This design comes from an exercise in tuning for small area, a short achievable clock period and few clock cycles per item on the open sky130 flow, not from production work.
At most, simulation tests tie the RTL to the original design; equivalence was not proved.
Some runs may be left out. An edit can pass the tests and still lose a function that they never use.
For runs 2 to 4, only the layout was checked, not whether the RTL still works.

===== flow/run.sh =====
#!/bin/bash
# synth_recipe.tcl (not shown) runs the flow's synth.tcl, then flattens the netlist and writes it again
# the make line also repeats each setting of config.mk as NAME=value (left out here)
make -C /OpenROAD-flow-scripts/flow DESIGN_CONFIG=/design/flow/config.mk WORK_HOME=/design/flow/orfs CLKGATE_MAP_FILE= SYNTH_SCRIPT=/design/flow/synth_recipe.tcl finish

===== flow/config.mk =====
export PLATFORM = sky130hd
export DESIGN_NAME = SHA256
export DESIGN_NICKNAME = SHA256
export VERILOG_FILES = /design/flow/design.v
export SDC_FILE = /design/flow/constraint.sdc
export NUM_CORES = 4
export LEC_CHECK = 0
export CAP_MARGIN = 20
export CORE_MARGIN = 2
export CORE_UTILIZATION = 40
export SLEW_MARGIN = 20

===== flow/constraint.sdc =====
create_clock -name core_clock -period 11.0 [get_ports {clk}]
set_input_delay 2.2000 -clock core_clock [delete_from_list [all_inputs] [get_ports {clk}]]
set_output_delay 2.2000 -clock core_clock [all_outputs]
set_load 0.01 [all_outputs]

===== flow/design.v =====
module d_ff (
	input wire d, clk, clr,
	output reg q,
	output wire qBar
);
	always @(posedge clk) begin
		if (clr)
			q <= 1'b0;
		else
			q <= d;
	end
	assign qBar = ~q;
endmodule
module counter #(
	parameter n = 8) (
	input wire [n-1:0] in,
	input wire D, en, load, rst, clk,
	output wire [n-1:0] out,
	output wire cout
);
	wire [n-1:0] Dout, Din;
	wire [n-2:0] Cout;
	HAS has0 (	.D(D),
				.Q(out[0]),
				.Cin(en),
				.Dout(Dout[0]),
				.Cout(Cout[0])
	);
	HAS has_n_1 (  	.D(D),
					.Q(out[n-1]),
					.Cin(Cout[n-2]),
					.Dout(Dout[n-1]),
					.Cout(cout)
	);
	generate
		genvar i;
		for (i=1; i<n-1; i=i+1) begin: HAS
			HAS has_i (	 	.Dout(Dout[i]),
							.Cout(Cout[i]),
							.D(D),
							.Q(out[i]),
							.Cin(Cout[i-1])
			);
		end 
		for (i=0; i<n; i=i+1) begin: MUX
			Mux2_1Bit mux_i (  .Y(Din[i]),
									   	   .D0(Dout[i]),
									       .D1(in[i]),
									       .S(load)
			);
		end
		for (i=0; i<n; i=i+1) begin: DFF
			d_ff dff_i (	 .d(Din[i]),
								    .clk(clk),
								    .q(out[i]),
								    .clr(rst)
			);
		end
	endgenerate
endmodule
module HAS (
	input wire D, Q, Cin,
	output wire Dout, Cout
);
	wire QBar, DBar, w1, w2;
	not n0 (QBar, Q);
	not n1 (DBar, D);
	and a0 (w1, D, Cin, QBar);
	and a1 (w2, Q, Cin, DBar);
	xor x0 (Dout, Q, Cin);
	or o0 (Cout, w1, w2);
endmodule
module Mux2_1Bit(
	input wire D0, D1, S,
	output wire Y
);
	wire Sbar, w0, w1;
	not n0 (Sbar, S);
	and a0 (w0, Sbar, D0);
	and a1 (w1, S, D1);
	or (Y, w0, w1);
endmodule
module comparator (
    input wire [7:0] a, b,
    output wire g, e, l
);
    assign g = a > b ? 1'b1 : 1'b0;
    assign e = a == b ? 1'b1 : 1'b0;
    assign l = a < b ? 1'b1 : 1'b0;
endmodule
module rotr #(
    parameter n = 1)(
    input wire [31:0] in,
    output wire [31:0] out
);
    assign out = { in[n-1:0], in[31:n] };
endmodule
module shr #(
    parameter n = 1)(
    input wire [31:0] in,
    output wire [31:0] out
);
    assign out = { {n{1'b0}}, in[31:n] };
endmodule
module sigma0 (
    input wire [31:0] in,
    output wire [31:0] out
);
    wire [31:0] rsl [2:0];
    rotr #(7) inst_0 (in, rsl[0]);
    rotr #(18) inst_1 (in, rsl[1]);
    shr #(3) inst_2 (in, rsl[2]);
    assign out = rsl[0] ^ rsl[1] ^ rsl[2];  
endmodule
module sigma1 (
    input wire [31:0] in,
    output wire [31:0] out
);
    wire [31:0] rsl [2:0];
    rotr #(17) inst_0 (in, rsl[0]);
    rotr #(19) inst_1 (in, rsl[1]);
    shr #(10) inst_2 (in, rsl[2]);
    assign out = rsl[0] ^ rsl[1] ^ rsl[2];  
endmodule
module usigma0 (
    input wire [31:0] in,
    output wire [31:0] out
);
    wire [31:0] rsl [2:0];
    rotr #(2) inst_0 (in, rsl[0]);
    rotr #(13) inst_1 (in, rsl[1]);
    rotr #(22) inst_2 (in, rsl[2]);
    assign out = rsl[0] ^ rsl[1] ^ rsl[2];  
endmodule
module usigma1 (
    input wire [31:0] in,
    output wire [31:0] out
);
    wire [31:0] rsl [2:0];
    rotr #(6) inst_0 (in, rsl[0]);
    rotr #(11) inst_1 (in, rsl[1]);
    rotr #(25) inst_2 (in, rsl[2]);
    assign out = rsl[0] ^ rsl[1] ^ rsl[2];  
endmodule
module ch (
    input wire [31:0] e, f, g,
    output wire [31:0] out
);
    assign out = (e & f) ^ (~e & g);
endmodule
module maj (
    input wire [31:0] a, b, c,
    output wire [31:0] out
);
    assign out = (a & b) ^ (a & c) ^ (b & c);
endmodule
module K (
	input wire [5:0] in,
	output reg [31:0] out
);
	always @(*) begin
		case (in)
			6'd0: out = 32'h428a2f98;
			6'd1: out = 32'h71374491;
			6'd2: out = 32'hb5c0fbcf;
			6'd3: out = 32'he9b5dba5;
			6'd4: out = 32'h3956c25b;
			6'd5: out = 32'h59f111f1;
			6'd6: out = 32'h923f82a4;
			6'd7: out = 32'hab1c5ed5;
			6'd8: out = 32'hd807aa98;
			6'd9: out = 32'h12835b01;
			6'd10: out = 32'h243185be;
			6'd11: out = 32'h550c7dc3;
			6'd12: out = 32'h72be5d74;
			6'd13: out = 32'h80deb1fe;
			6'd14: out = 32'h9bdc06a7;
			6'd15: out = 32'hc19bf174;
			6'd16: out = 32'he49b69c1;
			6'd17: out = 32'hefbe4786;
			6'd18: out = 32'h0fc19dc6;
			6'd19: out = 32'h240ca1cc;
			6'd20: out = 32'h2de92c6f;
			6'd21: out = 32'h4a7484aa;
			6'd22: out = 32'h5cb0a9dc;
			6'd23: out = 32'h76f988da;
			6'd24: out = 32'h983e5152;
			6'd25: out = 32'ha831c66d;
			6'd26: out = 32'hb00327c8;
			6'd27: out = 32'hbf597fc7;
			6'd28: out = 32'hc6e00bf3;
			6'd29: out = 32'hd5a79147;
			6'd30: out = 32'h06ca6351;
			6'd31: out = 32'h14292967;
			6'd32: out = 32'h27b70a85;
			6'd33: out = 32'h2e1b2138;
			6'd34: out = 32'h4d2c6dfc;
			6'd35: out = 32'h53380d13;
			6'd36: out = 32'h650a7354;
			6'd37: out = 32'h766a0abb;
			6'd38: out = 32'h81c2c92e;
			6'd39: out = 32'h92722c85;
			6'd40: out = 32'ha2bfe8a1;
			6'd41: out = 32'ha81a664b;
			6'd42: out = 32'hc24b8b70;
			6'd43: out = 32'hc76c51a3;
			6'd44: out = 32'hd192e819;
			6'd45: out = 32'hd6990624;
			6'd46: out = 32'hf40e3585;
			6'd47: out = 32'h106aa070;
			6'd48: out = 32'h19a4c116;
			6'd49: out = 32'h1e376c08;
			6'd50: out = 32'h2748774c;
			6'd51: out = 32'h34b0bcb5;
			6'd52: out = 32'h391c0cb3;
			6'd53: out = 32'h4ed8aa4a;
			6'd54: out = 32'h5b9cca4f;
			6'd55: out = 32'h682e6ff3;
			6'd56: out = 32'h748f82ee;
			6'd57: out = 32'h78a5636f;
			6'd58: out = 32'h84c87814;
			6'd59: out = 32'h8cc70208;
			6'd60: out = 32'h90befffa;
			6'd61: out = 32'ha4506ceb;
			6'd62: out = 32'hbef9a3f7;
			6'd63: out = 32'hc67178f2;
			default: out = 32'h0;
		endcase
	end
endmodule
module message_scheduler(
  input wire over_15, clk, en,
  input wire [31:0] padded_message,
  output wire [31:0] W
);
  wire [31:0] sig0, sig1;
  reg [31:0] Reg [15:0];
  sigma0 inst0 (  .in(Reg[1]),
                  .out(sig0)
  );
  sigma1 inst1 (  .in(Reg[14]),
                  .out(sig1)
  );  
  assign W = over_15 ? sig1 + Reg[9] + sig0 + Reg[0] : padded_message;
  always @(posedge clk) begin 
    if (en) begin
    Reg[15] <= W;
    Reg[14] <= Reg[15];
    Reg[13] <= Reg[14];
    Reg[12] <= Reg[13];
    Reg[11] <= Reg[12];
    Reg[10] <= Reg[11];
    Reg[9] <= Reg[10];
    Reg[8] <= Reg[9];
    Reg[7] <= Reg[8];
    Reg[6] <= Reg[7];
    Reg[5] <= Reg[6];
    Reg[4] <= Reg[5];
    Reg[3] <= Reg[4];
    Reg[2] <= Reg[3];
    Reg[1] <= Reg[2];
    Reg[0] <= Reg[1];
    end
  end
endmodule
module hash_computation (
	input wire clk, en, select_value,
	input wire [31:0] Wi, Ki, 
	input wire [255:0] digest_in,
	output wire [255:0]	digest_out
);	
	reg [31:0] a, b, c, d, e, f, g, h;
	wire [31:0]	maj_rsl, ch_rsl, usig0, usig1, w0, w1, w2, w3, w4, w5, ai, bi, ci, di, ei, fi, gi, hi;
	usigma0 inst0 (	.in(a),
					.out(usig0)
	);
	usigma1 inst1 (	.in(e),
					.out(usig1)
	);
	maj inst2 (	.a(a),
				.b(b),
				.c(c),
				.out(maj_rsl)
	);
	ch inst3 (	.e(e),
				.f(f),
				.g(g),
				.out(ch_rsl)
	);
	assign w0 = Ki + usig1;
	assign w1 = Wi + ch_rsl;
	assign w2 = h + usig0;
	assign w3 = h + d;
	assign w4 = w0 + w1;
	assign w5 = w2 + maj_rsl;
	assign ai = w4 + w5;
	assign bi = a;
	assign ci = b;
	assign di = c;
	assign ei = w4 + w3;
	assign fi = e;
	assign gi = f;
	assign hi = g;
	always@ (posedge clk) begin
		if (select_value | en) begin
		a <= select_value ? digest_in[255:224] 	: ai;
		b <= select_value ? digest_in[223:192] 	: bi;
		c <= select_value ? digest_in[191:160] 	: ci;
		d <= select_value ? digest_in[159:128] 	: di;
		e <= select_value ? digest_in[127:96] 	: ei;
		f <= select_value ? digest_in[95:64] 	: fi;
		g <= select_value ? digest_in[63:32] 	: gi;
		h <= select_value ? digest_in[31:0] 	: hi;
		end
	end
	assign digest_out = {a, b, c, d, e, f, g, h};
endmodule
module core (
	input wire en, clk, rst, load_hash_val, initial_hash_val, update_hash_val, done,
	input wire [31:0] padded_message,
	output wire [255:0] hash_val,
	output wire finish_loop,
	output wire [4:0] addr
);
	reg [255:0] result;
	wire [255:0] digest_in, digest_out, H0;
	wire [31:0] Wi, Ki;
	wire [7:0] index;
	wire over_15;
	assign H0 = { 32'h6a09e667, 32'hbb67ae85, 32'h3c6ef372, 32'ha54ff53a, 32'h510e527f, 32'h9b05688c, 32'h1f83d9ab, 32'h5be0cd19 };
	counter inst0 (	.in(8'b10000000),
					.D(1'b0), 
					.en(en),
					.load(1'b0), 
					.rst(rst),
					.clk(clk), 
					.out(index)
	);
	assign addr = index[6] ? index[4:0] + 5'd16 : index[4:0];
	comparator inst1 (	.a(8'd63),
						.b({ 2'b0, index[5:0] }),
						.e(finish_loop)
	);
	comparator inst2 (	.a(8'd15),
						.b({ 2'b0, index[5:0] }),
						.l(over_15)
	);
	K inst3 (	.in(index[5:0]),
				.out(Ki)
	);
	message_scheduler inst4 (	.over_15(over_15),
								.clk(clk),
								.en(en),
								.padded_message(padded_message),
								.W(Wi)
	);
	assign digest_in = initial_hash_val ? H0 : result;
	hash_computation inst5 (	.clk(clk),
							.en(en),
							.select_value(load_hash_val),
							.Wi(Wi),
							.Ki(Ki),
							.digest_in(digest_in),
							.digest_out(digest_out)
	);
	always @(posedge clk) begin
		if (initial_hash_val)
			result <= H0;
		else if (update_hash_val)
			result <= {	result[255:224] + digest_out[255:224],
						result[223:192] + digest_out[223:192],
						result[191:160] + digest_out[191:160],
						result[159:128] + digest_out[159:128],
						result[127:96] + digest_out[127:96],
						result[95:64] + digest_out[95:64],
						result[63:32] + digest_out[63:32],
						result[31:0] + digest_out[31:0]};
	end
	assign hash_val = result;
endmodule
module Regfile_8to32b(
	input wire clk, rst,
	input wire [7:0] data,addr_wr,
	input wire [4:0] addr_rd,
	output wire [31:0] data_rd
);
reg [7:0] Reg [127:0];
integer i;
assign data_rd = addr_rd == 5'd0 ? {Reg[0], Reg[1], Reg[2], Reg[3]} : 
				 addr_rd == 5'd1 ? {Reg[4], Reg[5], Reg[6], Reg[7]} : 
				 addr_rd == 5'd2 ? {Reg[8], Reg[9], Reg[10], Reg[11]} :
				 addr_rd == 5'd3 ? {Reg[12], Reg[13], Reg[14], Reg[15]} :
				 addr_rd == 5'd4 ? {Reg[16], Reg[17], Reg[18], Reg[19]} :
				 addr_rd == 5'd5 ? {Reg[20], Reg[21], Reg[22], Reg[23]} :
				 addr_rd == 5'd6 ? {Reg[24], Reg[25], Reg[26], Reg[27]} :
				 addr_rd == 5'd7 ? {Reg[28], Reg[29], Reg[30], Reg[31]} :
				 addr_rd == 5'd8 ? {Reg[32], Reg[33], Reg[34], Reg[35]} :
				 addr_rd == 5'd9 ? {Reg[36], Reg[37], Reg[38], Reg[39]} :
				 addr_rd == 5'd10 ? {Reg[40], Reg[41], Reg[42], Reg[43]} :
				 addr_rd == 5'd11 ? {Reg[44], Reg[45], Reg[46], Reg[47]} :
				 addr_rd == 5'd12 ? {Reg[48], Reg[49], Reg[50], Reg[51]} :
				 addr_rd == 5'd13 ? {Reg[52], Reg[53], Reg[54], Reg[55]} :
				 addr_rd == 5'd14 ? {Reg[56], Reg[57], Reg[58], Reg[59]} :
				 addr_rd == 5'd15 ? {Reg[60], Reg[61], Reg[62], Reg[63]} :
				 addr_rd == 5'd16 ? {Reg[64], Reg[65], Reg[66], Reg[67]} :
				 addr_rd == 5'd17 ? {Reg[68], Reg[69], Reg[70], Reg[71]} :
				 addr_rd == 5'd18 ? {Reg[72], Reg[73], Reg[74], Reg[75]} :
				 addr_rd == 5'd19 ? {Reg[76], Reg[77], Reg[78], Reg[79]} :
				 addr_rd == 5'd20 ? {Reg[80], Reg[81], Reg[82], Reg[83]} :
				 addr_rd == 5'd21 ? {Reg[84], Reg[85], Reg[86], Reg[87]} :
				 addr_rd == 5'd22 ? {Reg[88], Reg[89], Reg[90], Reg[91]} :
				 addr_rd == 5'd23 ? {Reg[92], Reg[93], Reg[94], Reg[95]} :
				 addr_rd == 5'd24 ? {Reg[96], Reg[97], Reg[98], Reg[99]} :
				 addr_rd == 5'd25 ? {Reg[100], Reg[101], Reg[102], Reg[103]} :
				 addr_rd == 5'd26 ? {Reg[104], Reg[105], Reg[106], Reg[107]} :
				 addr_rd == 5'd27 ? {Reg[108], Reg[109], Reg[110], Reg[111]} :
				 addr_rd == 5'd28 ? {Reg[112], Reg[113], Reg[114], Reg[115]} :
				 addr_rd == 5'd29 ? {Reg[116], Reg[117], Reg[118], Reg[119]} :
				 addr_rd == 5'd30 ? {Reg[120], Reg[121], Reg[122], Reg[123]} :
				 addr_rd == 5'd31 ? {Reg[124], Reg[125], Reg[126], Reg[127]} : 0;
always @(posedge clk) begin
   if (rst) begin
     for (i = 0; i < 128; i = i + 1)begin
       Reg[i] <= 0;
     end
   end
 else begin
     Reg[addr_wr[6:0]] <= data;
  end
end 
endmodule
module padding (
	input wire en, data_valid, data_len_sel, clk, rst, select,
	input wire [4:0] addr_rd,
	input wire [7:0] data,
	output wire [1:0] blocks_num,
	output wire[31:0] padded_message
);
	wire [7:0] a, b, d, e, count_out;
	wire [15:0] count_a;
	counter count (	.clk(clk),
					.en(en & data_valid),
					.rst(rst),
					.out(count_out),
					.D(1'b0),
					.load(1'b0),
					.in(8'hff)
	);
	comparator comp(.a(count_out),
					.b(8'd55),
					.g(blocks_num[0])
	);
	assign count_a = { 5'b0, count_out, 3'b0 };
	assign a = (en & data_valid) ? data : 8'b10000000; 
	assign b = data_len_sel == 0 ? a : (select == 0 ? count_a[15:8] : count_a[7:0]);
	assign d = blocks_num[0] ? (select == 0 ? 8'd126 : 8'd127) : (select == 0 ? 8'd62 : 8'd63);
	assign e = data_len_sel == 0 ? count_out : d;
	Regfile_8to32b RF(	.addr_rd(addr_rd), 
						.clk(clk),
						.addr_wr(e),
						.rst(rst),
						.data(b),
						.data_rd(padded_message)
	);
	assign blocks_num[1] = 1'b0;
endmodule
module datapath (
    input wire clk,
    input wire [7:0] message,
    input wire padding_en, padding_clr, rst, core_rst, core_en, load_hash_val, initial_hash_val, update_hash_val, load_blocks_num, len_hi_lo_sel, data_len_sel, data_valid, done,
    output wire finish_loop, is_zero,
    output wire [255:0] result
);
    wire[31:0] padded_message;
    wire [4:0] addr_rd;
    wire [1:0] blocks_num, block_index;
    padding inst0 ( .data_valid(data_valid),
                    .data_len_sel(data_len_sel),
                    .clk(clk),
                    .rst(rst | padding_clr),
                    .en(padding_en),
                    .select(len_hi_lo_sel),
                    .addr_rd(addr_rd),
                    .data(message),
                    .blocks_num(blocks_num),
                    .padded_message(padded_message)
    );
    core inst1 (    .rst(core_rst),
                    .en(core_en),
                    .clk(clk),
                    .load_hash_val(load_hash_val),
                    .initial_hash_val(initial_hash_val),
                    .update_hash_val(update_hash_val),
                    .done(done),
                    .padded_message(padded_message),
                    .finish_loop(finish_loop),
                    .addr(addr_rd),
                    .hash_val(result)
    );
    counter #(2) inst2 (    .clk(clk),
                            .in(blocks_num + 2'b1),
                            .D(1'b1),
                            .en(finish_loop & core_en),
                            .load(load_blocks_num),
                            .rst(rst),
                            .out(block_index)
    );
    assign is_zero = ~(block_index[1] | block_index[0]);
endmodule
module next_state(
    input wire [3:0] in,
    input wire start, data_valid, is_zero, finish_loop,
    output wire [3:0] out
);
    assign out =    in == 4'd0 ? (start ? 4'd1 : 4'd0) :
                    in == 4'd1 ? (data_valid ? 4'd1 : 4'd2) :
                    in == 4'd2 ? 4'd3 :
                    in == 4'd3 ? 4'd4 :
                    in == 4'd4 ? 4'd5 :
                    in == 4'd5 ? 4'd6 :
                    in == 4'd6 ? 4'd7 :
                    in == 4'd7 ? (finish_loop ? 4'd8 : 4'd7) :
                    in == 4'd8 ? (is_zero ? 4'd9 : 4'd6) :
                    in == 4'd9 ? 4'd0 : 4'd0;
endmodule
module current_state (
    input wire [3:0] in,
    input wire clk, rst,
    output wire [3:0] out
);
    d_ff ff [3:0] ( .d(in),
                    .clk(clk),
                    .clr(rst),
                    .q(out)
    );
endmodule
module Output (
    input wire [3:0] in,
    output reg padding_en, padding_clr, core_rst, core_en, load_hash_val, initial_hash_val, update_hash_val, load_blocks_num, len_hi_lo_sel, data_len_sel, done
);
    always@ (in) begin
        padding_en      = 1'b0;
        padding_clr     = 1'b0;
        core_rst        = 1'b0;
        core_en         = 1'b0;
        load_hash_val   = 1'b0;
        initial_hash_val= 1'b0;
        update_hash_val = 1'b0;
        load_blocks_num = 1'b0;
        len_hi_lo_sel   = 1'b0;
        data_len_sel    = 1'b0;
        done            = 1'b0;
        case (in)
            4'd0: begin
                padding_clr = 1'b1;
            end
            4'd1: begin
                padding_en = 1'b1;
            end
            4'd2: begin
                core_rst = 1'b1;
                load_blocks_num = 1'b1;
            end
            4'd3: begin
                len_hi_lo_sel = 1'b0;
                data_len_sel = 1'b1;
            end
            4'd4: begin
                len_hi_lo_sel = 1'b1;
                data_len_sel = 1'b1;
            end
            4'd5: begin
                initial_hash_val = 1'b1;
                load_hash_val = 1'b1;
            end
            4'd6: begin
                load_hash_val = 1'b1;
            end
            4'd7: begin
                core_en = 1'b1; 
            end
            4'd8: begin
                update_hash_val = 1'b1;
            end
            4'd9: begin
                done = 1'b1;
            end
            default: begin
            end
        endcase
    end
endmodule
module control_unit(
    input wire start, rst, clk, data_valid, is_zero, finish_loop,
    output wire padding_en, padding_clr, core_rst, core_en, load_hash_val, initial_hash_val, update_hash_val, load_blocks_num, len_hi_lo_sel, data_len_sel, done
);
    wire [3:0] q, qNext;
    next_state inst0 (  .in(q),
                        .start(start),
                        .data_valid(data_valid),
                        .is_zero(is_zero),
                        .finish_loop(finish_loop),
                        .out(qNext)
    );
    current_state inst1 (   .in(qNext),
                            .clk(clk),
                            .rst(rst),
                            .out(q)
    );
    Output inst2 (  .in(q),
                    .padding_en(padding_en),
                    .padding_clr(padding_clr),
                    .core_rst(core_rst),
                    .core_en(core_en),
                    .load_hash_val(load_hash_val),
                    .initial_hash_val(initial_hash_val),
                    .update_hash_val(update_hash_val),
                    .load_blocks_num(load_blocks_num),
                    .len_hi_lo_sel(len_hi_lo_sel),
                    .data_len_sel(data_len_sel),
                    .done(done)
    );
endmodule
module SHA256 (
    input wire start, rst, clk, data_valid,
    input wire [7:0] in,
    output wire [255:0] result,
    output wire done
);
    wire padding_en, padding_clr, core_rst, core_en, load_hash_val, initial_hash_val, update_hash_val, load_blocks_num, len_hi_lo_sel, data_len_sel, finish_loop, is_zero;
    control_unit inst0 (    .start(start),
                            .rst(rst),
                            .clk(clk),
                            .data_valid(data_valid),
                            .is_zero(is_zero),
                            .finish_loop(finish_loop),
                            .padding_en(padding_en),
                            .padding_clr(padding_clr),
                            .core_rst(core_rst),
                            .core_en(core_en),
                            .load_hash_val(load_hash_val),
                            .initial_hash_val(initial_hash_val),
                            .update_hash_val(update_hash_val),
                            .load_blocks_num(load_blocks_num),
                            .len_hi_lo_sel(len_hi_lo_sel),
                            .data_len_sel(data_len_sel),
                            .done(done)
    );
    datapath inst1 (    .message(in),
                        .data_valid(data_valid),
                        .clk(clk),
                        .rst(rst),
                        .padding_en(padding_en),
                        .padding_clr(padding_clr),
                        .core_rst(core_rst),
                        .core_en(core_en),
                        .load_hash_val(load_hash_val),
                        .initial_hash_val(initial_hash_val),
                        .update_hash_val(update_hash_val),
                        .load_blocks_num(load_blocks_num),
                        .len_hi_lo_sel(len_hi_lo_sel),
                        .data_len_sel(data_len_sel),
                        .finish_loop(finish_loop),
                        .is_zero(is_zero),
                        .result(result),
                        .done(done)
    );
endmodule

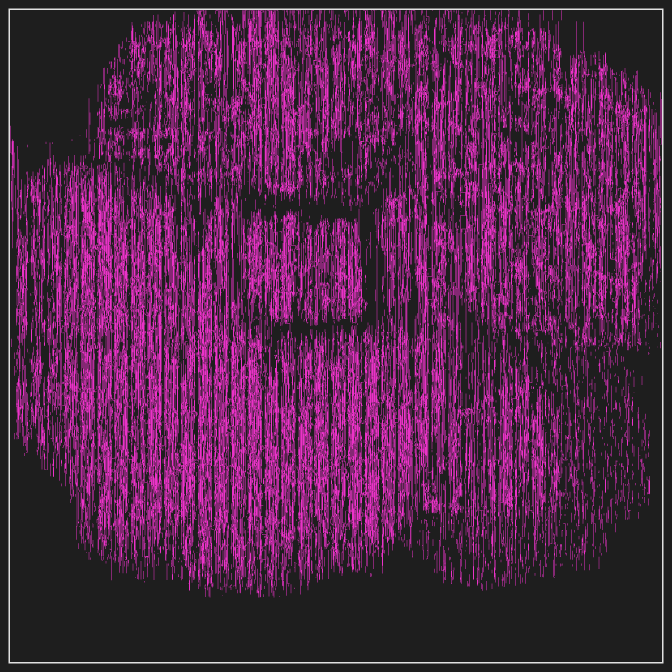
Fig. 1. M2 wires (run 1).
- main direction: vertical
- wire length on this layer: 184 mm
- nets with wire on the layer: 9473

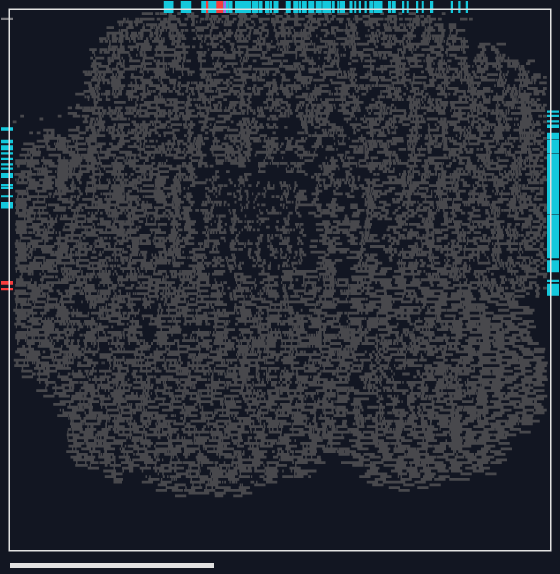
Fig. 2. I/O pins on the die edge (run 1).
The bar under the picture is 200 um long. Pins as bars across the die edge, other pins in grey.
- cyan: result (pins 256; direction output; edge 126 top, 109 right, 21 left)
- purple: start (pins 1; direction input; edge top)
- red: in (pins 8; direction input; edge 5 top, 3 left)
- all pins by edge: 135 top, 109 right, 25 left
die height: 530 um
Die X: 530 um
Port Buffers: 268

==> impl_metrics.json, run 1 <==
{
  "htreeDepth": 4,
  "final_hold_viol_count": 0,
  "grt_pass1_vias": 82856,
  "reg2reg_depth": 36,
  "io_pins": 269,
  "area_delta_synth_final_pct": 14.2,
  "holdPathStages": 0,
  "drv_slew": 0,
  "arrival_ns": 11.50,
  "status": "timing/DRC/antenna clean",
  "gp_congestion": 1.01,
  "reg2reg_to": "inst1.inst1.inst5.a[31]",
  "synth_top_area_share_pct": 48.6,
  "worstHoldPathType": "flop to flop",
  "antenna_found_initial": 19,
  "synth_edf_count": 1792,
  "via_per_inst": 6.08,
  "drv_cap": 0,
  "async_reset_ff_share_pct": 0,
  "synth_area_leaders": "edfxtp_1, dfxtp_1, nor2_1, ha_1, fa_1",
  "synth_nets": 11030,
  "core_area_um2": 276000,
  "synth_warnings": 13,
  "fin_nets": 11296,
  "reg2reg_setup_slack_ns": 0.28,
  "tns_ns": 0,
  "netlist_top_cells_count": "edfxtp_1, nor2_1, nand2_1, o21ai_0, a21oi_1",
  "yosysMostFrequentCell": "edfxtp_1",
  "path_max_fanout": 32,
  "crit_path_max_incr_delay_ns": 0.93,
  "dp_hpwl_mm": 314,
  "crit_path_start": "inst1.inst1.inst0.DFF[0].dff_i.q",
  "routed_wl_mm": 439,
  "ys_seq_area_share_pct": 54.2,
  "drc": 0,
  "cts_buffer_depth": 4,
  "grt_first_pass_wirelength_mm": 615,
  "cts_setup_buffers": 0,
  "cts_tree": "done",
  "fin_crit_ns": 10.72,
  "avgSynthCellArea_um2": 10.7,
  "required_ns": 11.79,
  "ys_ff_latch": 2101,
  "post-route-period-util_pct": 97.4,
  "finalSetupViolCount": 0,
  "rr_startpoint": "inst1.inst1.inst0.DFF[0].dff_i.q",
  "grt.overflow.total": 0,
  "cpMostUsedCell": "a21oi_1",
  "synth_cells": 10386,
  "start_util_pct": 40.1,
  "hold_path_end": "inst1.inst1.inst4.Reg[10][1]",
  "grt_max_degree": 189,
  "drive_gt1_share_pct": 8.56,
  "detail-route-antenna-nets": 0,
  "holdBufCountCts": 0,
  "critical_path_class": "flop to flop",
  "groute.usage.overall_pct": 30.3,
  "vias": 88498,
  "syn_area_um2": 111000,
  "drtIter0Drc": 13566,
  "max_freq_mhz": 93.3,
  "startpoint_type": "flop",
  "endpoint_kind": "flop",
  "routedWlPerCell_um": 30.1,
  "worst-slew-pin-transition_ns": 1.31,
  "ctsResizeCount": 1
}
Testbench counts for the RTL of run 1, summed over its fixed seeds: cycles 55,465, messages 320.
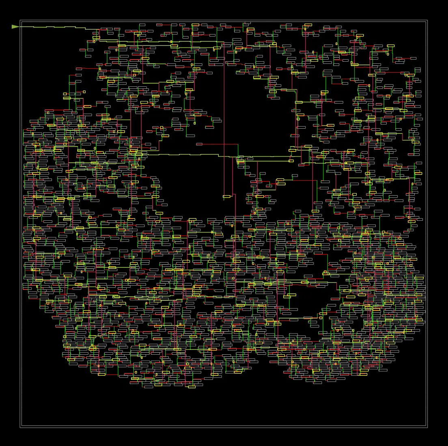
Fig. 3. The clock network (run 1).
CLK BUF: 274
TritonCTS buffer count: 227
Clock Sinks: 2101
Worst-Skew Late Latency: 0.94 ns
Layout Skew: 0.0898 ns

-- run 1: metal layers --
metal,part of all wire (%),vias up,GRT usage [%]
met5,0.0093,-,0
met4,6.0,6,14.7
met3,12,1202,6.76
met2,42,6015,44.2
met1,40,43543,42.6
li1,-,37732,-
-- run 1: layout by cell type, fill, tap and decap left out, types with 70 or more instances in the layout --
master / count
clkbuf_16: 228
clkdlybuf4s50_1: 268
a31oi_1: 77
nor3_1: 134
a22oi_1: 71
a21oi_1: 640
nand3_1: 119
ha_1: 403
nor2_1: 1438
xor2_1: 185
o211ai_1: 132
o21ai_1: 77
o21a_1: 78
a21o_1: 128
edfxtp_1: 1792
o21ai_0: 599
buf_4: 362
mux2i_1: 70
nand2_1: 1190
xnor2_1: 371
dfxtp_1: 306
o22ai_1: 101
inv_1: 505
fa_1: 226
nand3b_1: 128
-- run 1: kinds of logic (layout without fill, tap and decap cells) --
logic type                 after synthesis  in the layout  synth area share, %
and+or+nand+nor                       3386           3386                 13.1
AOI/OAI and AO/OA                     2410           2410                 13.6
DFF                                   2101           2101                 54.2
buffers and inverters                 1117           1566                 3.84
adders and majority gates              660            660                 8.93
xor gates and xnor gates               561            561                 4.46
muxes                                  151            151                 1.81
other                                    0             13                    0
-- run 1: worst max-delay path, delay by kind of cell (launching register included) --
kind | cells | cell delay, ns
AOI/OAI and AO/OA | 19 | 5.61
adders and majority gates | 5 | 2.10
buffers and inverters | 5 | 0.78
muxes | 1 | 0.58
and+or+nand+nor | 4 | 0.56
DFF | 1 | 0.48
xor gates and xnor gates | 2 | 0.40
-- run 1: registers in the layout, summed over array words and instances (netlist names), 8 cells and up --
| name | flops |
|---|---|
| inst1.inst0.RF.Reg | 1024 |
| inst1.inst1.inst4.Reg | 512 |
| inst1.inst1.inst5.h | 32 |
| inst1.inst1.inst5.b | 32 |
| inst1.inst1.inst5.d | 32 |
| inst1.inst0.count.DFF.dff_i.q | 8 |
| inst1.inst1.inst5.e | 32 |
| inst1.inst1.inst5.g | 32 |
| inst1.inst1.inst5.a | 32 |
| inst1.inst1.inst5.Ki | 32 |
| inst1.inst1.result | 256 |
| inst1.inst1.inst5.c | 32 |
| inst1.inst1.inst5.f | 32 |
-- run 1: per-stage QoR --
| step | util, % | instance area, um^2 | hold WS (ns) |
|---|---|---|---|
| floorplan | - | 111000 | 0.400 |
| global placement | 43.1 | 119000 | 0.400 |
| detailed placement | 43.1 | 119000 | 0.405 |
| CTS | 45.7 | 126000 | 0.356 |
| global route | 45.8 | 126000 | 0.349 |
| finish | 45.8 | 126000 | 0.358 |
-- run 1: how the worst max path moves through the flow --
stage | end | slack [ns] | depth (start not counted)
5_1_grt | inst1.inst1.inst5.a[30] | 0.005 | 46
6_report | inst1.inst1.inst5.a[31] | 0.28 | 36
3_5_place_dp | inst1.inst1.inst5.a[31] | -0.03 | 40
4_1_cts | inst1.inst1.inst5.a[31] | 0.03 | 37
3_3_place_gp | inst1.inst1.inst5.a[31] | -0.01 | 40
2_1_floorplan | inst1.inst1.inst5.Ki[17] | -0.06 | 18
-- run 1: layout make-up --
class / instances / area [um^2]
fill: 25611 / 149000
sequential: 2101 / 60000
multi-input combinational: 7168 / 46800
clock buffer: 274 / 5940
timing repair buffer: 643 / 5660
tap: 3705 / 4640
inverter: 511 / 1930
clock inverter: 138 / 1270
antenna: 13 / 32.5
==> run 2: a larger rewrite; changed files in full <==
==> flow/design.v <==
module SHA256 (
    input wire start, rst, clk, data_valid,
    input wire [7:0] in,
    output wire [255:0] result,
    output wire done
);
    localparam [255:0] H0 = { 32'h6a09e667, 32'hbb67ae85, 32'h3c6ef372, 32'ha54ff53a,
                              32'h510e527f, 32'h9b05688c, 32'h1f83d9ab, 32'h5be0cd19 };
    function [31:0] kconst(input [5:0] i);
        case (i)
            6'd0: kconst = 32'h428a2f98;  6'd1: kconst = 32'h71374491;  6'd2: kconst = 32'hb5c0fbcf;  6'd3: kconst = 32'he9b5dba5;
            6'd4: kconst = 32'h3956c25b;  6'd5: kconst = 32'h59f111f1;  6'd6: kconst = 32'h923f82a4;  6'd7: kconst = 32'hab1c5ed5;
            6'd8: kconst = 32'hd807aa98;  6'd9: kconst = 32'h12835b01;  6'd10: kconst = 32'h243185be; 6'd11: kconst = 32'h550c7dc3;
            6'd12: kconst = 32'h72be5d74; 6'd13: kconst = 32'h80deb1fe; 6'd14: kconst = 32'h9bdc06a7; 6'd15: kconst = 32'hc19bf174;
            6'd16: kconst = 32'he49b69c1; 6'd17: kconst = 32'hefbe4786; 6'd18: kconst = 32'h0fc19dc6; 6'd19: kconst = 32'h240ca1cc;
            6'd20: kconst = 32'h2de92c6f; 6'd21: kconst = 32'h4a7484aa; 6'd22: kconst = 32'h5cb0a9dc; 6'd23: kconst = 32'h76f988da;
            6'd24: kconst = 32'h983e5152; 6'd25: kconst = 32'ha831c66d; 6'd26: kconst = 32'hb00327c8; 6'd27: kconst = 32'hbf597fc7;
            6'd28: kconst = 32'hc6e00bf3; 6'd29: kconst = 32'hd5a79147; 6'd30: kconst = 32'h06ca6351; 6'd31: kconst = 32'h14292967;
            6'd32: kconst = 32'h27b70a85; 6'd33: kconst = 32'h2e1b2138; 6'd34: kconst = 32'h4d2c6dfc; 6'd35: kconst = 32'h53380d13;
            6'd36: kconst = 32'h650a7354; 6'd37: kconst = 32'h766a0abb; 6'd38: kconst = 32'h81c2c92e; 6'd39: kconst = 32'h92722c85;
            6'd40: kconst = 32'ha2bfe8a1; 6'd41: kconst = 32'ha81a664b; 6'd42: kconst = 32'hc24b8b70; 6'd43: kconst = 32'hc76c51a3;
            6'd44: kconst = 32'hd192e819; 6'd45: kconst = 32'hd6990624; 6'd46: kconst = 32'hf40e3585; 6'd47: kconst = 32'h106aa070;
            6'd48: kconst = 32'h19a4c116; 6'd49: kconst = 32'h1e376c08; 6'd50: kconst = 32'h2748774c; 6'd51: kconst = 32'h34b0bcb5;
            6'd52: kconst = 32'h391c0cb3; 6'd53: kconst = 32'h4ed8aa4a; 6'd54: kconst = 32'h5b9cca4f; 6'd55: kconst = 32'h682e6ff3;
            6'd56: kconst = 32'h748f82ee; 6'd57: kconst = 32'h78a5636f; 6'd58: kconst = 32'h84c87814; 6'd59: kconst = 32'h8cc70208;
            6'd60: kconst = 32'h90befffa; 6'd61: kconst = 32'ha4506ceb; 6'd62: kconst = 32'hbef9a3f7; default: kconst = 32'hc67178f2;
        endcase
    endfunction
    function [31:0] bsig0(input [31:0] x);
        bsig0 = {x[1:0], x[31:2]} ^ {x[12:0], x[31:13]} ^ {x[21:0], x[31:22]};
    endfunction
    function [31:0] bsig1(input [31:0] x);
        bsig1 = {x[5:0], x[31:6]} ^ {x[10:0], x[31:11]} ^ {x[24:0], x[31:25]};
    endfunction
    function [31:0] ssig0(input [31:0] x);
        ssig0 = {x[6:0], x[31:7]} ^ {x[17:0], x[31:18]} ^ {3'b000, x[31:3]};
    endfunction
    function [31:0] ssig1(input [31:0] x);
        ssig1 = {x[16:0], x[31:17]} ^ {x[18:0], x[31:19]} ^ {10'b0, x[31:10]};
    endfunction
    reg        run;       
    reg        rx;        
    reg  [6:0] cnt;       
    reg        blk;       
    reg  [5:0] t1;        
    reg        s1stop;    
    reg        lastf;     
    reg        v2, v3;    
    reg  [5:0] k2, k3;    
    reg        finp;      
    reg        done_r;
    wire idle    = ~run;
    wire go      = idle & start;
    wire ended   = ~rx;
    wire two     = cnt >= 7'd56;              
    wire s1_ok   = ~s1stop | (finp & ~lastf);
    wire avail   = t1[5] | t1[4] | blk | ended | (cnt[6:2] > {1'b0, t1[3:0]});
    wire s1go    = run & s1_ok & avail;
    always @(posedge clk) begin
        if (rst) begin
            run <= 1'b0; rx <= 1'b0; v2 <= 1'b0; v3 <= 1'b0; finp <= 1'b0; done_r <= 1'b0;
            s1stop <= 1'b0;
        end else begin
            v2     <= s1go;
            v3     <= v2;
            finp   <= v3 & (k3 == 6'd63);
            done_r <= finp & lastf;
            if (go) begin
                run <= 1'b1; rx <= 1'b1; s1stop <= 1'b0;
            end else begin
                if (done_r) run <= 1'b0;
                if (rx & ~data_valid) rx <= 1'b0;
                if (s1go & (t1 == 6'd63)) s1stop <= 1'b1;
                else if (finp & ~lastf) s1stop <= 1'b0;
            end
        end
    end
    always @(posedge clk) begin
        k2 <= t1;
        k3 <= k2;
        if (go) begin
            cnt <= 7'd0; blk <= 1'b0; t1 <= 6'd0;
        end else begin
            if (rx & data_valid) cnt <= cnt + 7'd1;
            if (s1go) begin
                t1 <= t1 + 6'd1;
                if (t1 == 6'd63) begin
                    lastf <= blk | ~two;
                    if (~blk & two) blk <= 1'b1;
                end
            end
        end
    end
    reg [7:0] dl [0:50];
    integer i;
    always @(posedge clk) begin
        dl[0] <= in;
        for (i = 1; i <= 50; i = i + 1) dl[i] <= dl[i-1];
    end
    reg [7:0] r0, r1, r2, r3;
    always @(*) begin
        if (blk) begin
            case (t1[3:0])
                4'd0:  begin r0 = dl[50]; r1 = dl[49]; r2 = dl[48]; r3 = dl[47]; end
                4'd1:  begin r0 = dl[47]; r1 = dl[46]; r2 = dl[45]; r3 = dl[44]; end
                4'd2:  begin r0 = dl[44]; r1 = dl[43]; r2 = dl[42]; r3 = dl[41]; end
                4'd3:  begin r0 = dl[41]; r1 = dl[40]; r2 = dl[39]; r3 = dl[38]; end
                4'd4:  begin r0 = dl[38]; r1 = dl[37]; r2 = dl[36]; r3 = dl[35]; end
                4'd5:  begin r0 = dl[35]; r1 = dl[34]; r2 = dl[33]; r3 = dl[32]; end
                4'd6:  begin r0 = dl[32]; r1 = dl[31]; r2 = dl[30]; r3 = dl[29]; end
                4'd7:  begin r0 = dl[29]; r1 = dl[28]; r2 = dl[27]; r3 = dl[26]; end
                4'd8:  begin r0 = dl[26]; r1 = dl[25]; r2 = dl[24]; r3 = dl[23]; end
                4'd9:  begin r0 = dl[23]; r1 = dl[22]; r2 = dl[21]; r3 = dl[20]; end
                4'd10: begin r0 = dl[20]; r1 = dl[19]; r2 = dl[18]; r3 = dl[17]; end
                4'd11: begin r0 = dl[17]; r1 = dl[16]; r2 = dl[15]; r3 = dl[14]; end
                4'd12: begin r0 = dl[14]; r1 = dl[13]; r2 = dl[12]; r3 = dl[11]; end
                default: begin r0 = dl[11]; r1 = dl[10]; r2 = dl[9]; r3 = dl[8]; end
            endcase
        end else begin
            r0 = ~ended ? dl[3] : (cnt[1:0] == 2'd1) ? dl[1] : (cnt[1:0] == 2'd2) ? dl[2] : dl[3];
            r1 = (ended & (cnt[1:0] == 2'd2)) ? dl[1] : dl[2];
            r2 = dl[1];
            r3 = dl[0];
        end
    end
    wire [6:0] pos0 = {blk, t1[3:0], 2'd0};
    function [7:0] padb(input [7:0] d, input [6:0] pos, input [6:0] n);
        padb = (pos < n) ? d : (pos == n) ? 8'h80 : 8'h00;
    endfunction
    wire [31:0] mword = (t1[3:0] == 4'd15 && (blk | ~two)) ? {22'd0, cnt, 3'd0} :
                        { padb(r0, pos0, cnt), padb(r1, pos0 | 7'd1, cnt),
                          padb(r2, pos0 | 7'd2, cnt), padb(r3, pos0 | 7'd3, cnt) };
    reg [31:0] w [0:15];
    wire [31:0] wsched = ssig1(w[14]) + w[9] + ssig0(w[1]) + w[0];
    wire [31:0] wnew = (t1[5] | t1[4]) ? wsched : mword;
    always @(posedge clk) begin
        if (s1go) begin
            for (i = 0; i < 15; i = i + 1) w[i] <= w[i+1];
            w[15] <= wnew;
        end
    end
    reg [31:0] a, b, c, d, e, f, g, h;
    reg [31:0] P, Q;
    reg [255:0] H;
    wire [31:0] hsel = v3 ? g : h;
    wire [31:0] dsel = v3 ? c : d;
    wire [31:0] kw = kconst(k2) + w[15];
    always @(posedge clk) begin
        P <= hsel + kw;
        Q <= hsel + dsel + kw;
    end
    wire [31:0] ch  = (e & f) ^ (~e & g);
    wire [31:0] mj  = (a & b) | (c & (a | b));
    wire [31:0] t1s = bsig1(e) + ch;
    wire [31:0] an  = P + t1s + bsig0(a) + mj;
    wire [31:0] en  = Q + t1s;
    wire [255:0] fsum = { H[255:224] + a, H[223:192] + b, H[191:160] + c, H[159:128] + d,
                          H[127:96]  + e, H[95:64]    + f, H[63:32]    + g, H[31:0]    + h };
    always @(posedge clk) begin
        if (go) begin
            {a, b, c, d, e, f, g, h} <= H0;
            H <= H0;
        end else if (v3) begin
            a <= an; b <= a; c <= b; d <= c;
            e <= en; f <= e; g <= f; h <= g;
        end else if (finp) begin
            {a, b, c, d, e, f, g, h} <= fsum;
            if (~lastf) H <= fsum;
        end
    end
    assign result = {a, b, c, d, e, f, g, h};
    assign done = done_r;
endmodule
==> run 2 against run 1 <==
Compared with the run above:
- worst hold slack lost 0.034 ns
- cell count shrank 24%
- sequential share of layout area shrank 7.9 points
- fmax grew 35%
- area after synthesis shrank 27%
==> impl_metrics.json, run 2 <==
{
  "worst-slew-pin-transition_ns": 1.21,
  "routed_wl_mm": 281,
  "dp_hpwl_mm": 205,
  "via_per_inst": 5.76,
  "wl_met2_mm": 121,
  "gp_congestion": 0.956,
  "slew-limit-headroom_pct": 18.7,
  "post-route-period-util_pct": 71.9,
  "antenna_found_initial": 11,
  "largest_registers": "w x512, dl x408, H x256",
  "tns_ns": 0,
  "final_area_um2": 92000,
  "clock_skew_ns": 0.0392,
  "grt_first_pass_wirelength_mm": 411,
  "vias": 64057,
  "place_area_um2": 86300,
  "status": "timing/DRC/antenna clean",
  "utilization_pct": 45.9,
  "portBuffers": 268,
  "synth_warnings": 3,
  "fin_crit_ns": 7.91,
  "avgSynthCellArea_um2": 9.85,
  "ys.flop_type": "dfxtp_1",
  "grt_max_degree": 199,
  "clock_latency_ns": 0.86,
  "worst_slack_ns": 3.09,
  "path_max_fanout": 8,
  "ctsResizeCount": 0,
  "numCtsBuffers": 170,
  "rsz0062_at_grt": "no",
  "layout_common_cells": "dfxtp_1, nand2_1, a21oi_1",
  "syn_area_um2": 80800,
  "fin_nets": 9002,
  "highest_layer": "met5",
  "area_delta_synth_final_pct": 13.8,
  "layout.cells.non_filler": 11124,
  "largest_reg_flops": 512,
  "detail-route-antenna-nets": 0,
  "finalSetupViolCount": 0,
  "synth_nets": 8872,
  "async_reset_ff_share_pct": 0,
  "wl_met1_mm": 127,
  "synth_area_leaders": "dfxtp_1, edfxtp_1, ha_1, xnor2_1, a21oi_1",
  "drtIter0Drc": 6955,
  "fp-row-count": 164,
  "pre_cts_slack_ns": 3.27,
  "first_pass_iters": 6,
  "critical_path_class": "flop to flop",
  "top_register": "w",
  "endpoint_kind": "flop",
  "start_util_pct": 40.4,
  "yosysTopAreaCell": "dfxtp_1",
  "synth_edf_count": 513,
  "nFillCells": 18830,
  "drv_slew": 0,
  "die_area_um2": 206000,
  "synth_top_area_share_pct": 26.0,
  "final_common_cell": "dfxtp_1",
  "fp.dieH_um": 454,
  "die_w_um": 454,
  "cts.sinks": 1562,
  "cts_setup_buffers": 0,
  "arrival_ns": 8.69,
  "groute.usage.overall_pct": 26.7,
  "netlist_top_cells_count": "dfxtp_1, nand2_1, a21oi_1, nor2_1, xnor2_1",
  "grt.overflow.total": 0,
  "dp.cells": 10816,
  "cts_root_buf": "clkbuf_16",
  "startpoint_type": "flop",
  "required_ns": 11.78,
  "htreeDepth": 4,
  "max_freq_mhz": 126,
  "drv_cap": 0,
  "wl_met3_mm": 21.3,
  "whs_ns": 0.323,
  "ys_seq_area_share_pct": 45.0,
  "drc": 0,
  "synth.distinct_cells": 90,
  "grt_pass1_vias": 60632,
  "cts_buffer_depth": 3,
  "drive_gt1_share_pct": 5.74,
  "worstHoldPathType": "flop to flop",
  "holdBufCountCts": 0,
  "cts_tree": "done",
  "final_hold_viol_count": 0,
  "core_area_um2": 200000,
  "yosysMostFrequentCell": "dfxtp_1",
  "synth_cells": 8204,
  "ys_ff_latch": 1562,
  "cts.reportedPaths.clkPinSlew_ns": 0.06,
  "routedWlPerCell_um": 25.3
}
-- run 2: cell types whose count changed after synthesis, moves of 141 or more --
| cell | before | now |
|---|---|---|
| xnor2_1 | 373 | 520 |
| dfxtp_1 | 309 | 1049 |
| nand2_1 | 1200 | 786 |
| inv_1 | 508 | 328 |
| clkbuf_1 | 528 | 356 |
| nor2_1 | 1444 | 539 |
| a21oi_1 | 642 | 783 |
| o21ai_0 | 679 | 432 |
| edfxtp_1 | 1792 | 513 |
-- run 2: worst paths after layout --
path,start,to,slack (ns),cells after the start
min,dl[6][4],dl[7][4],0.32,0
min reg2reg,dl[6][4],dl[7][4],0.32,0
max reg2reg,e[0],a[30],3.09,25
max,e[0],a[30],3.09,25
-- run 2: critical path: stages (launching register included) --
cell and delay (ns):
dfxtp_1 0.54, mux2_2 0.41, ha_1 0.25, fa_1 0.47, a21oi_1 0.23, o2111ai_1 0.24, o2111a_1 0.37, or2_2 0.33
a21o_1 0.18, a21oi_1 0.16, xnor2_1 0.34, fa_1 0.55, fa_1 0.45, ha_1 0.35, a21o_1 0.18, a21o_1 0.19
a21o_1 0.16, a221oi_1 0.58, o211ai_1 0.22, a31oi_1 0.30, nor2_1 0.08, a2111oi_0 0.71, nor2b_1 0.14, nor2_1 0.15
a211oi_1 0.06, a211oi_1 0.19
-- run 2: kinds of logic after synthesis --
| group | share of synthesized area (%) |
|---|---|
| buffers and inverters | 3.48 |
| AND/OR/NAND/NOR | 10.8 |
| multiplexers | 2.97 |
| adder cells (fa/ha/maj) | 12.0 |
| flip-flops | 45.0 |
| XOR/XNOR | 7.48 |
| AO/OA/AOI/OAI | 18.2 |
-- run 2: routing by layer --
| layer | vias to the layer above | GRT usage [%] |
|---|---|---|
| li1 | 29681 | - |
| met1 | 31228 | 38.3 |
| met2 | 2689 | 39.9 |
| met3 | 451 | 4.47 |
| met4 | 8 | 10.6 |
| met5 | - | 0 |
-- run 2: layout make-up --
cell class | count | area (um^2) | share of cell area [%]
multi-input combinational | 5894 | 41700 | 45.4
sequential | 1562 | 36400 | 39.6
clock buffer | 234 | 4780 | 5.19
timing repair buffer | 374 | 3560 | 3.87
tap | 2656 | 3320 | 3.61
inverter | 332 | 1250 | 1.36
clock inverter | 70 | 898 | 0.977
antenna | 2 | 5.00 | 0.00544
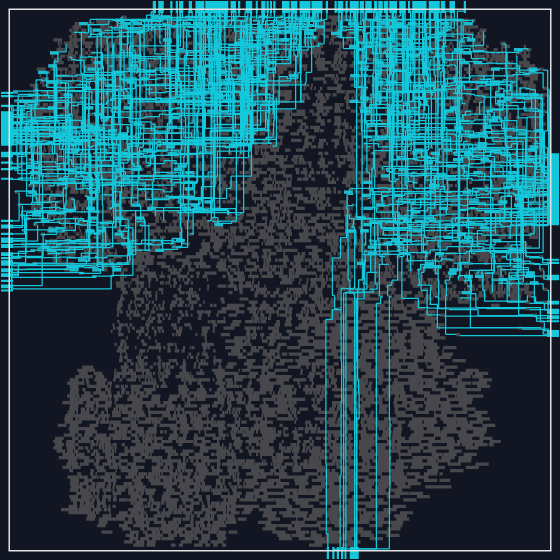
Fig. 4. Port wiring (run 2).
- cyan: result (bits 256; direction output; edge 133 top, 61 right, 53 left, 9 bottom; end cells 256; buffers 288; wire 53.2 mm)
I/O pin count: 269

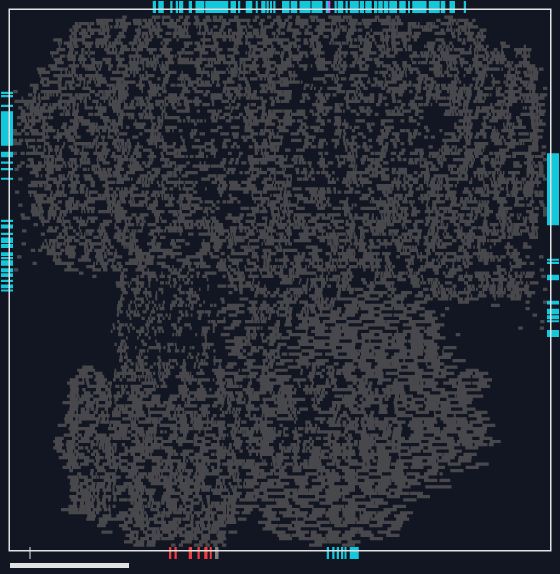
Fig. 5. I/O pins on the die edge (run 2).
The bar under the picture is 100 um long. Pins as bars across the die edge, other pins in grey.
- purple: start (pins 1; direction input; edge top)
- red: in (pins 8; direction input; edge bottom)
- cyan: result (pins 256; direction output; edge 133 top, 61 right, 53 left, 9 bottom)

==> run 2 -> run 3 <==
--- a/flow/design.v
+++ b/flow/design.v
@@ -39,4 +39,7 @@
         ssig1 = {x[16:0], x[31:17]} ^ {x[18:0], x[31:19]} ^ {10'b0, x[31:10]};
     endfunction
+    function [63:0] csa(input [31:0] x, input [31:0] y, input [31:0] z);
+        csa = { ((x & y) | (z & (x | y))) << 1, x ^ y ^ z };
+    endfunction
     reg        run;       
     reg        rx;        
@@ -50,4 +53,5 @@
     reg        finp;      
     reg        done_r;
+    reg        go_d;      
     wire idle    = ~run;
     wire go      = idle & start;
@@ -59,7 +63,8 @@
     always @(posedge clk) begin
         if (rst) begin
-            run <= 1'b0; rx <= 1'b0; v2 <= 1'b0; v3 <= 1'b0; finp <= 1'b0; done_r <= 1'b0;
+            run <= 1'b0; rx <= 1'b0; go_d <= 1'b0; v2 <= 1'b0; v3 <= 1'b0; finp <= 1'b0; done_r <= 1'b0;
             s1stop <= 1'b0;
         end else begin
+            go_d   <= go;
             v2     <= s1go;
             v3     <= v2;
@@ -132,5 +137,7 @@
                           padb(r2, pos0 | 7'd2, cnt), padb(r3, pos0 | 7'd3, cnt) };
     reg [31:0] w [0:15];
-    wire [31:0] wsched = ssig1(w[14]) + w[9] + ssig0(w[1]) + w[0];
+    wire [63:0] ws1 = csa(ssig1(w[14]), w[9], ssig0(w[1]));
+    wire [63:0] ws2 = csa(ws1[31:0], ws1[63:32], w[0]);
+    wire [31:0] wsched = ws2[31:0] + ws2[63:32];
     wire [31:0] wnew = (t1[5] | t1[4]) ? wsched : mword;
     always @(posedge clk) begin
@@ -142,32 +149,46 @@
     reg [31:0] a, b, c, d, e, f, g, h;
     reg [31:0] P, Q;
-    reg [255:0] H;
+    reg [31:0] ha [0:3];
+    reg [31:0] he [0:3];
     wire [31:0] hsel = v3 ? g : h;
     wire [31:0] dsel = v3 ? c : d;
-    wire [31:0] kw = kconst(k2) + w[15];
+    wire [63:0] pk = csa(hsel, kconst(k2), w[15]);
+    wire [63:0] qk = csa(pk[31:0], pk[63:32], dsel);
     always @(posedge clk) begin
-        P <= hsel + kw;
-        Q <= hsel + dsel + kw;
+        P <= pk[31:0] + pk[63:32];
+        Q <= qk[31:0] + qk[63:32];
     end
     wire [31:0] ch  = (e & f) ^ (~e & g);
     wire [31:0] mj  = (a & b) | (c & (a | b));
-    wire [31:0] t1s = bsig1(e) + ch;
-    wire [31:0] an  = P + t1s + bsig0(a) + mj;
-    wire [31:0] en  = Q + t1s;
-    wire [255:0] fsum = { H[255:224] + a, H[223:192] + b, H[191:160] + c, H[159:128] + d,
-                          H[127:96]  + e, H[95:64]    + f, H[63:32]    + g, H[31:0]    + h };
+    wire [31:0] s1e = bsig1(e);
+    wire [63:0] a1  = csa(P, ch, mj);
+    wire [63:0] a2  = csa(a1[31:0], a1[63:32], s1e);
+    wire [63:0] a3  = csa(a2[31:0], a2[63:32], bsig0(a));
+    wire [31:0] an  = a3[31:0] + a3[63:32];
+    wire [63:0] e1  = csa(Q, ch, s1e);
+    wire [31:0] en  = e1[31:0] + e1[63:32];
+    wire hstep = (v3 & (k3[5:2] == 4'd15) & (k3[1:0] != 2'd0)) | finp;
+    wire [31:0] suma = a + ha[3];
+    wire [31:0] sume = e + he[3];
     always @(posedge clk) begin
-        if (go) begin
-            {a, b, c, d, e, f, g, h} <= H0;
-            H <= H0;
-        end else if (v3) begin
+        if (go_d) begin
+            {ha[0], ha[1], ha[2], ha[3], he[0], he[1], he[2], he[3]} <= H0;
+        end else if (hstep) begin
+            ha[0] <= suma; ha[1] <= ha[0]; ha[2] <= ha[1]; ha[3] <= ha[2];
+            he[0] <= sume; he[1] <= he[0]; he[2] <= he[1]; he[3] <= he[2];
+        end
+    end
+    always @(posedge clk) begin
+        if (v3) begin
             a <= an; b <= a; c <= b; d <= c;
             e <= en; f <= e; g <= f; h <= g;
+        end else if (go_d) begin
+            {a, b, c, d, e, f, g, h} <= H0;
         end else if (finp) begin
-            {a, b, c, d, e, f, g, h} <= fsum;
-            if (~lastf) H <= fsum;
+            a <= suma; b <= ha[0]; c <= ha[1]; d <= ha[2];
+            e <= sume; f <= he[0]; g <= he[1]; h <= he[2];
         end
     end
-    assign result = {a, b, c, d, e, f, g, h};
+    assign result = {ha[0], ha[1], ha[2], ha[3], he[0], he[1], he[2], he[3]};
     assign done = done_r;
 endmodule
==> run 3 against run 2 <==
Compared with the run above:
- clock-buffer cell count increased by 1
- register-to-register slack better by 2.1 ns
- sequential cell count up 1
- critical path depth down 6
- critical path type unchanged
- fmax rose by 35%
- area after synthesis down 10%
- global-route usage shrank 0.64 points
==> impl_metrics.json, run 3 <==
{
  "status": "timing/DRC/antenna clean",
  "worst-slew-pin-transition_ns": 1.34,
  "clock_skew_ns": 0.0454,
  "grt.overflow.total": 0,
  "required_ns": 11.53,
  "final_common_cell": "nand2_1",
  "drv_slew": 0,
  "post-route-period-util_pct": 53.2,
  "antenna_found_initial": 12,
  "grt_first_pass_wirelength_mm": 355,
  "slew-limit-headroom_pct": 10.4,
  "die_w_um": 430,
  "fin_crit_ns": 5.85,
  "holdBufCountCts": 0,
  "avgSynthCellArea_um2": 10.8,
  "drtIter0Drc": 6716,
  "drv_cap": 0,
  "crit_path_start": "a[8]",
  "top_register": "w",
  "rr_startpoint": "a[8]",
  "ys_ff_latch": 1563,
  "cts_root_buf": "clkbuf_16",
  "synth_edf_count": 769,
  "detail-route-antenna-nets": 0,
  "path_max_fanout": 7,
  "hold_path_end": "dl[6][0]",
  "rsz0062_at_grt": "no",
  "arrival_ns": 6.38,
  "cts.reportedPaths.clkPinSlew_ns": 0.07,
  "reg2reg_to": "a[30]",
  "largest_reg_flops": 512,
  "via_per_inst": 5.64,
  "async_reset_ff_share_pct": 0,
  "fp.dieH_um": 430,
  "finalSetupViolCount": 0,
  "synth_area_leaders": "edfxtp_1, dfxtp_1, fa_1, nand2_1, ha_1",
  "area_delta_synth_final_pct": 14.9,
  "cts_setup_buffers": 0,
  "syn_area_um2": 72600,
  "groute.usage.overall_pct": 26.1,
  "cts.sinks": 1563,
  "holdPathStages": 0,
  "first_pass_iters": 7,
  "hold_path_startpoint": "dl[5][0]",
  "core_area_um2": 181000,
  "layout_common_cells": "nand2_1, dfxtp_1, edfxtp_1",
  "grt_pass1_vias": 50396,
  "ctsResizeCount": 0,
  "yosysTopAreaCell": "edfxtp_1",
  "synth.distinct_cells": 92,
  "reg2reg_depth": 19,
  "htreeDepth": 4,
  "final_hold_viol_count": 0,
  "drc": 0,
  "clock_latency_ns": 0.83,
  "gp_congestion": 1.02,
  "synth_top_area_share_pct": 31.8,
  "drive_gt1_share_pct": 6.17,
  "reg2reg_setup_slack_ns": 5.15,
  "dp_hpwl_mm": 182,
  "cts_tree": "done",
  "start_util_pct": 40.2
}
## run 3: changes by cell type after synthesis, sizes merged, moves of 90 or more
cell    change
a21o      -126
a21oi     -372
dfxtp     -255
edfxtp    +256
fa         +90
ha        -248
inv       +110
mux2i     -149
nand2     +126
nor2      -231
xnor2     -218
## run 3: per-stage QoR
| stage | worst slack [ns] | setup TNS (ns) | utilization, % | cell area, um^2 |
|---|---|---|---|---|
| after global placement | 5.20 | 0 | 43.0 | 77600 |
| after global routing | 4.75 | 0 | 46.2 | 83400 |
| after detailed placement | 5.20 | 0 | 43.0 | 77600 |
| after CTS | 5.17 | 0 | 46.2 | 83400 |
| final | 5.15 | 0 | 46.2 | 83400 |
| after floorplan | -0.789 | -3.48 | - | 72800 |
## run 3: worst max-delay path by stage
stage                       end  slack [ns]  cells after the start
after floorplan           t1[5]       -0.79                     13
final                     a[30]        5.15                     19
after detailed placement  a[28]        5.20                     19
after CTS                 a[28]        5.17                     19
after global routing      a[28]        4.75                     19
after global placement    a[28]        5.20                     19
## run 3: cell type report
class	instances	area [um^2]
diodes	6	15.0
multi-input cells	4352	30700
repair buffers	329	3200
well taps	2370	2970
clock inverters	81	1030
fillers	16526	97100
clock buffers	235	4820
inverters	441	1670
flip-flops and latches	1563	39000
## run 3: cells by family after synthesis
kind of cell,share of synthesized area (%)
xor+xnor,5.52
flops,53.7
mux,1.20
simple gates,10.2
compound gates,13.8
buf+inv,4.18
fa+ha+maj,11.4
## run 3: routing by layer
| layer | global-route usage (%) | vias to the layer above | wire (um) |
|---|---|---|---|
| li1 | - | 23869 | - |
| met1 | 37.5 | 26094 | 108000 |
| met2 | 38.9 | 2498 | 107000 |
| met3 | 4.39 | 437 | 19700 |
| met4 | 10.8 | 6 | 10900 |
| met5 | 0 | - | 39 |
## run 3: critical path: stages (launching register included)
cell	delay (ns)
edfxtp_1	0.72
a21o_1	0.18
o21ai_0	0.18
fa_1	0.57
inv_1	0.05
fa_1	0.50
inv_1	0.05
fa_1	0.47
inv_1	0.05
ha_1	0.34
o21ai_0	0.22
o21bai_1	0.14
a31oi_1	0.48
o21bai_1	0.21
a2111o_1	0.50
a311oi_2	0.35
o21ai_0	0.13
o21ai_0	0.11
xor2_1	0.19
a22oi_1	0.10
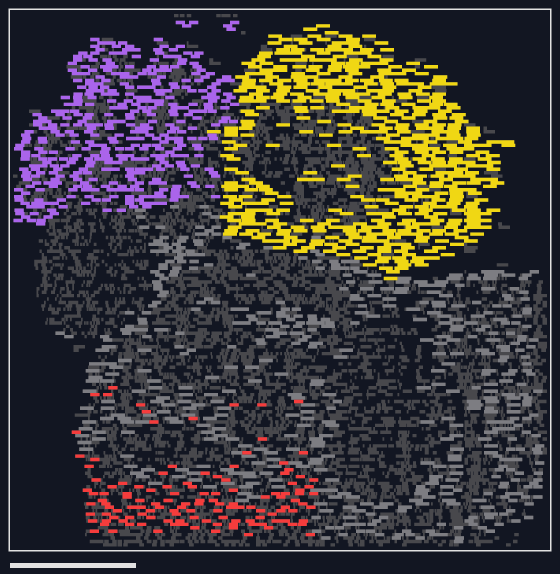
Fig. 6. Register map, names as in the netlist (run 3).
The bar under the picture is 100 um long.
- purple: dl (placed flops 408; where upper left)
- red: he (placed flops 128)
- yellow: w (placed flops 512)
- not coloured: 515
final core occ: 46.2%
Reg area: 39000 um^2

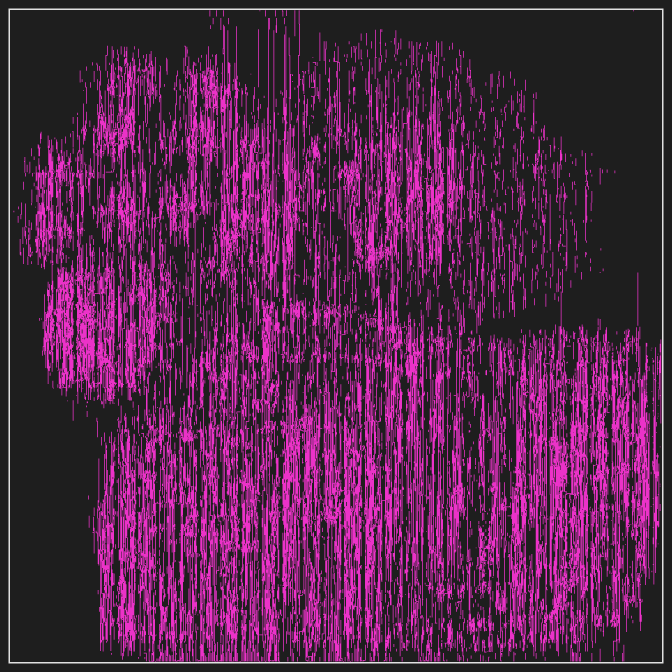
Fig. 7. M2 wires (run 3).
- main direction: vertical
- share of all routed wire: 44%
met2 Resource Use GR: 38.9%
total length of routed wires: 246 mm
routed via count: 52904

==> run 3 -> run 4 <==
--- a/flow/config.mk
+++ b/flow/config.mk
@@ -9,3 +9,4 @@
 export CORE_MARGIN = 2
 export CORE_UTILIZATION = 40
+export SETUP_SLACK_MARGIN = 5
 export SLEW_MARGIN = 20
==> run 4 against run 3 <==
Compared with the run above:
- still clean on timing, DRC and antenna
- cell count about the same
- routed wire length is 1.0% lower
- clock-buffer cell count shrank 14
==> impl_metrics.json, run 4 <==
{
  "utilization_pct": 46.3,
  "cts_tree": "done",
  "routedWlPerCell_um": 25.9,
  "finalSetupViolCount": 0,
  "async_reset_ff_share_pct": 0,
  "required_ns": 11.58,
  "max_freq_mhz": 176,
  "ys.flop_type": "dfxtp_1",
  "cts_root_buf": "clkbuf_16",
  "grt_pass1_vias": 50201,
  "synth_edf_count": 769,
  "ys_seq_area_share_pct": 53.7,
  "reg2reg_setup_slack_ns": 5.32,
  "grt_max_degree": 174,
  "endpoint_kind": "flop",
  "top_register": "w",
  "drive_gt1_share_pct": 6.46,
  "synth_cells": 6723,
  "groute.usage.overall_pct": 25.8,
  "drc": 0,
  "final_hold_viol_count": 0,
  "cts_buffer_depth": 3,
  "largest_reg_flops": 512,
  "die_w_um": 430,
  "cts.reportedPaths.clkPinSlew_ns": 0.06,
  "yosysMostFrequentCell": "nand2_1",
  "register_area_um2": 39000,
  "arrival_ns": 6.26,
  "dp_hpwl_mm": 180,
  "synth.distinct_cells": 92,
  "first_pass_iters": 6,
  "path_max_fanout": 7,
  "drv_cap": 0,
  "status": "timing/DRC/antenna clean",
  "via_per_inst": 5.63,
  "htreeDepth": 4,
  "worstHoldPathType": "flop to flop",
  "rsz0062_at_grt": "no",
  "start_util_pct": 40.2,
  "ctsResizeCount": 0,
  "io_pins": 269,
  "area_delta_synth_final_pct": 15.1,
  "ys_ff_latch": 1563,
  "synth_area_leaders": "edfxtp_1, dfxtp_1, fa_1, nand2_1, ha_1",
  "tns_ns": 0
}
[run 4: cell counts after synthesis]
Identical to the previous run, type by type.
[run 4: cell type report]
type | count | share of cell area (%)
clock buffer | 221 | 5.67
antenna | 5 | 0.0150
inverter | 441 | 2.00
sequential | 1563 | 46.7
clock inverter | 96 | 1.41
tap | 2370 | 3.55
timing repair buffer | 337 | 3.91
multi-input combinational | 4352 | 36.8
[run 4: cell families (layout without fill, tap and decap cells)]
kind of cell | after synthesis | in the layout | synth area share [%]
xor+xnor | 458 | 458 | 5.52
flops | 1563 | 1563 | 53.7
buf+inv | 808 | 1095 | 4.18
other cells | 0 | 5 | 0
fa+ha+maj | 514 | 514 | 11.4
mux | 79 | 79 | 1.20
simple gates | 1713 | 1713 | 10.2
compound gates | 1588 | 1588 | 13.8
[run 4: through the flow]
stage | hold WS [ns] | area (um^2) | cells | setup WS (ns)
4_1_cts | 0.321 | 83500 | 9379 | 5.11
3_3_place_gp | 0.311 | 77600 | 9062 | 5.16
2_1_floorplan | 0.310 | 72800 | 6723 | -0.789
3_5_place_dp | 0.312 | 77600 | 9062 | 5.14
5_1_grt | 0.332 | 83600 | 9381 | 5.07
6_report | 0.322 | 83600 | 9385 | 5.32
[run 4: final timing paths]
check / startpoint / end / cells past startpoint
setup / recovery: a[1] / a[31] / 18
hold / removal: dl[4][5] / dl[5][5] / 0
setup reg to reg: a[1] / a[31] / 18
hold reg to reg: dl[4][5] / dl[5][5] / 0
[run 4: metal layers]
metal | up-vias | track usage, % | wire length (um)
li1 | 23887 | - | -
met1 | 26292 | 36.9 | 106000
met2 | 2267 | 38.7 | 107000
met3 | 394 | 4.56 | 19200
met4 | 6 | 10.1 | 10200
met5 | - | 0 | 38
[run 4: critical path, stage by stage, from the launching register on]
cell and delay, ns:
edfxtp_1 0.57, o21ai_0 0.48, fa_1 0.52, fa_1 0.49
fa_1 0.49, inv_1 0.04, ha_1 0.21, inv_1 0.08
fa_1 0.23, nor2b_1 0.07, o31a_1 0.30, o211ai_1 0.22
o211ai_1 0.28, o2bb2ai_1 0.26, o41a_1 0.35, a21o_1 0.18
o41a_1 0.32, xnor2_1 0.13, a21o_1 0.18
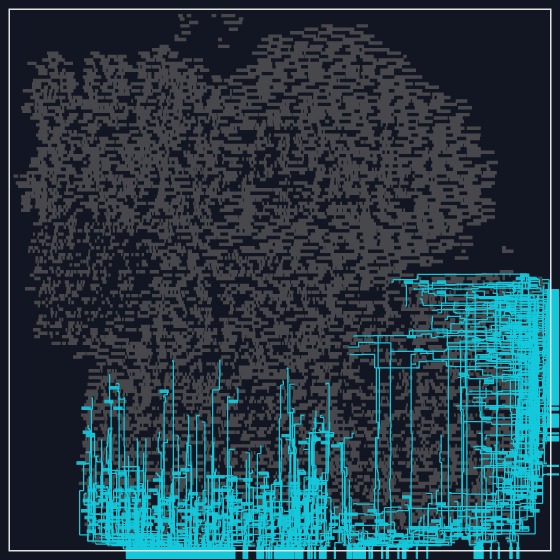
Fig. 8. Port wiring (run 4).
- cyan: result (bits 256; direction output; edge 172 bottom, 84 right; end cells 256; buffers 258; wire 28.0 mm)

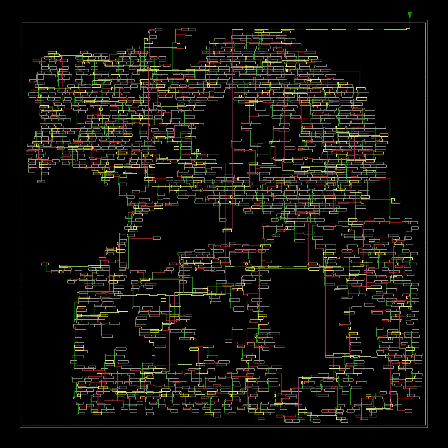
Fig. 9. The clock network (run 4).
Worst-Skew Late Latency: 0.85 ns
CLK BUF: 221
Layout Skew: 0.0361 ns
Clock Sinks: 1563
TritonCTS buffer count: 169

## Run 5: files that changed since run 4, shown whole
==> flow/design.v <==
module SHA256 (
    input wire start, rst, clk, data_valid,
    input wire [7:0] in,
    output wire [255:0] result,
    output wire done
);
    localparam [255:0] H0 = { 32'h6a09e667, 32'hbb67ae85, 32'h3c6ef372, 32'ha54ff53a,
                              32'h510e527f, 32'h9b05688c, 32'h1f83d9ab, 32'h5be0cd19 };
    localparam [2047:0] KT = {
        32'hc67178f2, 32'hbef9a3f7, 32'ha4506ceb, 32'h90befffa,
        32'h8cc70208, 32'h84c87814, 32'h78a5636f, 32'h748f82ee,
        32'h682e6ff3, 32'h5b9cca4f, 32'h4ed8aa4a, 32'h391c0cb3,
        32'h34b0bcb5, 32'h2748774c, 32'h1e376c08, 32'h19a4c116,
        32'h106aa070, 32'hf40e3585, 32'hd6990624, 32'hd192e819,
        32'hc76c51a3, 32'hc24b8b70, 32'ha81a664b, 32'ha2bfe8a1,
        32'h92722c85, 32'h81c2c92e, 32'h766a0abb, 32'h650a7354,
        32'h53380d13, 32'h4d2c6dfc, 32'h2e1b2138, 32'h27b70a85,
        32'h14292967, 32'h06ca6351, 32'hd5a79147, 32'hc6e00bf3,
        32'hbf597fc7, 32'hb00327c8, 32'ha831c66d, 32'h983e5152,
        32'h76f988da, 32'h5cb0a9dc, 32'h4a7484aa, 32'h2de92c6f,
        32'h240ca1cc, 32'h0fc19dc6, 32'hefbe4786, 32'he49b69c1,
        32'hc19bf174, 32'h9bdc06a7, 32'h80deb1fe, 32'h72be5d74,
        32'h550c7dc3, 32'h243185be, 32'h12835b01, 32'hd807aa98,
        32'hab1c5ed5, 32'h923f82a4, 32'h59f111f1, 32'h3956c25b,
        32'he9b5dba5, 32'hb5c0fbcf, 32'h71374491, 32'h428a2f98
    };
    function [31:0] bsig0(input [31:0] x);
        bsig0 = {x[1:0], x[31:2]} ^ {x[12:0], x[31:13]} ^ {x[21:0], x[31:22]};
    endfunction
    function [31:0] bsig1(input [31:0] x);
        bsig1 = {x[5:0], x[31:6]} ^ {x[10:0], x[31:11]} ^ {x[24:0], x[31:25]};
    endfunction
    function [31:0] ssig0(input [31:0] x);
        ssig0 = {x[6:0], x[31:7]} ^ {x[17:0], x[31:18]} ^ {3'b000, x[31:3]};
    endfunction
    function [31:0] ssig1(input [31:0] x);
        ssig1 = {x[16:0], x[31:17]} ^ {x[18:0], x[31:19]} ^ {10'b0, x[31:10]};
    endfunction
    function [63:0] csa(input [31:0] x, input [31:0] y, input [31:0] z);
        csa = { ((x & y) | (z & (x | y))) << 1, x ^ y ^ z };
    endfunction
    reg        run;       
    reg        rx;        
    reg  [6:0] cnt;       
    reg        blk;       
    reg  [5:0] t1;        
    reg        s1stop;    
    reg        lastf;     
    reg        v2, v3;    
    reg  [5:0] k2, k3;    
    reg [31:0] kreg;      
    reg        finp;      
    reg        done_r;
    reg        go_d;      
    wire idle    = ~run;
    wire go      = idle & start;
    wire ended   = ~rx;
    wire two     = cnt >= 7'd56;              
    wire s1_ok   = ~s1stop | (finp & ~lastf);
    wire avail   = t1[5] | t1[4] | blk | ended | (cnt[6:2] > {1'b0, t1[3:0]});
    wire s1go    = run & s1_ok & avail;
    always @(posedge clk) begin
        if (rst) begin
            run <= 1'b0; rx <= 1'b0; go_d <= 1'b0; v2 <= 1'b0; v3 <= 1'b0; finp <= 1'b0; done_r <= 1'b0;
            s1stop <= 1'b0;
        end else begin
            go_d   <= go;
            v2     <= s1go;
            v3     <= v2;
            finp   <= v3 & (k3 == 6'd63);
            done_r <= finp & lastf;
            if (go) begin
                run <= 1'b1; rx <= 1'b1; s1stop <= 1'b0;
            end else begin
                if (done_r) run <= 1'b0;
                if (rx & ~data_valid) rx <= 1'b0;
                if (s1go & (t1 == 6'd63)) s1stop <= 1'b1;
                else if (finp & ~lastf) s1stop <= 1'b0;
            end
        end
    end
    always @(posedge clk) begin
        k2 <= t1;
        kreg <= KT[{t1, 5'd0} +: 32];
        k3 <= k2;
        if (go) begin
            cnt <= 7'd0; blk <= 1'b0; t1 <= 6'd0;
        end else begin
            if (rx & data_valid) cnt <= cnt + 7'd1;
            if (s1go) begin
                t1 <= t1 + 6'd1;
                if (t1 == 6'd63) begin
                    lastf <= blk | ~two;
                    if (~blk & two) blk <= 1'b1;
                end
            end
        end
    end
    reg [7:0] dl [0:50];
    integer i;
    always @(posedge clk) begin
        dl[0] <= in;
        for (i = 1; i <= 50; i = i + 1) dl[i] <= dl[i-1];
    end
    reg [7:0] r0, r1, r2, r3;
    always @(*) begin
        if (blk) begin
            case (t1[3:0])
                4'd0:  begin r0 = dl[50]; r1 = dl[49]; r2 = dl[48]; r3 = dl[47]; end
                4'd1:  begin r0 = dl[47]; r1 = dl[46]; r2 = dl[45]; r3 = dl[44]; end
                4'd2:  begin r0 = dl[44]; r1 = dl[43]; r2 = dl[42]; r3 = dl[41]; end
                4'd3:  begin r0 = dl[41]; r1 = dl[40]; r2 = dl[39]; r3 = dl[38]; end
                4'd4:  begin r0 = dl[38]; r1 = dl[37]; r2 = dl[36]; r3 = dl[35]; end
                4'd5:  begin r0 = dl[35]; r1 = dl[34]; r2 = dl[33]; r3 = dl[32]; end
                4'd6:  begin r0 = dl[32]; r1 = dl[31]; r2 = dl[30]; r3 = dl[29]; end
                4'd7:  begin r0 = dl[29]; r1 = dl[28]; r2 = dl[27]; r3 = dl[26]; end
                4'd8:  begin r0 = dl[26]; r1 = dl[25]; r2 = dl[24]; r3 = dl[23]; end
                4'd9:  begin r0 = dl[23]; r1 = dl[22]; r2 = dl[21]; r3 = dl[20]; end
                4'd10: begin r0 = dl[20]; r1 = dl[19]; r2 = dl[18]; r3 = dl[17]; end
                4'd11: begin r0 = dl[17]; r1 = dl[16]; r2 = dl[15]; r3 = dl[14]; end
                4'd12: begin r0 = dl[14]; r1 = dl[13]; r2 = dl[12]; r3 = dl[11]; end
                default: begin r0 = dl[11]; r1 = dl[10]; r2 = dl[9]; r3 = dl[8]; end
            endcase
        end else begin
            r0 = ~ended ? dl[3] : (cnt[1:0] == 2'd1) ? dl[1] : (cnt[1:0] == 2'd2) ? dl[2] : dl[3];
            r1 = (ended & (cnt[1:0] == 2'd2)) ? dl[1] : dl[2];
            r2 = dl[1];
            r3 = dl[0];
        end
    end
    wire [6:0] pos0 = {blk, t1[3:0], 2'd0};
    function [7:0] padb(input [7:0] d, input [6:0] pos, input [6:0] n);
        padb = (pos < n) ? d : (pos == n) ? 8'h80 : 8'h00;
    endfunction
    wire [31:0] mword = (t1[3:0] == 4'd15 && (blk | ~two)) ? {22'd0, cnt, 3'd0} :
                        { padb(r0, pos0, cnt), padb(r1, pos0 | 7'd1, cnt),
                          padb(r2, pos0 | 7'd2, cnt), padb(r3, pos0 | 7'd3, cnt) };
    reg [31:0] w [0:15];
    wire [63:0] ws1 = csa(ssig1(w[14]), w[9], ssig0(w[1]));
    wire [63:0] ws2 = csa(ws1[31:0], ws1[63:32], w[0]);
    wire [31:0] wsched = ws2[31:0] + ws2[63:32];
    wire [31:0] wnew = (t1[5] | t1[4]) ? wsched : mword;
    always @(posedge clk) begin
        if (s1go) begin
            for (i = 0; i < 15; i = i + 1) w[i] <= w[i+1];
            w[15] <= wnew;
        end
    end
    reg [31:0] a, b, c, d, e, f, g, h;
    reg [31:0] P;
    reg [31:0] ha [0:3];
    reg [31:0] he [0:3];
    wire [31:0] hsel = v3 ? g : h;
    wire [63:0] pk = csa(hsel, kreg, w[15]);
    always @(posedge clk) P <= pk[31:0] + pk[63:32];
    wire [31:0] ch  = (e & f) ^ (~e & g);
    wire [31:0] mj  = (a & b) | (c & (a | b));
    wire [31:0] s1e = bsig1(e);
    wire [63:0] a1  = csa(P, ch, mj);
    wire [63:0] a2  = csa(a1[31:0], a1[63:32], s1e);
    wire [63:0] a3  = csa(a2[31:0], a2[63:32], bsig0(a));
    wire [31:0] an  = a3[31:0] + a3[63:32];
    wire [63:0] e1  = csa(P, ch, d);
    wire [63:0] e2  = csa(e1[31:0], e1[63:32], s1e);
    wire [31:0] en  = e2[31:0] + e2[63:32];
    wire hstep = (v3 & (k3[5:2] == 4'd15) & (k3[1:0] != 2'd0)) | finp;
    wire [31:0] suma = a + ha[3];
    wire [31:0] sume = e + he[3];
    always @(posedge clk) begin
        if (go_d) begin
            {ha[0], ha[1], ha[2], ha[3], he[0], he[1], he[2], he[3]} <= H0;
        end else if (hstep) begin
            ha[0] <= suma; ha[1] <= ha[0]; ha[2] <= ha[1]; ha[3] <= ha[2];
            he[0] <= sume; he[1] <= he[0]; he[2] <= he[1]; he[3] <= he[2];
        end
    end
    always @(posedge clk) begin
        if (v3) begin
            a <= an; b <= a; c <= b; d <= c;
            e <= en; f <= e; g <= f; h <= g;
        end else if (go_d) begin
            {a, b, c, d, e, f, g, h} <= H0;
        end else if (finp) begin
            a <= suma; b <= ha[0]; c <= ha[1]; d <= ha[2];
            e <= sume; f <= he[0]; g <= he[1]; h <= he[2];
        end
    end
    assign result = {ha[0], ha[1], ha[2], ha[3], he[0], he[1], he[2], he[3]};
    assign done = done_r;
endmodule
==> flow/config.mk <==
export PLATFORM = sky130hd
export DESIGN_NAME = SHA256
export DESIGN_NICKNAME = SHA256
export VERILOG_FILES = /design/flow/design.v
export SDC_FILE = /design/flow/constraint.sdc
export NUM_CORES = 4
export LEC_CHECK = 0
export CAP_MARGIN = 20
export CORE_MARGIN = 2
export CORE_UTILIZATION = 55
export CTS_CLUSTER_DIAMETER = 60
export CTS_CLUSTER_SIZE = 25
export SETUP_SLACK_MARGIN = 5
export SLEW_MARGIN = 20
==> run 5 against run 4 <==
Compared with the run above:
- area after synthesis decreased by 2.6%
- core utilization increased by 16 points
- via count decreased by 3.3%
- cell area decreased by 5.2%
- clock-buffer cell count decreased by 93
- setup slack got worse by 0.091 ns
- critical path depth unchanged
- routed wire length decreased by 7.3%
- largest cell class unchanged
==> impl_metrics.json, run 5 <==
{
  "status": "timing/DRC/antenna clean",
  "whs_ns": 0.327,
  "cts.sinks": 1531,
  "fin_nets": 7090,
  "arrival_ns": 6.24,
  "path_cells": "mux2i_1 > inv_1 > fa_1 > fa_1 > inv_1 > fa_1 > inv_1 > ha_1 > a21oi_1 > o21a_1 > nor4b_2 > o21ai_1 > o311a_1 > nor2_1 > o21ai_1 > a221oi_1 > xor2_1 > a211oi_1",
  "groute.usage.overall_pct": 33.9,
  "finalSetupViolCount": 0,
  "area_delta_synth_final_pct": 12.0,
  "drive_gt1_share_pct": 5.69,
  "die_area_um2": 132000,
  "path_max_fanout": 6,
  "slew-limit-headroom_pct": 20.1,
  "synth_area_leaders": "edfxtp_1, dfxtp_1, fa_1, nand2_1, ha_1",
  "numCtsBuffers": 118,
  "pre_cts_slack_ns": 5.16,
  "drv_slew": 0,
  "rsz0062_at_grt": "no",
  "htreeDepth": 3,
  "startpoint_type": "flop",
  "start_util_pct": 55.4,
  "grt_pass1_vias": 47682,
  "place_area_um2": 74700,
  "post-route-period-util_pct": 52.4,
  "routed_wl_mm": 225,
  "holdBufCountCts": 0,
  "largest_reg_flops": 512,
  "gp_congestion": 1.01,
  "syn_area_um2": 70700,
  "drtIter0Drc": 6673,
  "grt.overflow.total": 0,
  "worst-slew-pin-transition_ns": 1.19,
  "via_per_inst": 6.10,
  "fin_crit_ns": 5.77,
  "vias": 51087,
  "avgSynthCellArea_um2": 10.8,
  "drv_cap": 0,
  "top_register": "w",
  "max_freq_mhz": 173,
  "grt_max_degree": 204,
  "worst_slack_ns": 5.23,
  "io_pins": 269,
  "netlist_top_cells_count": "nand2_1, edfxtp_1, dfxtp_1, inv_1, o21ai_0",
  "critical_path_class": "flop to flop",
  "layout_common_cells": "nand2_1, edfxtp_1, dfxtp_1",
  "yosysMostFrequentCell": "nand2_1",
  "grt_first_pass_wirelength_mm": 326,
  "final_hold_viol_count": 0,
  "final_common_cell": "nand2_1",
  "ys_ff_latch": 1531,
  "ys.flop_type": "edfxtp_1",
  "ys_seq_area_share_pct": 54.2,
  "synth_warnings": 5,
  "crit_path_max_incr_delay_ns": 0.55,
  "synth_cells": 6531,
  "synth.distinct_cells": 91,
  "cts_root_buf": "clkbuf_16",
  "core_area_um2": 128000,
  "dp_hpwl_mm": 166,
  "synth_nets": 7008,
  "routedWlPerCell_um": 26.9,
  "drc": 0,
  "detail-route-antenna-nets": 0,
  "utilization_pct": 62.1,
  "async_reset_ff_share_pct": 0,
  "first_pass_iters": 7,
  "cts_buffer_depth": 3,
  "required_ns": 11.47,
  "worstHoldPathType": "flop to flop",
  "antenna_found_initial": 12,
  "endpoint_kind": "flop",
  "synth_edf_count": 769,
  "portBuffers": 268,
  "cpMaxStageDelayCell": "edfxtp_1",
  "cts_tree": "done",
  "fp-row-count": 131,
  "final_area_um2": 79200,
  "yosysTopAreaCell": "edfxtp_1",
  "synth_top_area_share_pct": 32.6,
  "largest_registers": "w x512, dl x408",
  "clock_skew_ns": 0.0424,
  "clock_latency_ns": 0.78,
  "cts.reportedPaths.clkPinSlew_ns": 0.09
}
Testbench counts for the RTL of run 5, summed over its fixed seeds: cycles 46,059, messages 320.
## run 5: worst max-delay path: cells and delay by family (launching register included)
kind | cells | cell delay, ns
fa+ha+maj | 4 | 1.80
flops | 1 | 0.55
buf+inv | 3 | 0.21
xor+xnor | 1 | 0.19
compound gates | 7 | 1.59
simple gates | 2 | 0.61
mux | 1 | 0.54
## run 5: cells by family after synthesis
group | after synthesis | synth area share (%)
AOI/OAI and AO/OA | 1498 | 13.5
DFF | 1531 | 54.2
and+or+nand+nor | 1677 | 10.2
buffers and inverters | 840 | 4.48
adders and majority gates | 480 | 11.1
xor gates and xnor gates | 427 | 5.29
muxes | 78 | 1.32
## run 5: routing by layer
layer | part of all wire (%) | global-route usage, % | wire length, um
met1 | 44 | 50.3 | 98900
met2 | 43 | 49.2 | 95900
met3 | 10 | 7.88 | 22600
met4 | 3.5 | 10.2 | 7780
met5 | 0.046 | 0 | 103
## run 5: stage by stage
stage                     setup TNS, ns  std cells
after floorplan                   -1.67       6531
after global placement                0       8147
after detailed placement              0       8148
after CTS                             0       8367
after global routing                  0       8374
final                                 0       8377
## run 5: final timing paths
check	endpoint	cells after the start	start	slack [ns]
setup / recovery	a[30]	18	e[10]	5.23
setup reg to reg	a[30]	18	e[10]	5.23
hold reg to reg	k3[1]	0	k2[1]	0.33
hold / removal	k3[1]	0	k2[1]	0.33
## run 5: repair_timing
item                       CTS  global route
gates resized for setup      0             6
setup endpoints to repair    0             3
setup buffers                0             5
## run 5: layout make-up
class,instances,area [um^2]
repair buffers,332,3220
flip-flops and latches,1531,38400
clock buffers,128,3110
fillers,10404,48400
clock inverters,91,1290
diodes,3,7.51
multi-input cells,4160,29400
inverters,470,1770
well taps,1662,2080
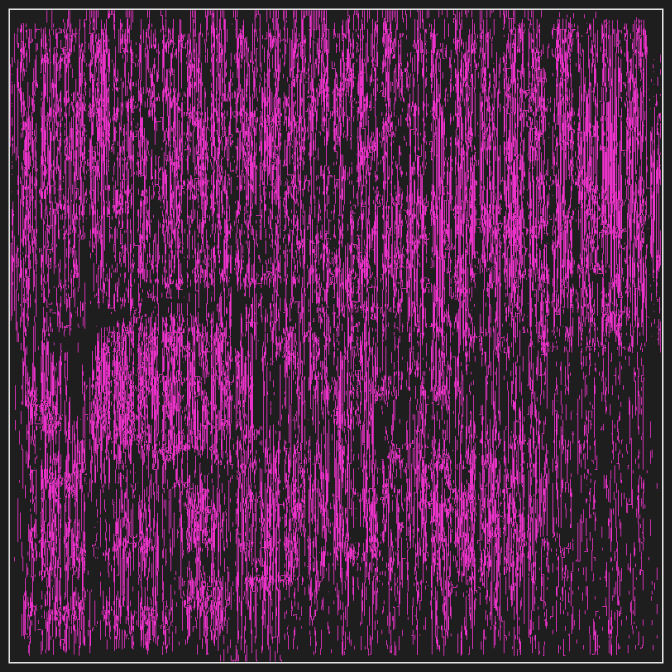
Fig. 10. M2 wires (run 5).
- nets with wire on the layer: 5882
- main direction: vertical
- wire length on this layer: 95.9 mm
- share of all routed wire: 43%
- longest straight run: 149 um

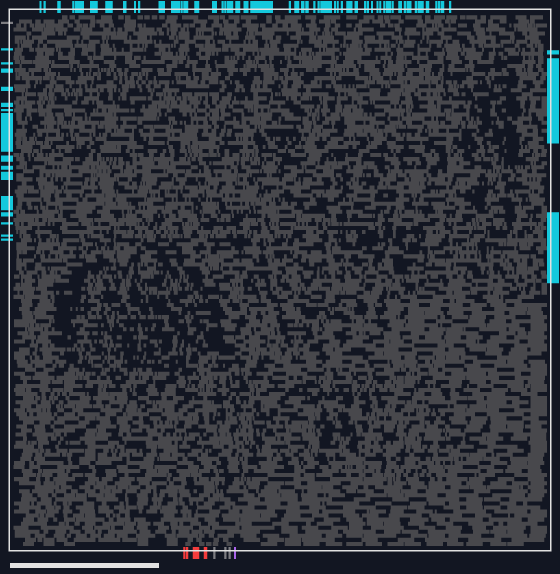
Fig. 11. I/O pins on the die edge (run 5).
The bar under the picture is 100 um long. Pins as bars across the die edge, other pins in grey.
- purple: start (pins 1; direction input; edge bottom)
- cyan: result (pins 256; direction output; edge 128 top, 79 right, 49 left)
- red: in (pins 8; direction input; edge bottom)
- all pins by edge: 128 top, 79 right, 50 left, 12 bottom
die height: 363 um
Die X: 363 um

==> run 5 -> run 6 <==
==> flow/flow/run.sh (new file) <==
#!/bin/bash
set -euo pipefail
bash standard.sh SETUP_SLACK_MARGIN=7 finish > orfs_flow.log 2>&1
==> flow/standard.sh (new file) <==
#!/bin/bash
# synth_recipe.tcl (not shown) runs the flow's synth.tcl, then flattens the netlist and writes it again
# the make line also repeats each setting of config.mk as NAME=value (left out here)
make -C /OpenROAD-flow-scripts/flow DESIGN_CONFIG=/design/flow/config.mk WORK_HOME=/design/flow/orfs CLKGATE_MAP_FILE= SYNTH_SCRIPT=/design/flow/synth_recipe.tcl "${@:-finish}"
--- a/flow/config.mk
+++ b/flow/config.mk
@@ -6,4 +6,5 @@
 export NUM_CORES = 4
 export LEC_CHECK = 0
+export ABC_AREA = 1
 export CAP_MARGIN = 20
 export CORE_MARGIN = 2
removed: flow/run.sh
==> run 6 against run 5 <==
Compared with the run above:
- cell count increased by 24%
- non-clock buffer count rose by 241
- via count rose by 22%
- clock skew up 0.033 ns
- critical path depth did not move
- critical endpoint is now a[31]
==> impl_metrics.json, run 6 <==
{
  "async_reset_ff_share_pct": 0,
  "detail-route-antenna-nets": 0,
  "die_area_um2": 138000,
  "critPathTopFamily": "adder cells",
  "cts_tree": "done",
  "die_w_um": 372,
  "drc": 0,
  "utilization_pct": 65.6,
  "drtIter0Drc": 8496,
  "status": "timing/DRC/antenna clean",
  "fin_nets": 9050,
  "synth_top_area_share_pct": 31.1,
  "grt.overflow.total": 0,
  "routedWlPerCell_um": 26.9,
  "startpoint_type": "flop",
  "yosysTopAreaCell": "edfxtp_1",
  "drv_slew": 0,
  "rsz0062_at_grt": "yes",
  "syn_area_um2": 74400,
  "dp_hpwl_mm": 202,
  "fp-row-count": 134,
  "endpoint_kind": "flop",
  "gp_congestion": 1.01,
  "synth.distinct_cells": 60,
  "dp.cells": 9990,
  "final_hold_viol_count": 0,
  "worst_slack_ns": 6.76,
  "synth-compound-area-share_pct": 8.95,
  "netlist_top_cells_count": "nand2_1, inv_1, edfxtp_1, dfxtp_1, nor2_1",
  "largest_registers": "w x512, dl x408",
  "wl_met2_mm": 123,
  "critical_path_class": "flop to flop",
  "avgSynthCellArea_um2": 9.11,
  "pre_cts_slack_ns": 6.10,
  "cts_root_buf": "clkbuf_16",
  "core_area_um2": 134000,
  "fp.dieH_um": 372,
  "path_cells": "inv_1 > o21ai_0 > o21ai_2 > fa_1 > inv_1 > fa_1 > fa_1 > ha_1 > inv_1 > o21bai_1 > a21oi_1 > nand2_1 > a21oi_1 > nand2_1 > inv_1 > nand2_1 > nand3_1 > nand2_1",
  "wl_met1_mm": 110,
  "slew-limit-headroom_pct": 20.5,
  "fin_crit_ns": 4.24,
  "largest_reg_flops": 512,
  "area_delta_synth_final_pct": 18.0,
  "worst-slew-pin-transition_ns": 1.18,
  "synth_mux_area_share_pct": 0.0135,
  "synth_area_leaders": "edfxtp_1, dfxtp_1, nand2_1, fa_1, inv_1",
  "synth_warnings": 5,
  "layout_common_cells": "nand2_1, inv_1, edfxtp_1",
  "required_ns": 11.54,
  "synth_edf_count": 769,
  "top_register": "w",
  "max_freq_mhz": 236,
  "yosysMostFrequentCell": "nand2_1",
  "synth_nets": 8644,
  "synth_top_family_by_area": "simple AND/OR/NAND/NOR gates",
  "start_util_pct": 55.6,
  "wl_met3_mm": 32.8,
  "drv_cap": 0,
  "grt_first_pass_wirelength_mm": 392,
  "reg2reg_setup_slack_ns": 6.76,
  "highest_layer": "met5",
  "antenna_found_initial": 13,
  "ys.flop_type": "edfxtp_1",
  "groute.usage.overall_pct": 39.0,
  "post-route-period-util_pct": 38.6,
  "synthXorXnorAreaFrac_pct": 3.72,
  "synthAdderAreaFrac_pct": 10.5,
  "synth_cells": 8167,
  "portBuffers": 268,
  "ys_seq_area_share_pct": 51.6,
  "tns_ns": 0,
  "grt_pass1_vias": 57769,
  "htreeDepth": 3,
  "via_per_inst": 5.97,
  "path_max_fanout": 3,
  "drive_gt1_share_pct": 13.8,
  "io_pins": 269,
  "synth-simple-area-share_pct": 18.2,
  "finalSetupViolCount": 0,
  "cts_buffer_depth": 3,
  "place_area_um2": 78700,
  "worstHoldPathType": "flop to flop",
  "cts.reportedPaths.clkPinSlew_ns": 0.09,
  "final_area_um2": 87800,
  "arrival_ns": 4.78,
  "grt_max_degree": 184,
  "final_common_cell": "nand2_1",
  "critPathBufInv": 4,
  "first_pass_iters": 9,
  "cpMaxStageDelayCell": "fa_1",
  "layout.cells.non_filler": 10429,
  "crit_path_max_incr_delay_ns": 0.60,
  "ys_ff_latch": 1531,
  "cts.sinks": 1531
}
-- run 6: cell count changes after synthesis, sizes merged, moves of 63 or more --
| cell | before | now |
|---|---|---|
| xnor2 | 281 | 121 |
| a21o | 107 | 17 |
| inv | 465 | 1079 |
| nor2 | 300 | 721 |
| a22oi | 136 | 6 |
| clkbuf | 334 | 191 |
| nand2 | 927 | 1918 |
| o21ai | 419 | 545 |
| nand3 | 186 | 439 |
| nand4 | 58 | 121 |
-- run 6: layout make-up --
class | count | area (um^2)
diodes | 1 | 2.50
inverters | 1088 | 4160
multi-input cells | 5275 | 33800
flip-flops and latches | 1531 | 38600
clock inverters | 76 | 1120
well taps | 1768 | 2210
clock buffers | 117 | 2680
fillers | 10677 | 46000
repair buffers | 573 | 5150
-- run 6: layer usage --
layer	track usage [%]	vias to the layer above
met5	0	-
met4	15.7	16
met3	8.58	768
met2	58.6	3968
met1	54.9	30032
li1	-	27434
-- run 6: cells by family after synthesis --
group	Yosys count
muxes	1
xor gates and xnor gates	316
AOI/OAI and AO/OA	1181
and+or+nand+nor	3298
buffers and inverters	1361
adders and majority gates	479
DFF	1531
-- run 6: per-stage QoR --
stage / hold WS [ns]
after CTS: 0.323
final: 0.328
after global routing: 0.332
after floorplan: 0.310
after detailed placement: 0.313
after global placement: 0.310
-- run 6: final timing paths --
| check | start | end | cells after the start |
|---|---|---|---|
| hold / removal | dl[4][3] | dl[5][3] | 0 |
| setup reg to reg | a[29] | a[31] | 18 |
| setup / recovery | a[29] | a[31] | 18 |
| hold reg to reg | dl[4][3] | dl[5][3] | 0 |
-- run 6: what timing repair did --
item | in CTS | in global routing
buffers inserted | 149 | 96
hold buffers | 0 | 0
pin swaps | 75 | 145
endpoints found under the setup margin | 516 | 235
gates resized for setup | 523 | 479
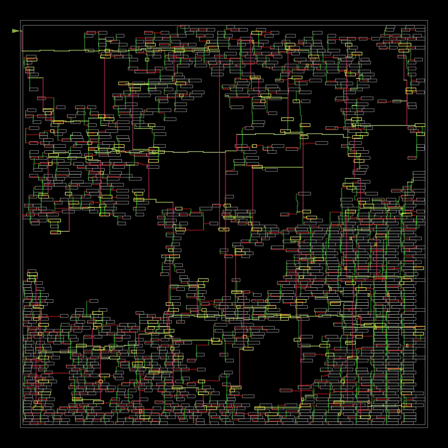
Fig. 12. The clock network (run 6).
TritonCTS buffer count: 104
Worst-Skew Late Latency: 0.81 ns
Layout Skew: 0.0751 ns

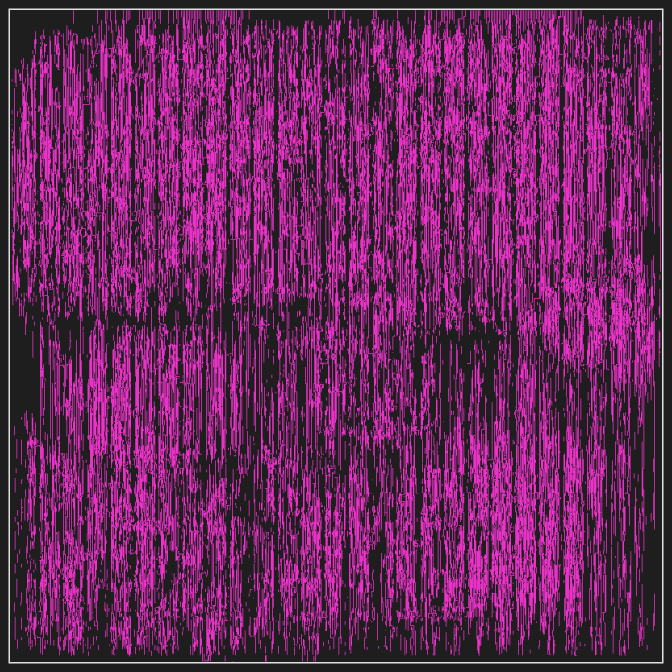
Fig. 13. M2 wires (run 6).
- wire length on this layer: 123 mm
- longest straight run: 126 um
- share of all routed wire: 44%
met2 Resource Use GR: 58.6%
total length of routed wires: 281 mm
routed via count: 62218

==> run 7: a larger rewrite; changed files in full <==
==> flow/design.v <==
module SHA256 (
    input wire start, rst, clk, data_valid,
    input wire [7:0] in,
    output wire [255:0] result,
    output wire done
);
    localparam [255:0] H0 = { 32'h6a09e667, 32'hbb67ae85, 32'h3c6ef372, 32'ha54ff53a,
                              32'h510e527f, 32'h9b05688c, 32'h1f83d9ab, 32'h5be0cd19 };
    localparam [2047:0] KT = {
        32'hc67178f2, 32'hbef9a3f7, 32'ha4506ceb, 32'h90befffa,
        32'h8cc70208, 32'h84c87814, 32'h78a5636f, 32'h748f82ee,
        32'h682e6ff3, 32'h5b9cca4f, 32'h4ed8aa4a, 32'h391c0cb3,
        32'h34b0bcb5, 32'h2748774c, 32'h1e376c08, 32'h19a4c116,
        32'h106aa070, 32'hf40e3585, 32'hd6990624, 32'hd192e819,
        32'hc76c51a3, 32'hc24b8b70, 32'ha81a664b, 32'ha2bfe8a1,
        32'h92722c85, 32'h81c2c92e, 32'h766a0abb, 32'h650a7354,
        32'h53380d13, 32'h4d2c6dfc, 32'h2e1b2138, 32'h27b70a85,
        32'h14292967, 32'h06ca6351, 32'hd5a79147, 32'hc6e00bf3,
        32'hbf597fc7, 32'hb00327c8, 32'ha831c66d, 32'h983e5152,
        32'h76f988da, 32'h5cb0a9dc, 32'h4a7484aa, 32'h2de92c6f,
        32'h240ca1cc, 32'h0fc19dc6, 32'hefbe4786, 32'he49b69c1,
        32'hc19bf174, 32'h9bdc06a7, 32'h80deb1fe, 32'h72be5d74,
        32'h550c7dc3, 32'h243185be, 32'h12835b01, 32'hd807aa98,
        32'hab1c5ed5, 32'h923f82a4, 32'h59f111f1, 32'h3956c25b,
        32'he9b5dba5, 32'hb5c0fbcf, 32'h71374491, 32'h428a2f98
    };
    function [31:0] bsig0(input [31:0] x);
        bsig0 = {x[1:0], x[31:2]} ^ {x[12:0], x[31:13]} ^ {x[21:0], x[31:22]};
    endfunction
    function [31:0] bsig1(input [31:0] x);
        bsig1 = {x[5:0], x[31:6]} ^ {x[10:0], x[31:11]} ^ {x[24:0], x[31:25]};
    endfunction
    function [31:0] ssig0(input [31:0] x);
        ssig0 = {x[6:0], x[31:7]} ^ {x[17:0], x[31:18]} ^ {3'b000, x[31:3]};
    endfunction
    function [31:0] ssig1(input [31:0] x);
        ssig1 = {x[16:0], x[31:17]} ^ {x[18:0], x[31:19]} ^ {10'b0, x[31:10]};
    endfunction
    function [63:0] csa(input [31:0] x, input [31:0] y, input [31:0] z);
        csa = { ((x & y) | (z & (x | y))) << 1, x ^ y ^ z };
    endfunction
    reg        run;       
    reg        rx;        
    reg  [6:0] cnt;       
    reg  [6:0] len;       
    reg        blk;       
    reg  [5:0] t1;        
    reg [13:0] tsel;      
    reg        s1stop;    
    reg        lastf;     
    reg        v2, v3;    
    reg        cons;      
    reg  [5:0] k2, k3;    
    reg        finp;      
    reg        done_r;
    reg        go_d;      
    wire idle    = ~run;
    wire go      = idle & start;
    wire ended   = ~rx;
    wire two     = rx | (len >= 7'd56);
    wire s1_ok   = ~s1stop | (finp & ~lastf);
    wire avail   = t1[5] | t1[4] | blk | ended | (cnt[6:2] > {1'b0, t1[3:0]});
    wire s1go    = run & ~go_d & s1_ok & avail;
    always @(posedge clk) begin
        if (rst) begin
            run <= 1'b0; rx <= 1'b0; go_d <= 1'b0; v2 <= 1'b0; v3 <= 1'b0; cons <= 1'b0;
            finp <= 1'b0; done_r <= 1'b0;
        end else begin
            go_d   <= go;
            v2     <= s1go;
            v3     <= v2;
            cons   <= v2 & s1go;
            finp   <= v3 & (k3 == 6'd63);
            done_r <= finp & lastf;
            if (go) begin
                run <= 1'b1; rx <= 1'b1;
            end else begin
                if (done_r) run <= 1'b0;
                if (~data_valid) rx <= 1'b0;
            end
        end
    end
    always @(posedge clk) begin
        k2 <= t1;
        k3 <= k2;
        if (go_d) begin
            cnt <= 7'd1; len <= 7'd0; blk <= 1'b0; t1 <= 6'd0; s1stop <= 1'b0;
        end else begin
            if (rx) begin
                cnt <= cnt + 7'd1;
                len <= cnt;
            end
            if (s1go & (t1 == 6'd63)) s1stop <= 1'b1;
            else if (finp & ~lastf) s1stop <= 1'b0;
            if (s1go) begin
                t1 <= t1 + 6'd1;
                tsel <= {tsel[12:0], 1'b0};
                if (t1 == 6'd63) begin
                    lastf <= blk | ~two;
                    if (~blk & two) begin
                        blk <= 1'b1;
                        tsel <= 14'd1;
                    end
                end
            end
        end
    end
    reg [7:0] dl [0:50];
    integer i;
    always @(posedge clk) begin
        dl[0] <= in;
        for (i = 1; i <= 50; i = i + 1) dl[i] <= dl[i-1];
    end
    reg [7:0] r0, r1, r2, r3;
    integer j;
    always @(*) begin
        if (blk) begin
            r0 = 8'd0; r1 = 8'd0; r2 = 8'd0; r3 = 8'd0;
            for (j = 0; j < 14; j = j + 1) begin
                r0 = r0 | ({8{tsel[j]}} & dl[50-3*j]);
                r1 = r1 | ({8{tsel[j]}} & dl[49-3*j]);
                r2 = r2 | ({8{tsel[j]}} & dl[48-3*j]);
                r3 = r3 | ({8{tsel[j]}} & dl[47-3*j]);
            end
        end else begin
            r0 = ~ended ? dl[3] : (len[1:0] == 2'd1) ? dl[1] : (len[1:0] == 2'd2) ? dl[2] : dl[3];
            r1 = (ended & (len[1:0] == 2'd2)) ? dl[1] : dl[2];
            r2 = dl[1];
            r3 = dl[0];
        end
    end
    wire [6:0] pos0 = {blk, t1[3:0], 2'd0};
    function [7:0] padb(input [7:0] d, input [6:0] pos, input [6:0] n, input e);
        padb = (~e | pos < n) ? d : (pos == n) ? 8'h80 : 8'h00;
    endfunction
    wire [31:0] mword = (t1[3:0] == 4'd15 && (blk | ~two)) ? {22'd0, len, 3'd0} :
                        { padb(r0, pos0, len, ended), padb(r1, pos0 | 7'd1, len, ended),
                          padb(r2, pos0 | 7'd2, len, ended), padb(r3, pos0 | 7'd3, len, ended) };
    reg [31:0] w [0:15];
    reg  [31:0] wy;
    wire [63:0] wy1 = csa(w[10], ssig0(w[2]), w[1]);
    always @(posedge clk) wy <= wy1[31:0] + wy1[63:32];
    wire [31:0] wsched = ssig1(w[14]) + wy;
    wire [31:0] wnew = (t1[5] | t1[4]) ? wsched : mword;
    always @(posedge clk) begin
        if (s1go) begin
            for (i = 0; i < 15; i = i + 1) w[i] <= w[i+1];
            w[15] <= wnew;
        end
    end
    reg [31:0] a, b, c, d, e, f, g, h;
    reg [31:0] P;
    reg [31:0] ha [0:3];
    reg [31:0] he [0:3];
    wire [31:0] hsel = cons ? g : h;
    wire [63:0] pk = csa(hsel, KT[{k2, 5'd0} +: 32], w[15]);
    always @(posedge clk) P <= pk[31:0] + pk[63:32];
    wire [31:0] ch  = (e & f) ^ (~e & g);
    wire [31:0] mj  = (a & b) | (c & (a | b));
    wire [31:0] s1e = bsig1(e);
    wire [63:0] a1  = csa(P, ch, mj);
    wire [63:0] a2  = csa(a1[31:0], a1[63:32], s1e);
    wire [63:0] a3  = csa(a2[31:0], a2[63:32], bsig0(a));
    wire [31:0] an  = a3[31:0] + a3[63:32];
    wire [63:0] e1  = csa(P, ch, d);
    wire [63:0] e2  = csa(e1[31:0], e1[63:32], s1e);
    wire [31:0] en  = e2[31:0] + e2[63:32];
    wire hstep = (v3 & (k3[5:2] == 4'd15) & (k3[1:0] != 2'd0)) | finp;
    wire [31:0] suma = a + ha[3];
    wire [31:0] sume = e + he[3];
    always @(posedge clk) begin
        if (go_d) begin
            {ha[0], ha[1], ha[2], ha[3], he[0], he[1], he[2], he[3]} <= H0;
        end else if (hstep) begin
            ha[0] <= suma; ha[1] <= ha[0]; ha[2] <= ha[1]; ha[3] <= ha[2];
            he[0] <= sume; he[1] <= he[0]; he[2] <= he[1]; he[3] <= he[2];
        end
    end
    always @(posedge clk) begin
        if (v3) begin
            a <= an; b <= a; c <= b; d <= c;
            e <= en; f <= e; g <= f; h <= g;
        end else if (go_d) begin
            {a, b, c, d, e, f, g, h} <= H0;
        end else if (finp) begin
            a <= suma; b <= ha[0]; c <= ha[1]; d <= ha[2];
            e <= sume; f <= he[0]; g <= he[1]; h <= he[2];
        end
    end
    assign result = {ha[0], ha[1], ha[2], ha[3], he[0], he[1], he[2], he[3]};
    assign done = done_r;
endmodule
==> flow/flow/run.sh <==
#!/bin/bash
# The standard layout (standard.sh, ORFS synthesis to finish) with two
# changes to how it is made:
#  - ADDER_MAP_FILE is emptied, so synthesis does not extract full/half adder
#    cells and ABC maps the adder logic with the rest (the registers are the
#    same as the standard synthesis's);
set -euo pipefail
bash standard.sh ADDER_MAP_FILE= SETUP_SLACK_MARGIN=7 finish > orfs_flow.log 2>&1
==> flow/config.mk <==
export PLATFORM = sky130hd
export DESIGN_NAME = SHA256
export DESIGN_NICKNAME = SHA256
export VERILOG_FILES = /design/flow/design.v
export SDC_FILE = /design/flow/constraint.sdc
export NUM_CORES = 4
export LEC_CHECK = 0
export ABC_AREA = 1
export CAP_MARGIN = 20
export CORE_MARGIN = 2
export CORE_UTILIZATION = 60
export CTS_CLUSTER_DIAMETER = 50
export CTS_CLUSTER_SIZE = 20
export SETUP_SLACK_MARGIN = 5
export SLEW_MARGIN = 20
==> run 7 against run 6 <==
Compared with the run above:
- still clean on timing, DRC and antenna
- fmax is 2.6% higher
- register-to-register slack better by 0.11 ns
- via count is 17% higher
- synthesized cell count is 21% higher
- cell area is 1.2% lower
- clock-buffer cell count is 43 higher
- non-clock buffer count is 154 lower
- area after synthesis is 2.7% higher
- largest cell class unchanged
==> impl_metrics.json, run 7 <==
{
  "status": "timing/DRC/antenna clean",
  "syn_area_um2": 76400,
  "rr_startpoint": "e[9]",
  "finalSetupViolCount": 0,
  "critPathTopFamily": "simple AND/OR/NAND/NOR gates",
  "tns_ns": 0,
  "layout.cells.non_filler": 11900,
  "die_area_um2": 130000,
  "die_w_um": 361,
  "groute.usage.overall_pct": 42.3,
  "core_area_um2": 126000,
  "yosysTopAreaCell": "edfxtp_1",
  "synth_area_leaders": "edfxtp_1, dfxtp_1, nand2_1, inv_1, nand3_1",
  "max_freq_mhz": 242,
  "avgSynthCellArea_um2": 7.73,
  "yosysMostFrequentCell": "nand2_1",
  "netlist_top_cells_count": "nand2_1, inv_1, nor2_1, dfxtp_1, edfxtp_1",
  "grt_pass1_vias": 65833,
  "cts.reportedPaths.clkPinSlew_ns": 0.09,
  "final_common_cell": "nand2_1",
  "drive_gt1_share_pct": 7.31,
  "fp-row-count": 130,
  "cpMaxStageDelayCell": "xor2_1",
  "dp.cells": 11547,
  "post-route-period-util_pct": 37.6,
  "synth_top_area_share_pct": 29.5,
  "worstHoldPathType": "flop to flop",
  "holdBufCountCts": 0,
  "critPathBufInv": 4,
  "startpoint_type": "flop",
  "drv_cap": 0,
  "slew-limit-headroom_pct": 13.5,
  "top_register": "w",
  "dp_hpwl_mm": 207,
  "final_hold_viol_count": 0,
  "routed_wl_mm": 286,
  "hold_path_startpoint": "dl[4][6]",
  "reg2reg_setup_slack_ns": 6.87,
  "cts_buffer_depth": 3,
  "async_reset_ff_share_pct": 0,
  "largest_reg_flops": 480,
  "layout_common_cells": "nand2_1, inv_1, nor2_1",
  "worst-slew-pin-transition_ns": 1.29,
  "path_max_fanout": 5,
  "antenna_found_initial": 6,
  "multi_input_area_um2": 33700,
  "endpoint_kind": "flop",
  "routedWlPerCell_um": 24.0,
  "crit_path_max_incr_delay_ns": 0.61
}
Testbench counts for the RTL of run 7, summed over its fixed seeds: cycles 46,059, messages 320.
[run 7: cell count changes after synthesis, sizes merged, moves of 23 or more]
cell / delta
nand2: +1337
nand3: +308
fa: -250
ha: -215
nor2: +209
xor2: +118
a221oi: +73
or2: +56
xnor2: +40
nand3b: +27
o21ai: -23
[run 7: metal layers]
layer	track usage (%)	wire length [um]	share of wire [%]
met1	61.2	114000	40
met2	59.8	116000	41
met3	11.4	41300	14
met4	17.0	14200	5.0
met5	0	38	0.013
[run 7: per-stage QoR]
step / setup slack [ns] / hold WS (ns) / util, %
floorplan: 2.52 / 0.310 / -
global placement: 6.54 / 0.310 / 63.7
detailed placement: 6.63 / 0.313 / 63.7
CTS: 7.00 / 0.331 / 67.6
global route: 6.95 / 0.334 / 68.8
finish: 6.87 / 0.331 / 68.8
[run 7: kinds of logic after synthesis]
family                     synth area share, %
xor gates and xnor gates                  5.44
buffers and inverters                     7.07
DFF                                       49.7
muxes                                   0.0131
and+or+nand+nor                           28.1
adders and majority gates               0.0262
AOI/OAI and AO/OA                         9.64
[run 7: worst max path at each step]
stage	slack (ns)	end	start	cells after the start
after floorplan	2.52	w[10][0]	cnt[2]	8
final	6.87	e[25]	e[9]	18
after global routing	6.95	a[27]	e[17]	19
after global placement	6.54	P[13]	k2[3]	17
after detailed placement	6.63	P[13]	k2[3]	17
after CTS	7.00	result[247]	ha[0][23]	1
[run 7: repair_timing]
action                     in CTS  in global routing
pin swaps                       0                  6
buffers inserted                3                102
resized for setup             285                159
setup endpoints to repair     331                506
[run 7: layout make-up]
cell class	count	area share, %
multi-input combinational	6967	38.8
clock buffer	160	4.24
sequential	1521	44.1
antenna	7	0.0202
tap	1650	2.38
clock inverter	80	1.16
timing repair buffer	419	4.51
inverter	1096	4.79
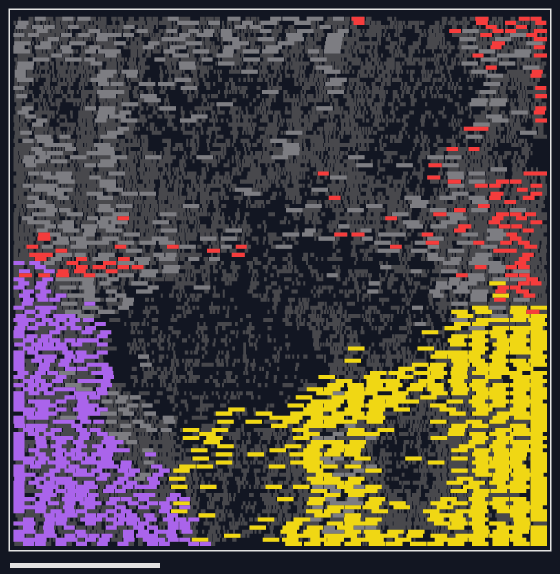
Fig. 14. Register map, names as in the netlist (run 7).
The bar under the picture is 100 um long.
- red: he (placed flops 128)
- purple: dl (placed flops 408; where lower left)
- yellow: w (placed flops 480; where lower right)
- not coloured: 505
Reg area: 38200 um^2
final core occ: 68.8%
Seq area share: 44.1%

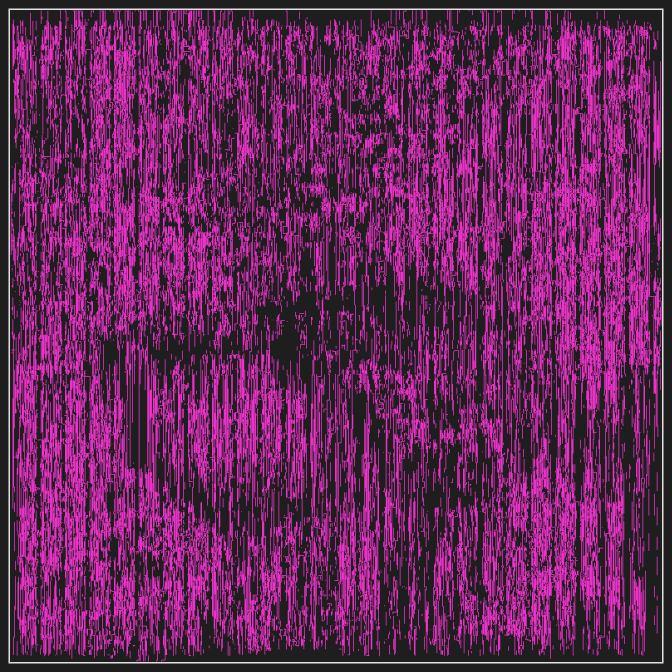
Fig. 15. M2 wires (run 7).
- main direction: vertical
- nets with wire on the layer: 8664
- share of all routed wire: 41%
- longest straight run: 130 um
- wire length on this layer: 116 mm

==> run 7 -> run 8 <==
--- a/flow/design.v
+++ b/flow/design.v
@@ -59,5 +59,6 @@
     wire ended   = ~rx;
     wire two     = rx | (len >= 7'd56);
-    wire s1_ok   = ~s1stop | (finp & ~lastf);
+    wire s3last  = v3 & (k3 == 6'd63);         
+    wire s1_ok   = ~s1stop | (s3last & ~lastf);
     wire avail   = t1[5] | t1[4] | blk | ended | (cnt[6:2] > {1'b0, t1[3:0]});
     wire s1go    = run & ~go_d & s1_ok & avail;
@@ -71,5 +72,5 @@
             v3     <= v2;
             cons   <= v2 & s1go;
-            finp   <= v3 & (k3 == 6'd63);
+            finp   <= s3last;
             done_r <= finp & lastf;
             if (go) begin
@@ -92,5 +93,5 @@
             end
             if (s1go & (t1 == 6'd63)) s1stop <= 1'b1;
-            else if (finp & ~lastf) s1stop <= 1'b0;
+            else if (s3last & ~lastf) s1stop <= 1'b0;
             if (s1go) begin
                 t1 <= t1 + 6'd1;
@@ -106,9 +107,9 @@
         end
     end
-    reg [7:0] dl [0:50];
+    reg [7:0] dl [0:49];
     integer i;
     always @(posedge clk) begin
         dl[0] <= in;
-        for (i = 1; i <= 50; i = i + 1) dl[i] <= dl[i-1];
+        for (i = 1; i <= 49; i = i + 1) dl[i] <= dl[i-1];
     end
     reg [7:0] r0, r1, r2, r3;
@@ -118,8 +119,8 @@
             r0 = 8'd0; r1 = 8'd0; r2 = 8'd0; r3 = 8'd0;
             for (j = 0; j < 14; j = j + 1) begin
-                r0 = r0 | ({8{tsel[j]}} & dl[50-3*j]);
-                r1 = r1 | ({8{tsel[j]}} & dl[49-3*j]);
-                r2 = r2 | ({8{tsel[j]}} & dl[48-3*j]);
-                r3 = r3 | ({8{tsel[j]}} & dl[47-3*j]);
+                r0 = r0 | ({8{tsel[j]}} & dl[49-3*j]);
+                r1 = r1 | ({8{tsel[j]}} & dl[48-3*j]);
+                r2 = r2 | ({8{tsel[j]}} & dl[47-3*j]);
+                r3 = r3 | ({8{tsel[j]}} & dl[46-3*j]);
             end
         end else begin
@@ -153,5 +154,5 @@
     reg [31:0] ha [0:3];
     reg [31:0] he [0:3];
-    wire [31:0] hsel = cons ? g : h;
+    wire [31:0] hsel = cons ? g : finp ? he[2] : h;
     wire [63:0] pk = csa(hsel, KT[{k2, 5'd0} +: 32], w[15]);
     always @(posedge clk) P <= pk[31:0] + pk[63:32];
@@ -178,9 +179,9 @@
     end
     always @(posedge clk) begin
-        if (v3) begin
+        if (go_d) begin
+            {a, b, c, d, e, f, g, h} <= H0;
+        end else if (v3) begin
             a <= an; b <= a; c <= b; d <= c;
             e <= en; f <= e; g <= f; h <= g;
-        end else if (go_d) begin
-            {a, b, c, d, e, f, g, h} <= H0;
         end else if (finp) begin
             a <= suma; b <= ha[0]; c <= ha[1]; d <= ha[2];
==> run 8 against run 7 <==
Compared with the run above:
- cell count up 2.7%
- setup slack better by 0.15 ns
- still clean on timing, DRC and antenna
- highest routed layer unchanged
- critical path depth down 17
- largest cell class unchanged
==> impl_metrics.json, run 8 <==
{
  "synth.distinct_cells": 76,
  "drtIter0Drc": 9953,
  "start_util_pct": 60.7,
  "largest_reg_flops": 480,
  "first_pass_iters": 9,
  "ys_ff_latch": 1513,
  "layout.cells.non_filler": 12216,
  "synth_nets": 10359,
  "max_freq_mhz": 251,
  "path_max_fanout": 4,
  "utilization_pct": 68.2,
  "drv_slew": 0,
  "final_area_um2": 85900,
  "globalRouteMet1Util_pct": 54.9,
  "fp.dieH_um": 361,
  "dp_hpwl_mm": 203,
  "async_reset_ff_share_pct": 0,
  "final_hold_viol_count": 0,
  "synth_warnings": 5,
  "startpoint_type": "flop",
  "path_depth": 1,
  "syn_area_um2": 76500,
  "status": "timing/DRC/antenna clean",
  "groute.usage.overall_pct": 40.2,
  "fin_crit_ns": 3.98,
  "reg2reg_setup_slack_ns": 7.11,
  "portBuffers": 268,
  "grt.overflow.total": 0,
  "avgSynthCellArea_um2": 7.39,
  "final_common_cell": "nand2_1",
  "synth_cells": 10347,
  "drive_gt1_share_pct": 7.63,
  "dp.cells": 11959,
  "fp-row-count": 130,
  "worst-slew-pin-transition_ns": 1.22,
  "cts.reportedPaths.clkPinSlew_ns": 0.08,
  "synth_area_leaders": "dfxtp_1, edfxtp_1, nand2_1, inv_1, nand3_1",
  "core_area_um2": 126000,
  "slew-limit-headroom_pct": 18.7,
  "ys.flop_type": "dfxtp_1"
}
Testbench counts for the RTL of run 8, summed over its fixed seeds: cycles 45,877, messages 320.
-- run 8: final cells by class --
class / count / area (um^2)
fill: 10401 / 40100
sequential: 1513 / 35600
multi-input combinational: 7268 / 35400
inverter: 1208 / 4590
clock buffer: 153 / 3590
timing repair buffer: 329 / 3290
tap: 1650 / 2060
clock inverter: 94 / 1350
timing repair inverter: 1 / 7.51
-- run 8: cell families (layout without fill, tap and decap cells) --
kind of cell	count (synthesis)	in the layout	share of synthesized area [%]
XOR/XNOR	470	470	5.41
AND/OR/NAND/NOR	5290	5290	28.8
buffers and inverters	1566	1785	8.00
multiplexers	17	17	0.224
AO/OA/AOI/OAI	1490	1490	11.4
flip-flops	1513	1513	46.1
adder cells (fa/ha/maj)	1	1	0.0131
-- run 8: worst min path at each step --
stage                         from        to  slack [ns]  cells after the start
after floorplan           dl[4][0]  dl[5][0]        0.31                      0
after global placement    dl[4][1]  dl[5][1]        0.31                      0
after detailed placement  dl[5][5]  dl[6][5]        0.31                      0
after CTS                 dl[4][6]  dl[5][6]        0.31                      0
after global routing      dl[4][6]  dl[5][6]        0.33                      0
final                     dl[4][6]  dl[5][6]        0.31                      0
-- run 8: repair_timing --
item	in CTS	in global routing
pin swaps	0	3
setup buffers	1	6
endpoints found under the setup margin	579	218
cloned	2	0
resized for setup	249	163
-- run 8: routing by layer --
layer / vias up / share of wire, % / routed length (um)
li1: 33712 / - / -
met1: 33394 / 40 / 108000
met2: 4354 / 42 / 113000
met3: 896 / 12 / 33200
met4: 12 / 6.3 / 17100
met5: - / 0.033 / 90
-- run 8: worst register-to-register path, cell delays in order, from the launching register on --
cell and delay (ns):
dfxtp_2 0.56, inv_1 0.11, nand2_1 0.24, nand2_1 0.09, nand2_1 0.24, nand2_1 0.15, xor2_1 0.18, or2_1 0.25
nand2_1 0.08, xor2_1 0.18, nand3_1 0.14, nand2_1 0.16, inv_1 0.07, nand2_1 0.11, nor2_1 0.05, nor2_1 0.14
a21boi_0 0.23, nand3_1 0.12, o21ai_0 0.49, nand2_1 0.13
-- run 8: metrics by stage --
stage | hold WS (ns) | worst slack (ns)
after floorplan | 0.310 | 2.52
after global placement | 0.310 | 6.30
after detailed placement | 0.312 | 6.17
after CTS | 0.306 | 7.00
after global routing | 0.327 | 6.92
final | 0.310 | 7.02
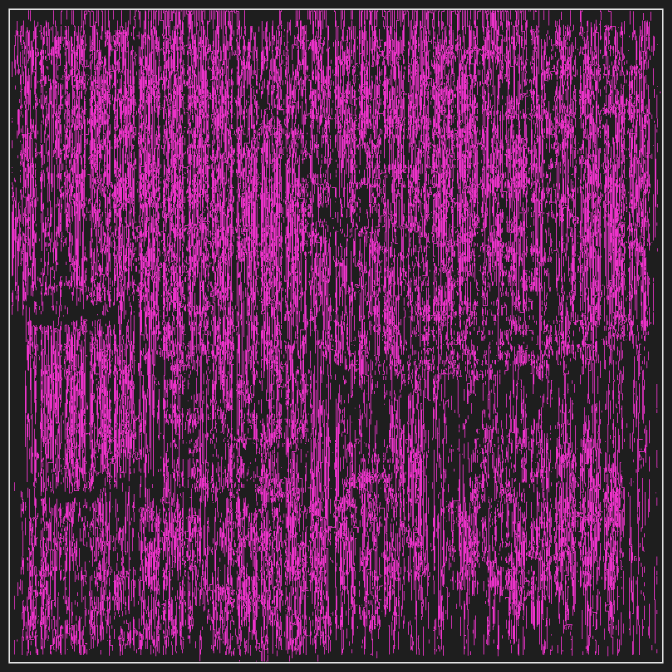
Fig. 16. M2 wires (run 8).
- share of all routed wire: 42%
- wire length on this layer: 113 mm
- longest straight run: 85.8 um
- main direction: vertical
- nets with wire on the layer: 8654

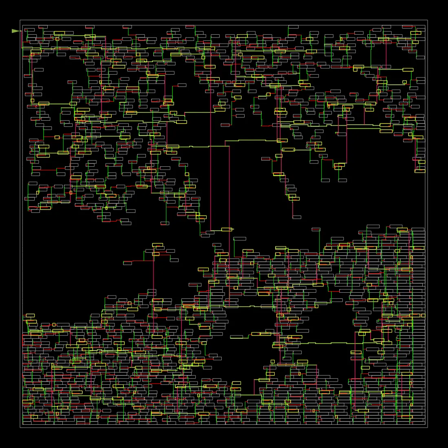
Fig. 17. The clock network (run 8).
Clock Sinks: 1513
CLK BUF: 153
TritonCTS buffer count: 137
Layout Skew: 0.0459 ns
num sequential: 1513

==> run 8 -> run 9 <==
--- a/flow/flow/run.sh
+++ b/flow/flow/run.sh
@@ -6,3 +6,3 @@
 #    same as the standard synthesis's);
 set -euo pipefail
-bash standard.sh ADDER_MAP_FILE= SETUP_SLACK_MARGIN=7 finish > orfs_flow.log 2>&1
+bash standard.sh ADDER_MAP_FILE= SETUP_SLACK_MARGIN=7.5 finish > orfs_flow.log 2>&1
--- a/flow/config.mk
+++ b/flow/config.mk
@@ -14,2 +14,3 @@
 export SETUP_SLACK_MARGIN = 5
 export SLEW_MARGIN = 20
+export TNS_END_PERCENT = 10
==> run 9 against run 8 <==
Compared with the run above:
- critical endpoint is now result[187]
- synthesized cell count unchanged
- sequential cell count unchanged
- die area unchanged
- critical path depth stayed put
- largest cell class is now multi-input combinational cells
- critical path type unchanged
- sequential share of layout area is 0.88 points lower
- area after synthesis did not move
- cell area grew 3.1%
==> impl_metrics.json, run 9 <==
{
  "netlist_top_cells_count": "nand2_1, inv_1, dfxtp_1, nand3_1, nor2_1",
  "clock_skew_ns": 0.0447,
  "groute.usage.overall_pct": 41.6,
  "crit_path_max_incr_delay_ns": 0.38,
  "synth.distinct_cells": 76,
  "cts.sinks": 1513,
  "utilization_pct": 70.3,
  "arrival_ns": 1.49,
  "grt_pass1_vias": 66498,
  "largest_registers": "w x480, dl x400",
  "holdBufCountCts": 0,
  "numCtsBuffers": 135,
  "synth_edf_count": 495,
  "fp-row-count": 130,
  "cts_buffer_depth": 3,
  "core_area_um2": 126000,
  "rsz0062_at_grt": "yes",
  "clock_latency_ns": 0.82,
  "ys_seq_area_share_pct": 46.1,
  "io_pins": 269,
  "largest_reg_flops": 480,
  "reg2reg_to": "a[26]",
  "status": "timing/DRC/antenna clean",
  "area_delta_synth_final_pct": 15.8,
  "drv_cap": 0,
  "layout_common_cells": "nand2_1, inv_1, nand3_1",
  "antenna_found_initial": 12,
  "finalSetupViolCount": 0,
  "avgSynthCellArea_um2": 7.39,
  "slew-limit-headroom_pct": 13.9,
  "post-route-period-util_pct": 33.5,
  "reg2reg_setup_slack_ns": 7.39,
  "start_util_pct": 60.7,
  "vias": 75091,
  "drc": 0,
  "required_ns": 8.80,
  "rr_startpoint": "e[18]",
  "cpMaxStageDelayCell": "dfxtp_1",
  "top_register": "w",
  "portBuffers": 268,
  "async_reset_ff_share_pct": 0,
  "holdPathStages": 0,
  "routedWlPerCell_um": 23.4,
  "cts_root_buf": "clkbuf_16",
  "tns_ns": 0,
  "max_freq_mhz": 271,
  "fp.dieH_um": 361,
  "ys.flop_type": "dfxtp_1",
  "final_hold_viol_count": 0,
  "synth_cells": 10347,
  "worst-slew-pin-transition_ns": 1.29,
  "hold_path_end": "dl[1][7]",
  "critical_path_class": "flop to output port",
  "drive_gt1_share_pct": 13.6,
  "startpoint_type": "flop",
  "yosysMostFrequentCell": "nand2_1",
  "synth_top_area_share_pct": 26.7
}
==> run 9: cell counts after synthesis <==
No cell type changed its count.
==> run 9: cells by family (layout without fill, tap and decap cells) <==
| logic type | Yosys count | count (layout) | share of synthesized area (%) |
|---|---|---|---|
| AND/OR/NAND/NOR | 5290 | 5290 | 28.8 |
| buffers and inverters | 1566 | 1898 | 8.00 |
| flip-flops | 1513 | 1513 | 46.1 |
| AO/OA/AOI/OAI | 1490 | 1490 | 11.4 |
| XOR/XNOR | 470 | 470 | 5.41 |
| multiplexers | 17 | 17 | 0.224 |
| adder cells (fa/ha/maj) | 1 | 1 | 0.0131 |
| other | 0 | 5 | 0 |
==> run 9: final cells by class <==
type | instances | area (um^2) | share of cell area [%]
diodes | 5 | 12.5 | 0.0141
repair inverters | 2 | 12.5 | 0.0141
clock inverters | 87 | 1130 | 1.28
clock buffers | 154 | 3620 | 4.08
flip-flops and latches | 1513 | 35900 | 40.6
well taps | 1650 | 2060 | 2.33
inverters | 1208 | 4660 | 5.26
multi-input cells | 7268 | 37200 | 42.1
repair buffers | 447 | 3890 | 4.39
==> run 9: how the worst max path moves through the flow <==
stage              start          end  slack [ns]  depth (start not counted)
2_1_floorplan     cnt[2]     w[10][0]        2.52                          8
3_3_place_gp          v3     w[6][15]        6.62                          8
3_5_place_dp          v3     w[3][14]        6.43                          8
4_1_cts        ha[2][12]  result[172]        7.22                          1
5_1_grt        ha[2][27]  result[187]        7.27                          1
6_report       ha[2][27]  result[187]        7.31                          1
==> run 9: worst register-to-register path: stages (launching register included) <==
cell     delay (ns)
dfxtp_4        0.46
xor2_1         0.67
xor2_4         0.37
inv_1          0.11
nand3_1        0.15
nand2_1        0.08
nand2_1        0.12
nand3_1        0.11
nand2_1        0.08
nand2_1        0.09
nand2_2        0.13
inv_1          0.07
nand2_1        0.12
nor2_1         0.08
nor2_1         0.14
nand2_1        0.09
a21oi_2        0.13
nand2_1        0.07
nand2_1        0.06
nand3_1        0.14
a21oi_1        0.22
==> run 9: per-layer routing <==
layer  vias to the layer above  GRT usage [%]  share of wire, %
li1                      34000              -                 -
met1                     34665           56.7                38
met2                      5265           61.5                42
met3                      1151           9.74                13
met4                        10           21.3               6.5
met5                         -              0             0.026
==> run 9: repair_timing <==
item | in CTS | in global routing
pin swaps | 1 | 53
setup endpoints to repair | 1055 | 951
gates cloned | 3 | 5
gates resized for setup | 526 | 1026
buffers inserted | 4 | 119
==> run 9: through the flow <==
| stage | cell area, um^2 | setup WS, ns | std cells | hold slack [ns] |
|---|---|---|---|---|
| after floorplan | 76500 | 2.52 | 10347 | 0.310 |
| after global placement | 80100 | 6.62 | 11957 | 0.310 |
| after detailed placement | 80100 | 6.43 | 11957 | 0.313 |
| after CTS | 85200 | 7.22 | 12205 | 0.327 |
| after global routing | 88600 | 7.27 | 12329 | 0.330 |
| final | 88600 | 7.31 | 12334 | 0.323 |
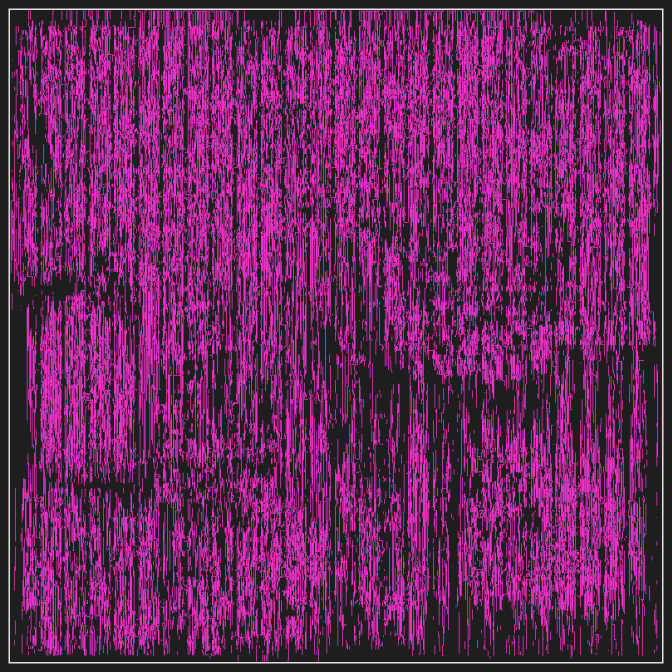
Fig. 18. M2 wires (run 9).
- nets with wire on the layer: 8972
- share of all routed wire: 42%
- main direction: vertical
- longest straight run: 105 um

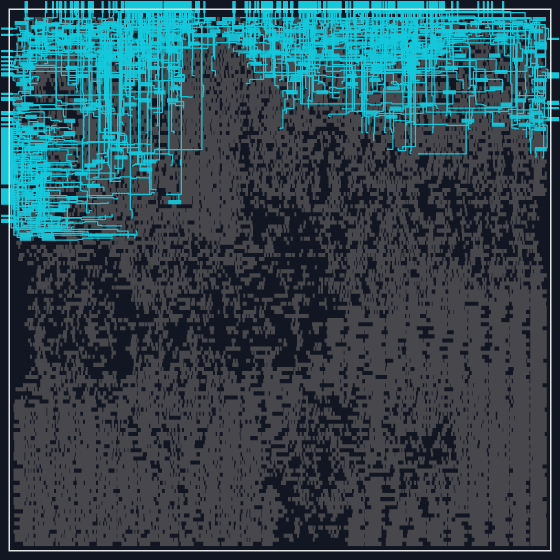
Fig. 19. Port wiring (run 9).
- cyan: result (bits 256; direction output; edge 191 top, 56 left, 9 right; end cells 256; buffers 257; wire 24.8 mm)

==> port drivers added, routing unchanged <==
Ports are ideal in the flow. The routed layouts listed here were re-timed in OpenROAD.
Step 1 sets driving cells, clkbuf_16 on the clock port and buf_2 on the other inputs (assumed; they add their load-dependent delay and slew).
Step 2 also shifts input and output timing later by t, the mid clock arrival at the registers, as if the neighbouring blocks saw the same clock.
Slacks: no drivers / after step 1 / after step 2; pairs: no drivers / after step 1.
| run | shift t [ns] | setup WS [ns] | worst slew at a driven data input, ns |
|---|---|---|---|
| run 1 | 1.009 | 0.285 / 0.285 / 0.285 | 0.19 |
| run 2 | 0.921 | 3.088 / 3.088 / 3.088 | 0.14 |
| run 3 | 0.903 | 5.148 / 5.148 / 5.148 | 0.13 |
| run 4 | 0.916 | 5.324 / 5.324 / 5.324 | 0.13 |
| run 5 | 0.847 | 5.234 / 5.234 / 5.234 | 0.03 |
| run 6 | 0.859 | 6.759 / 6.759 / 6.759 | 0.06 |
| run 7 | 0.865 | 6.868 / 6.868 / 6.868 | 0.05 |
| run 8 | 0.877 | 7.015 / 6.926 / 7.112 | 0.07 |
| run 9 | 0.885 | 7.313 / 7.230 / 7.385 | 0.04 |
After both steps every run listed still meets setup and hold.
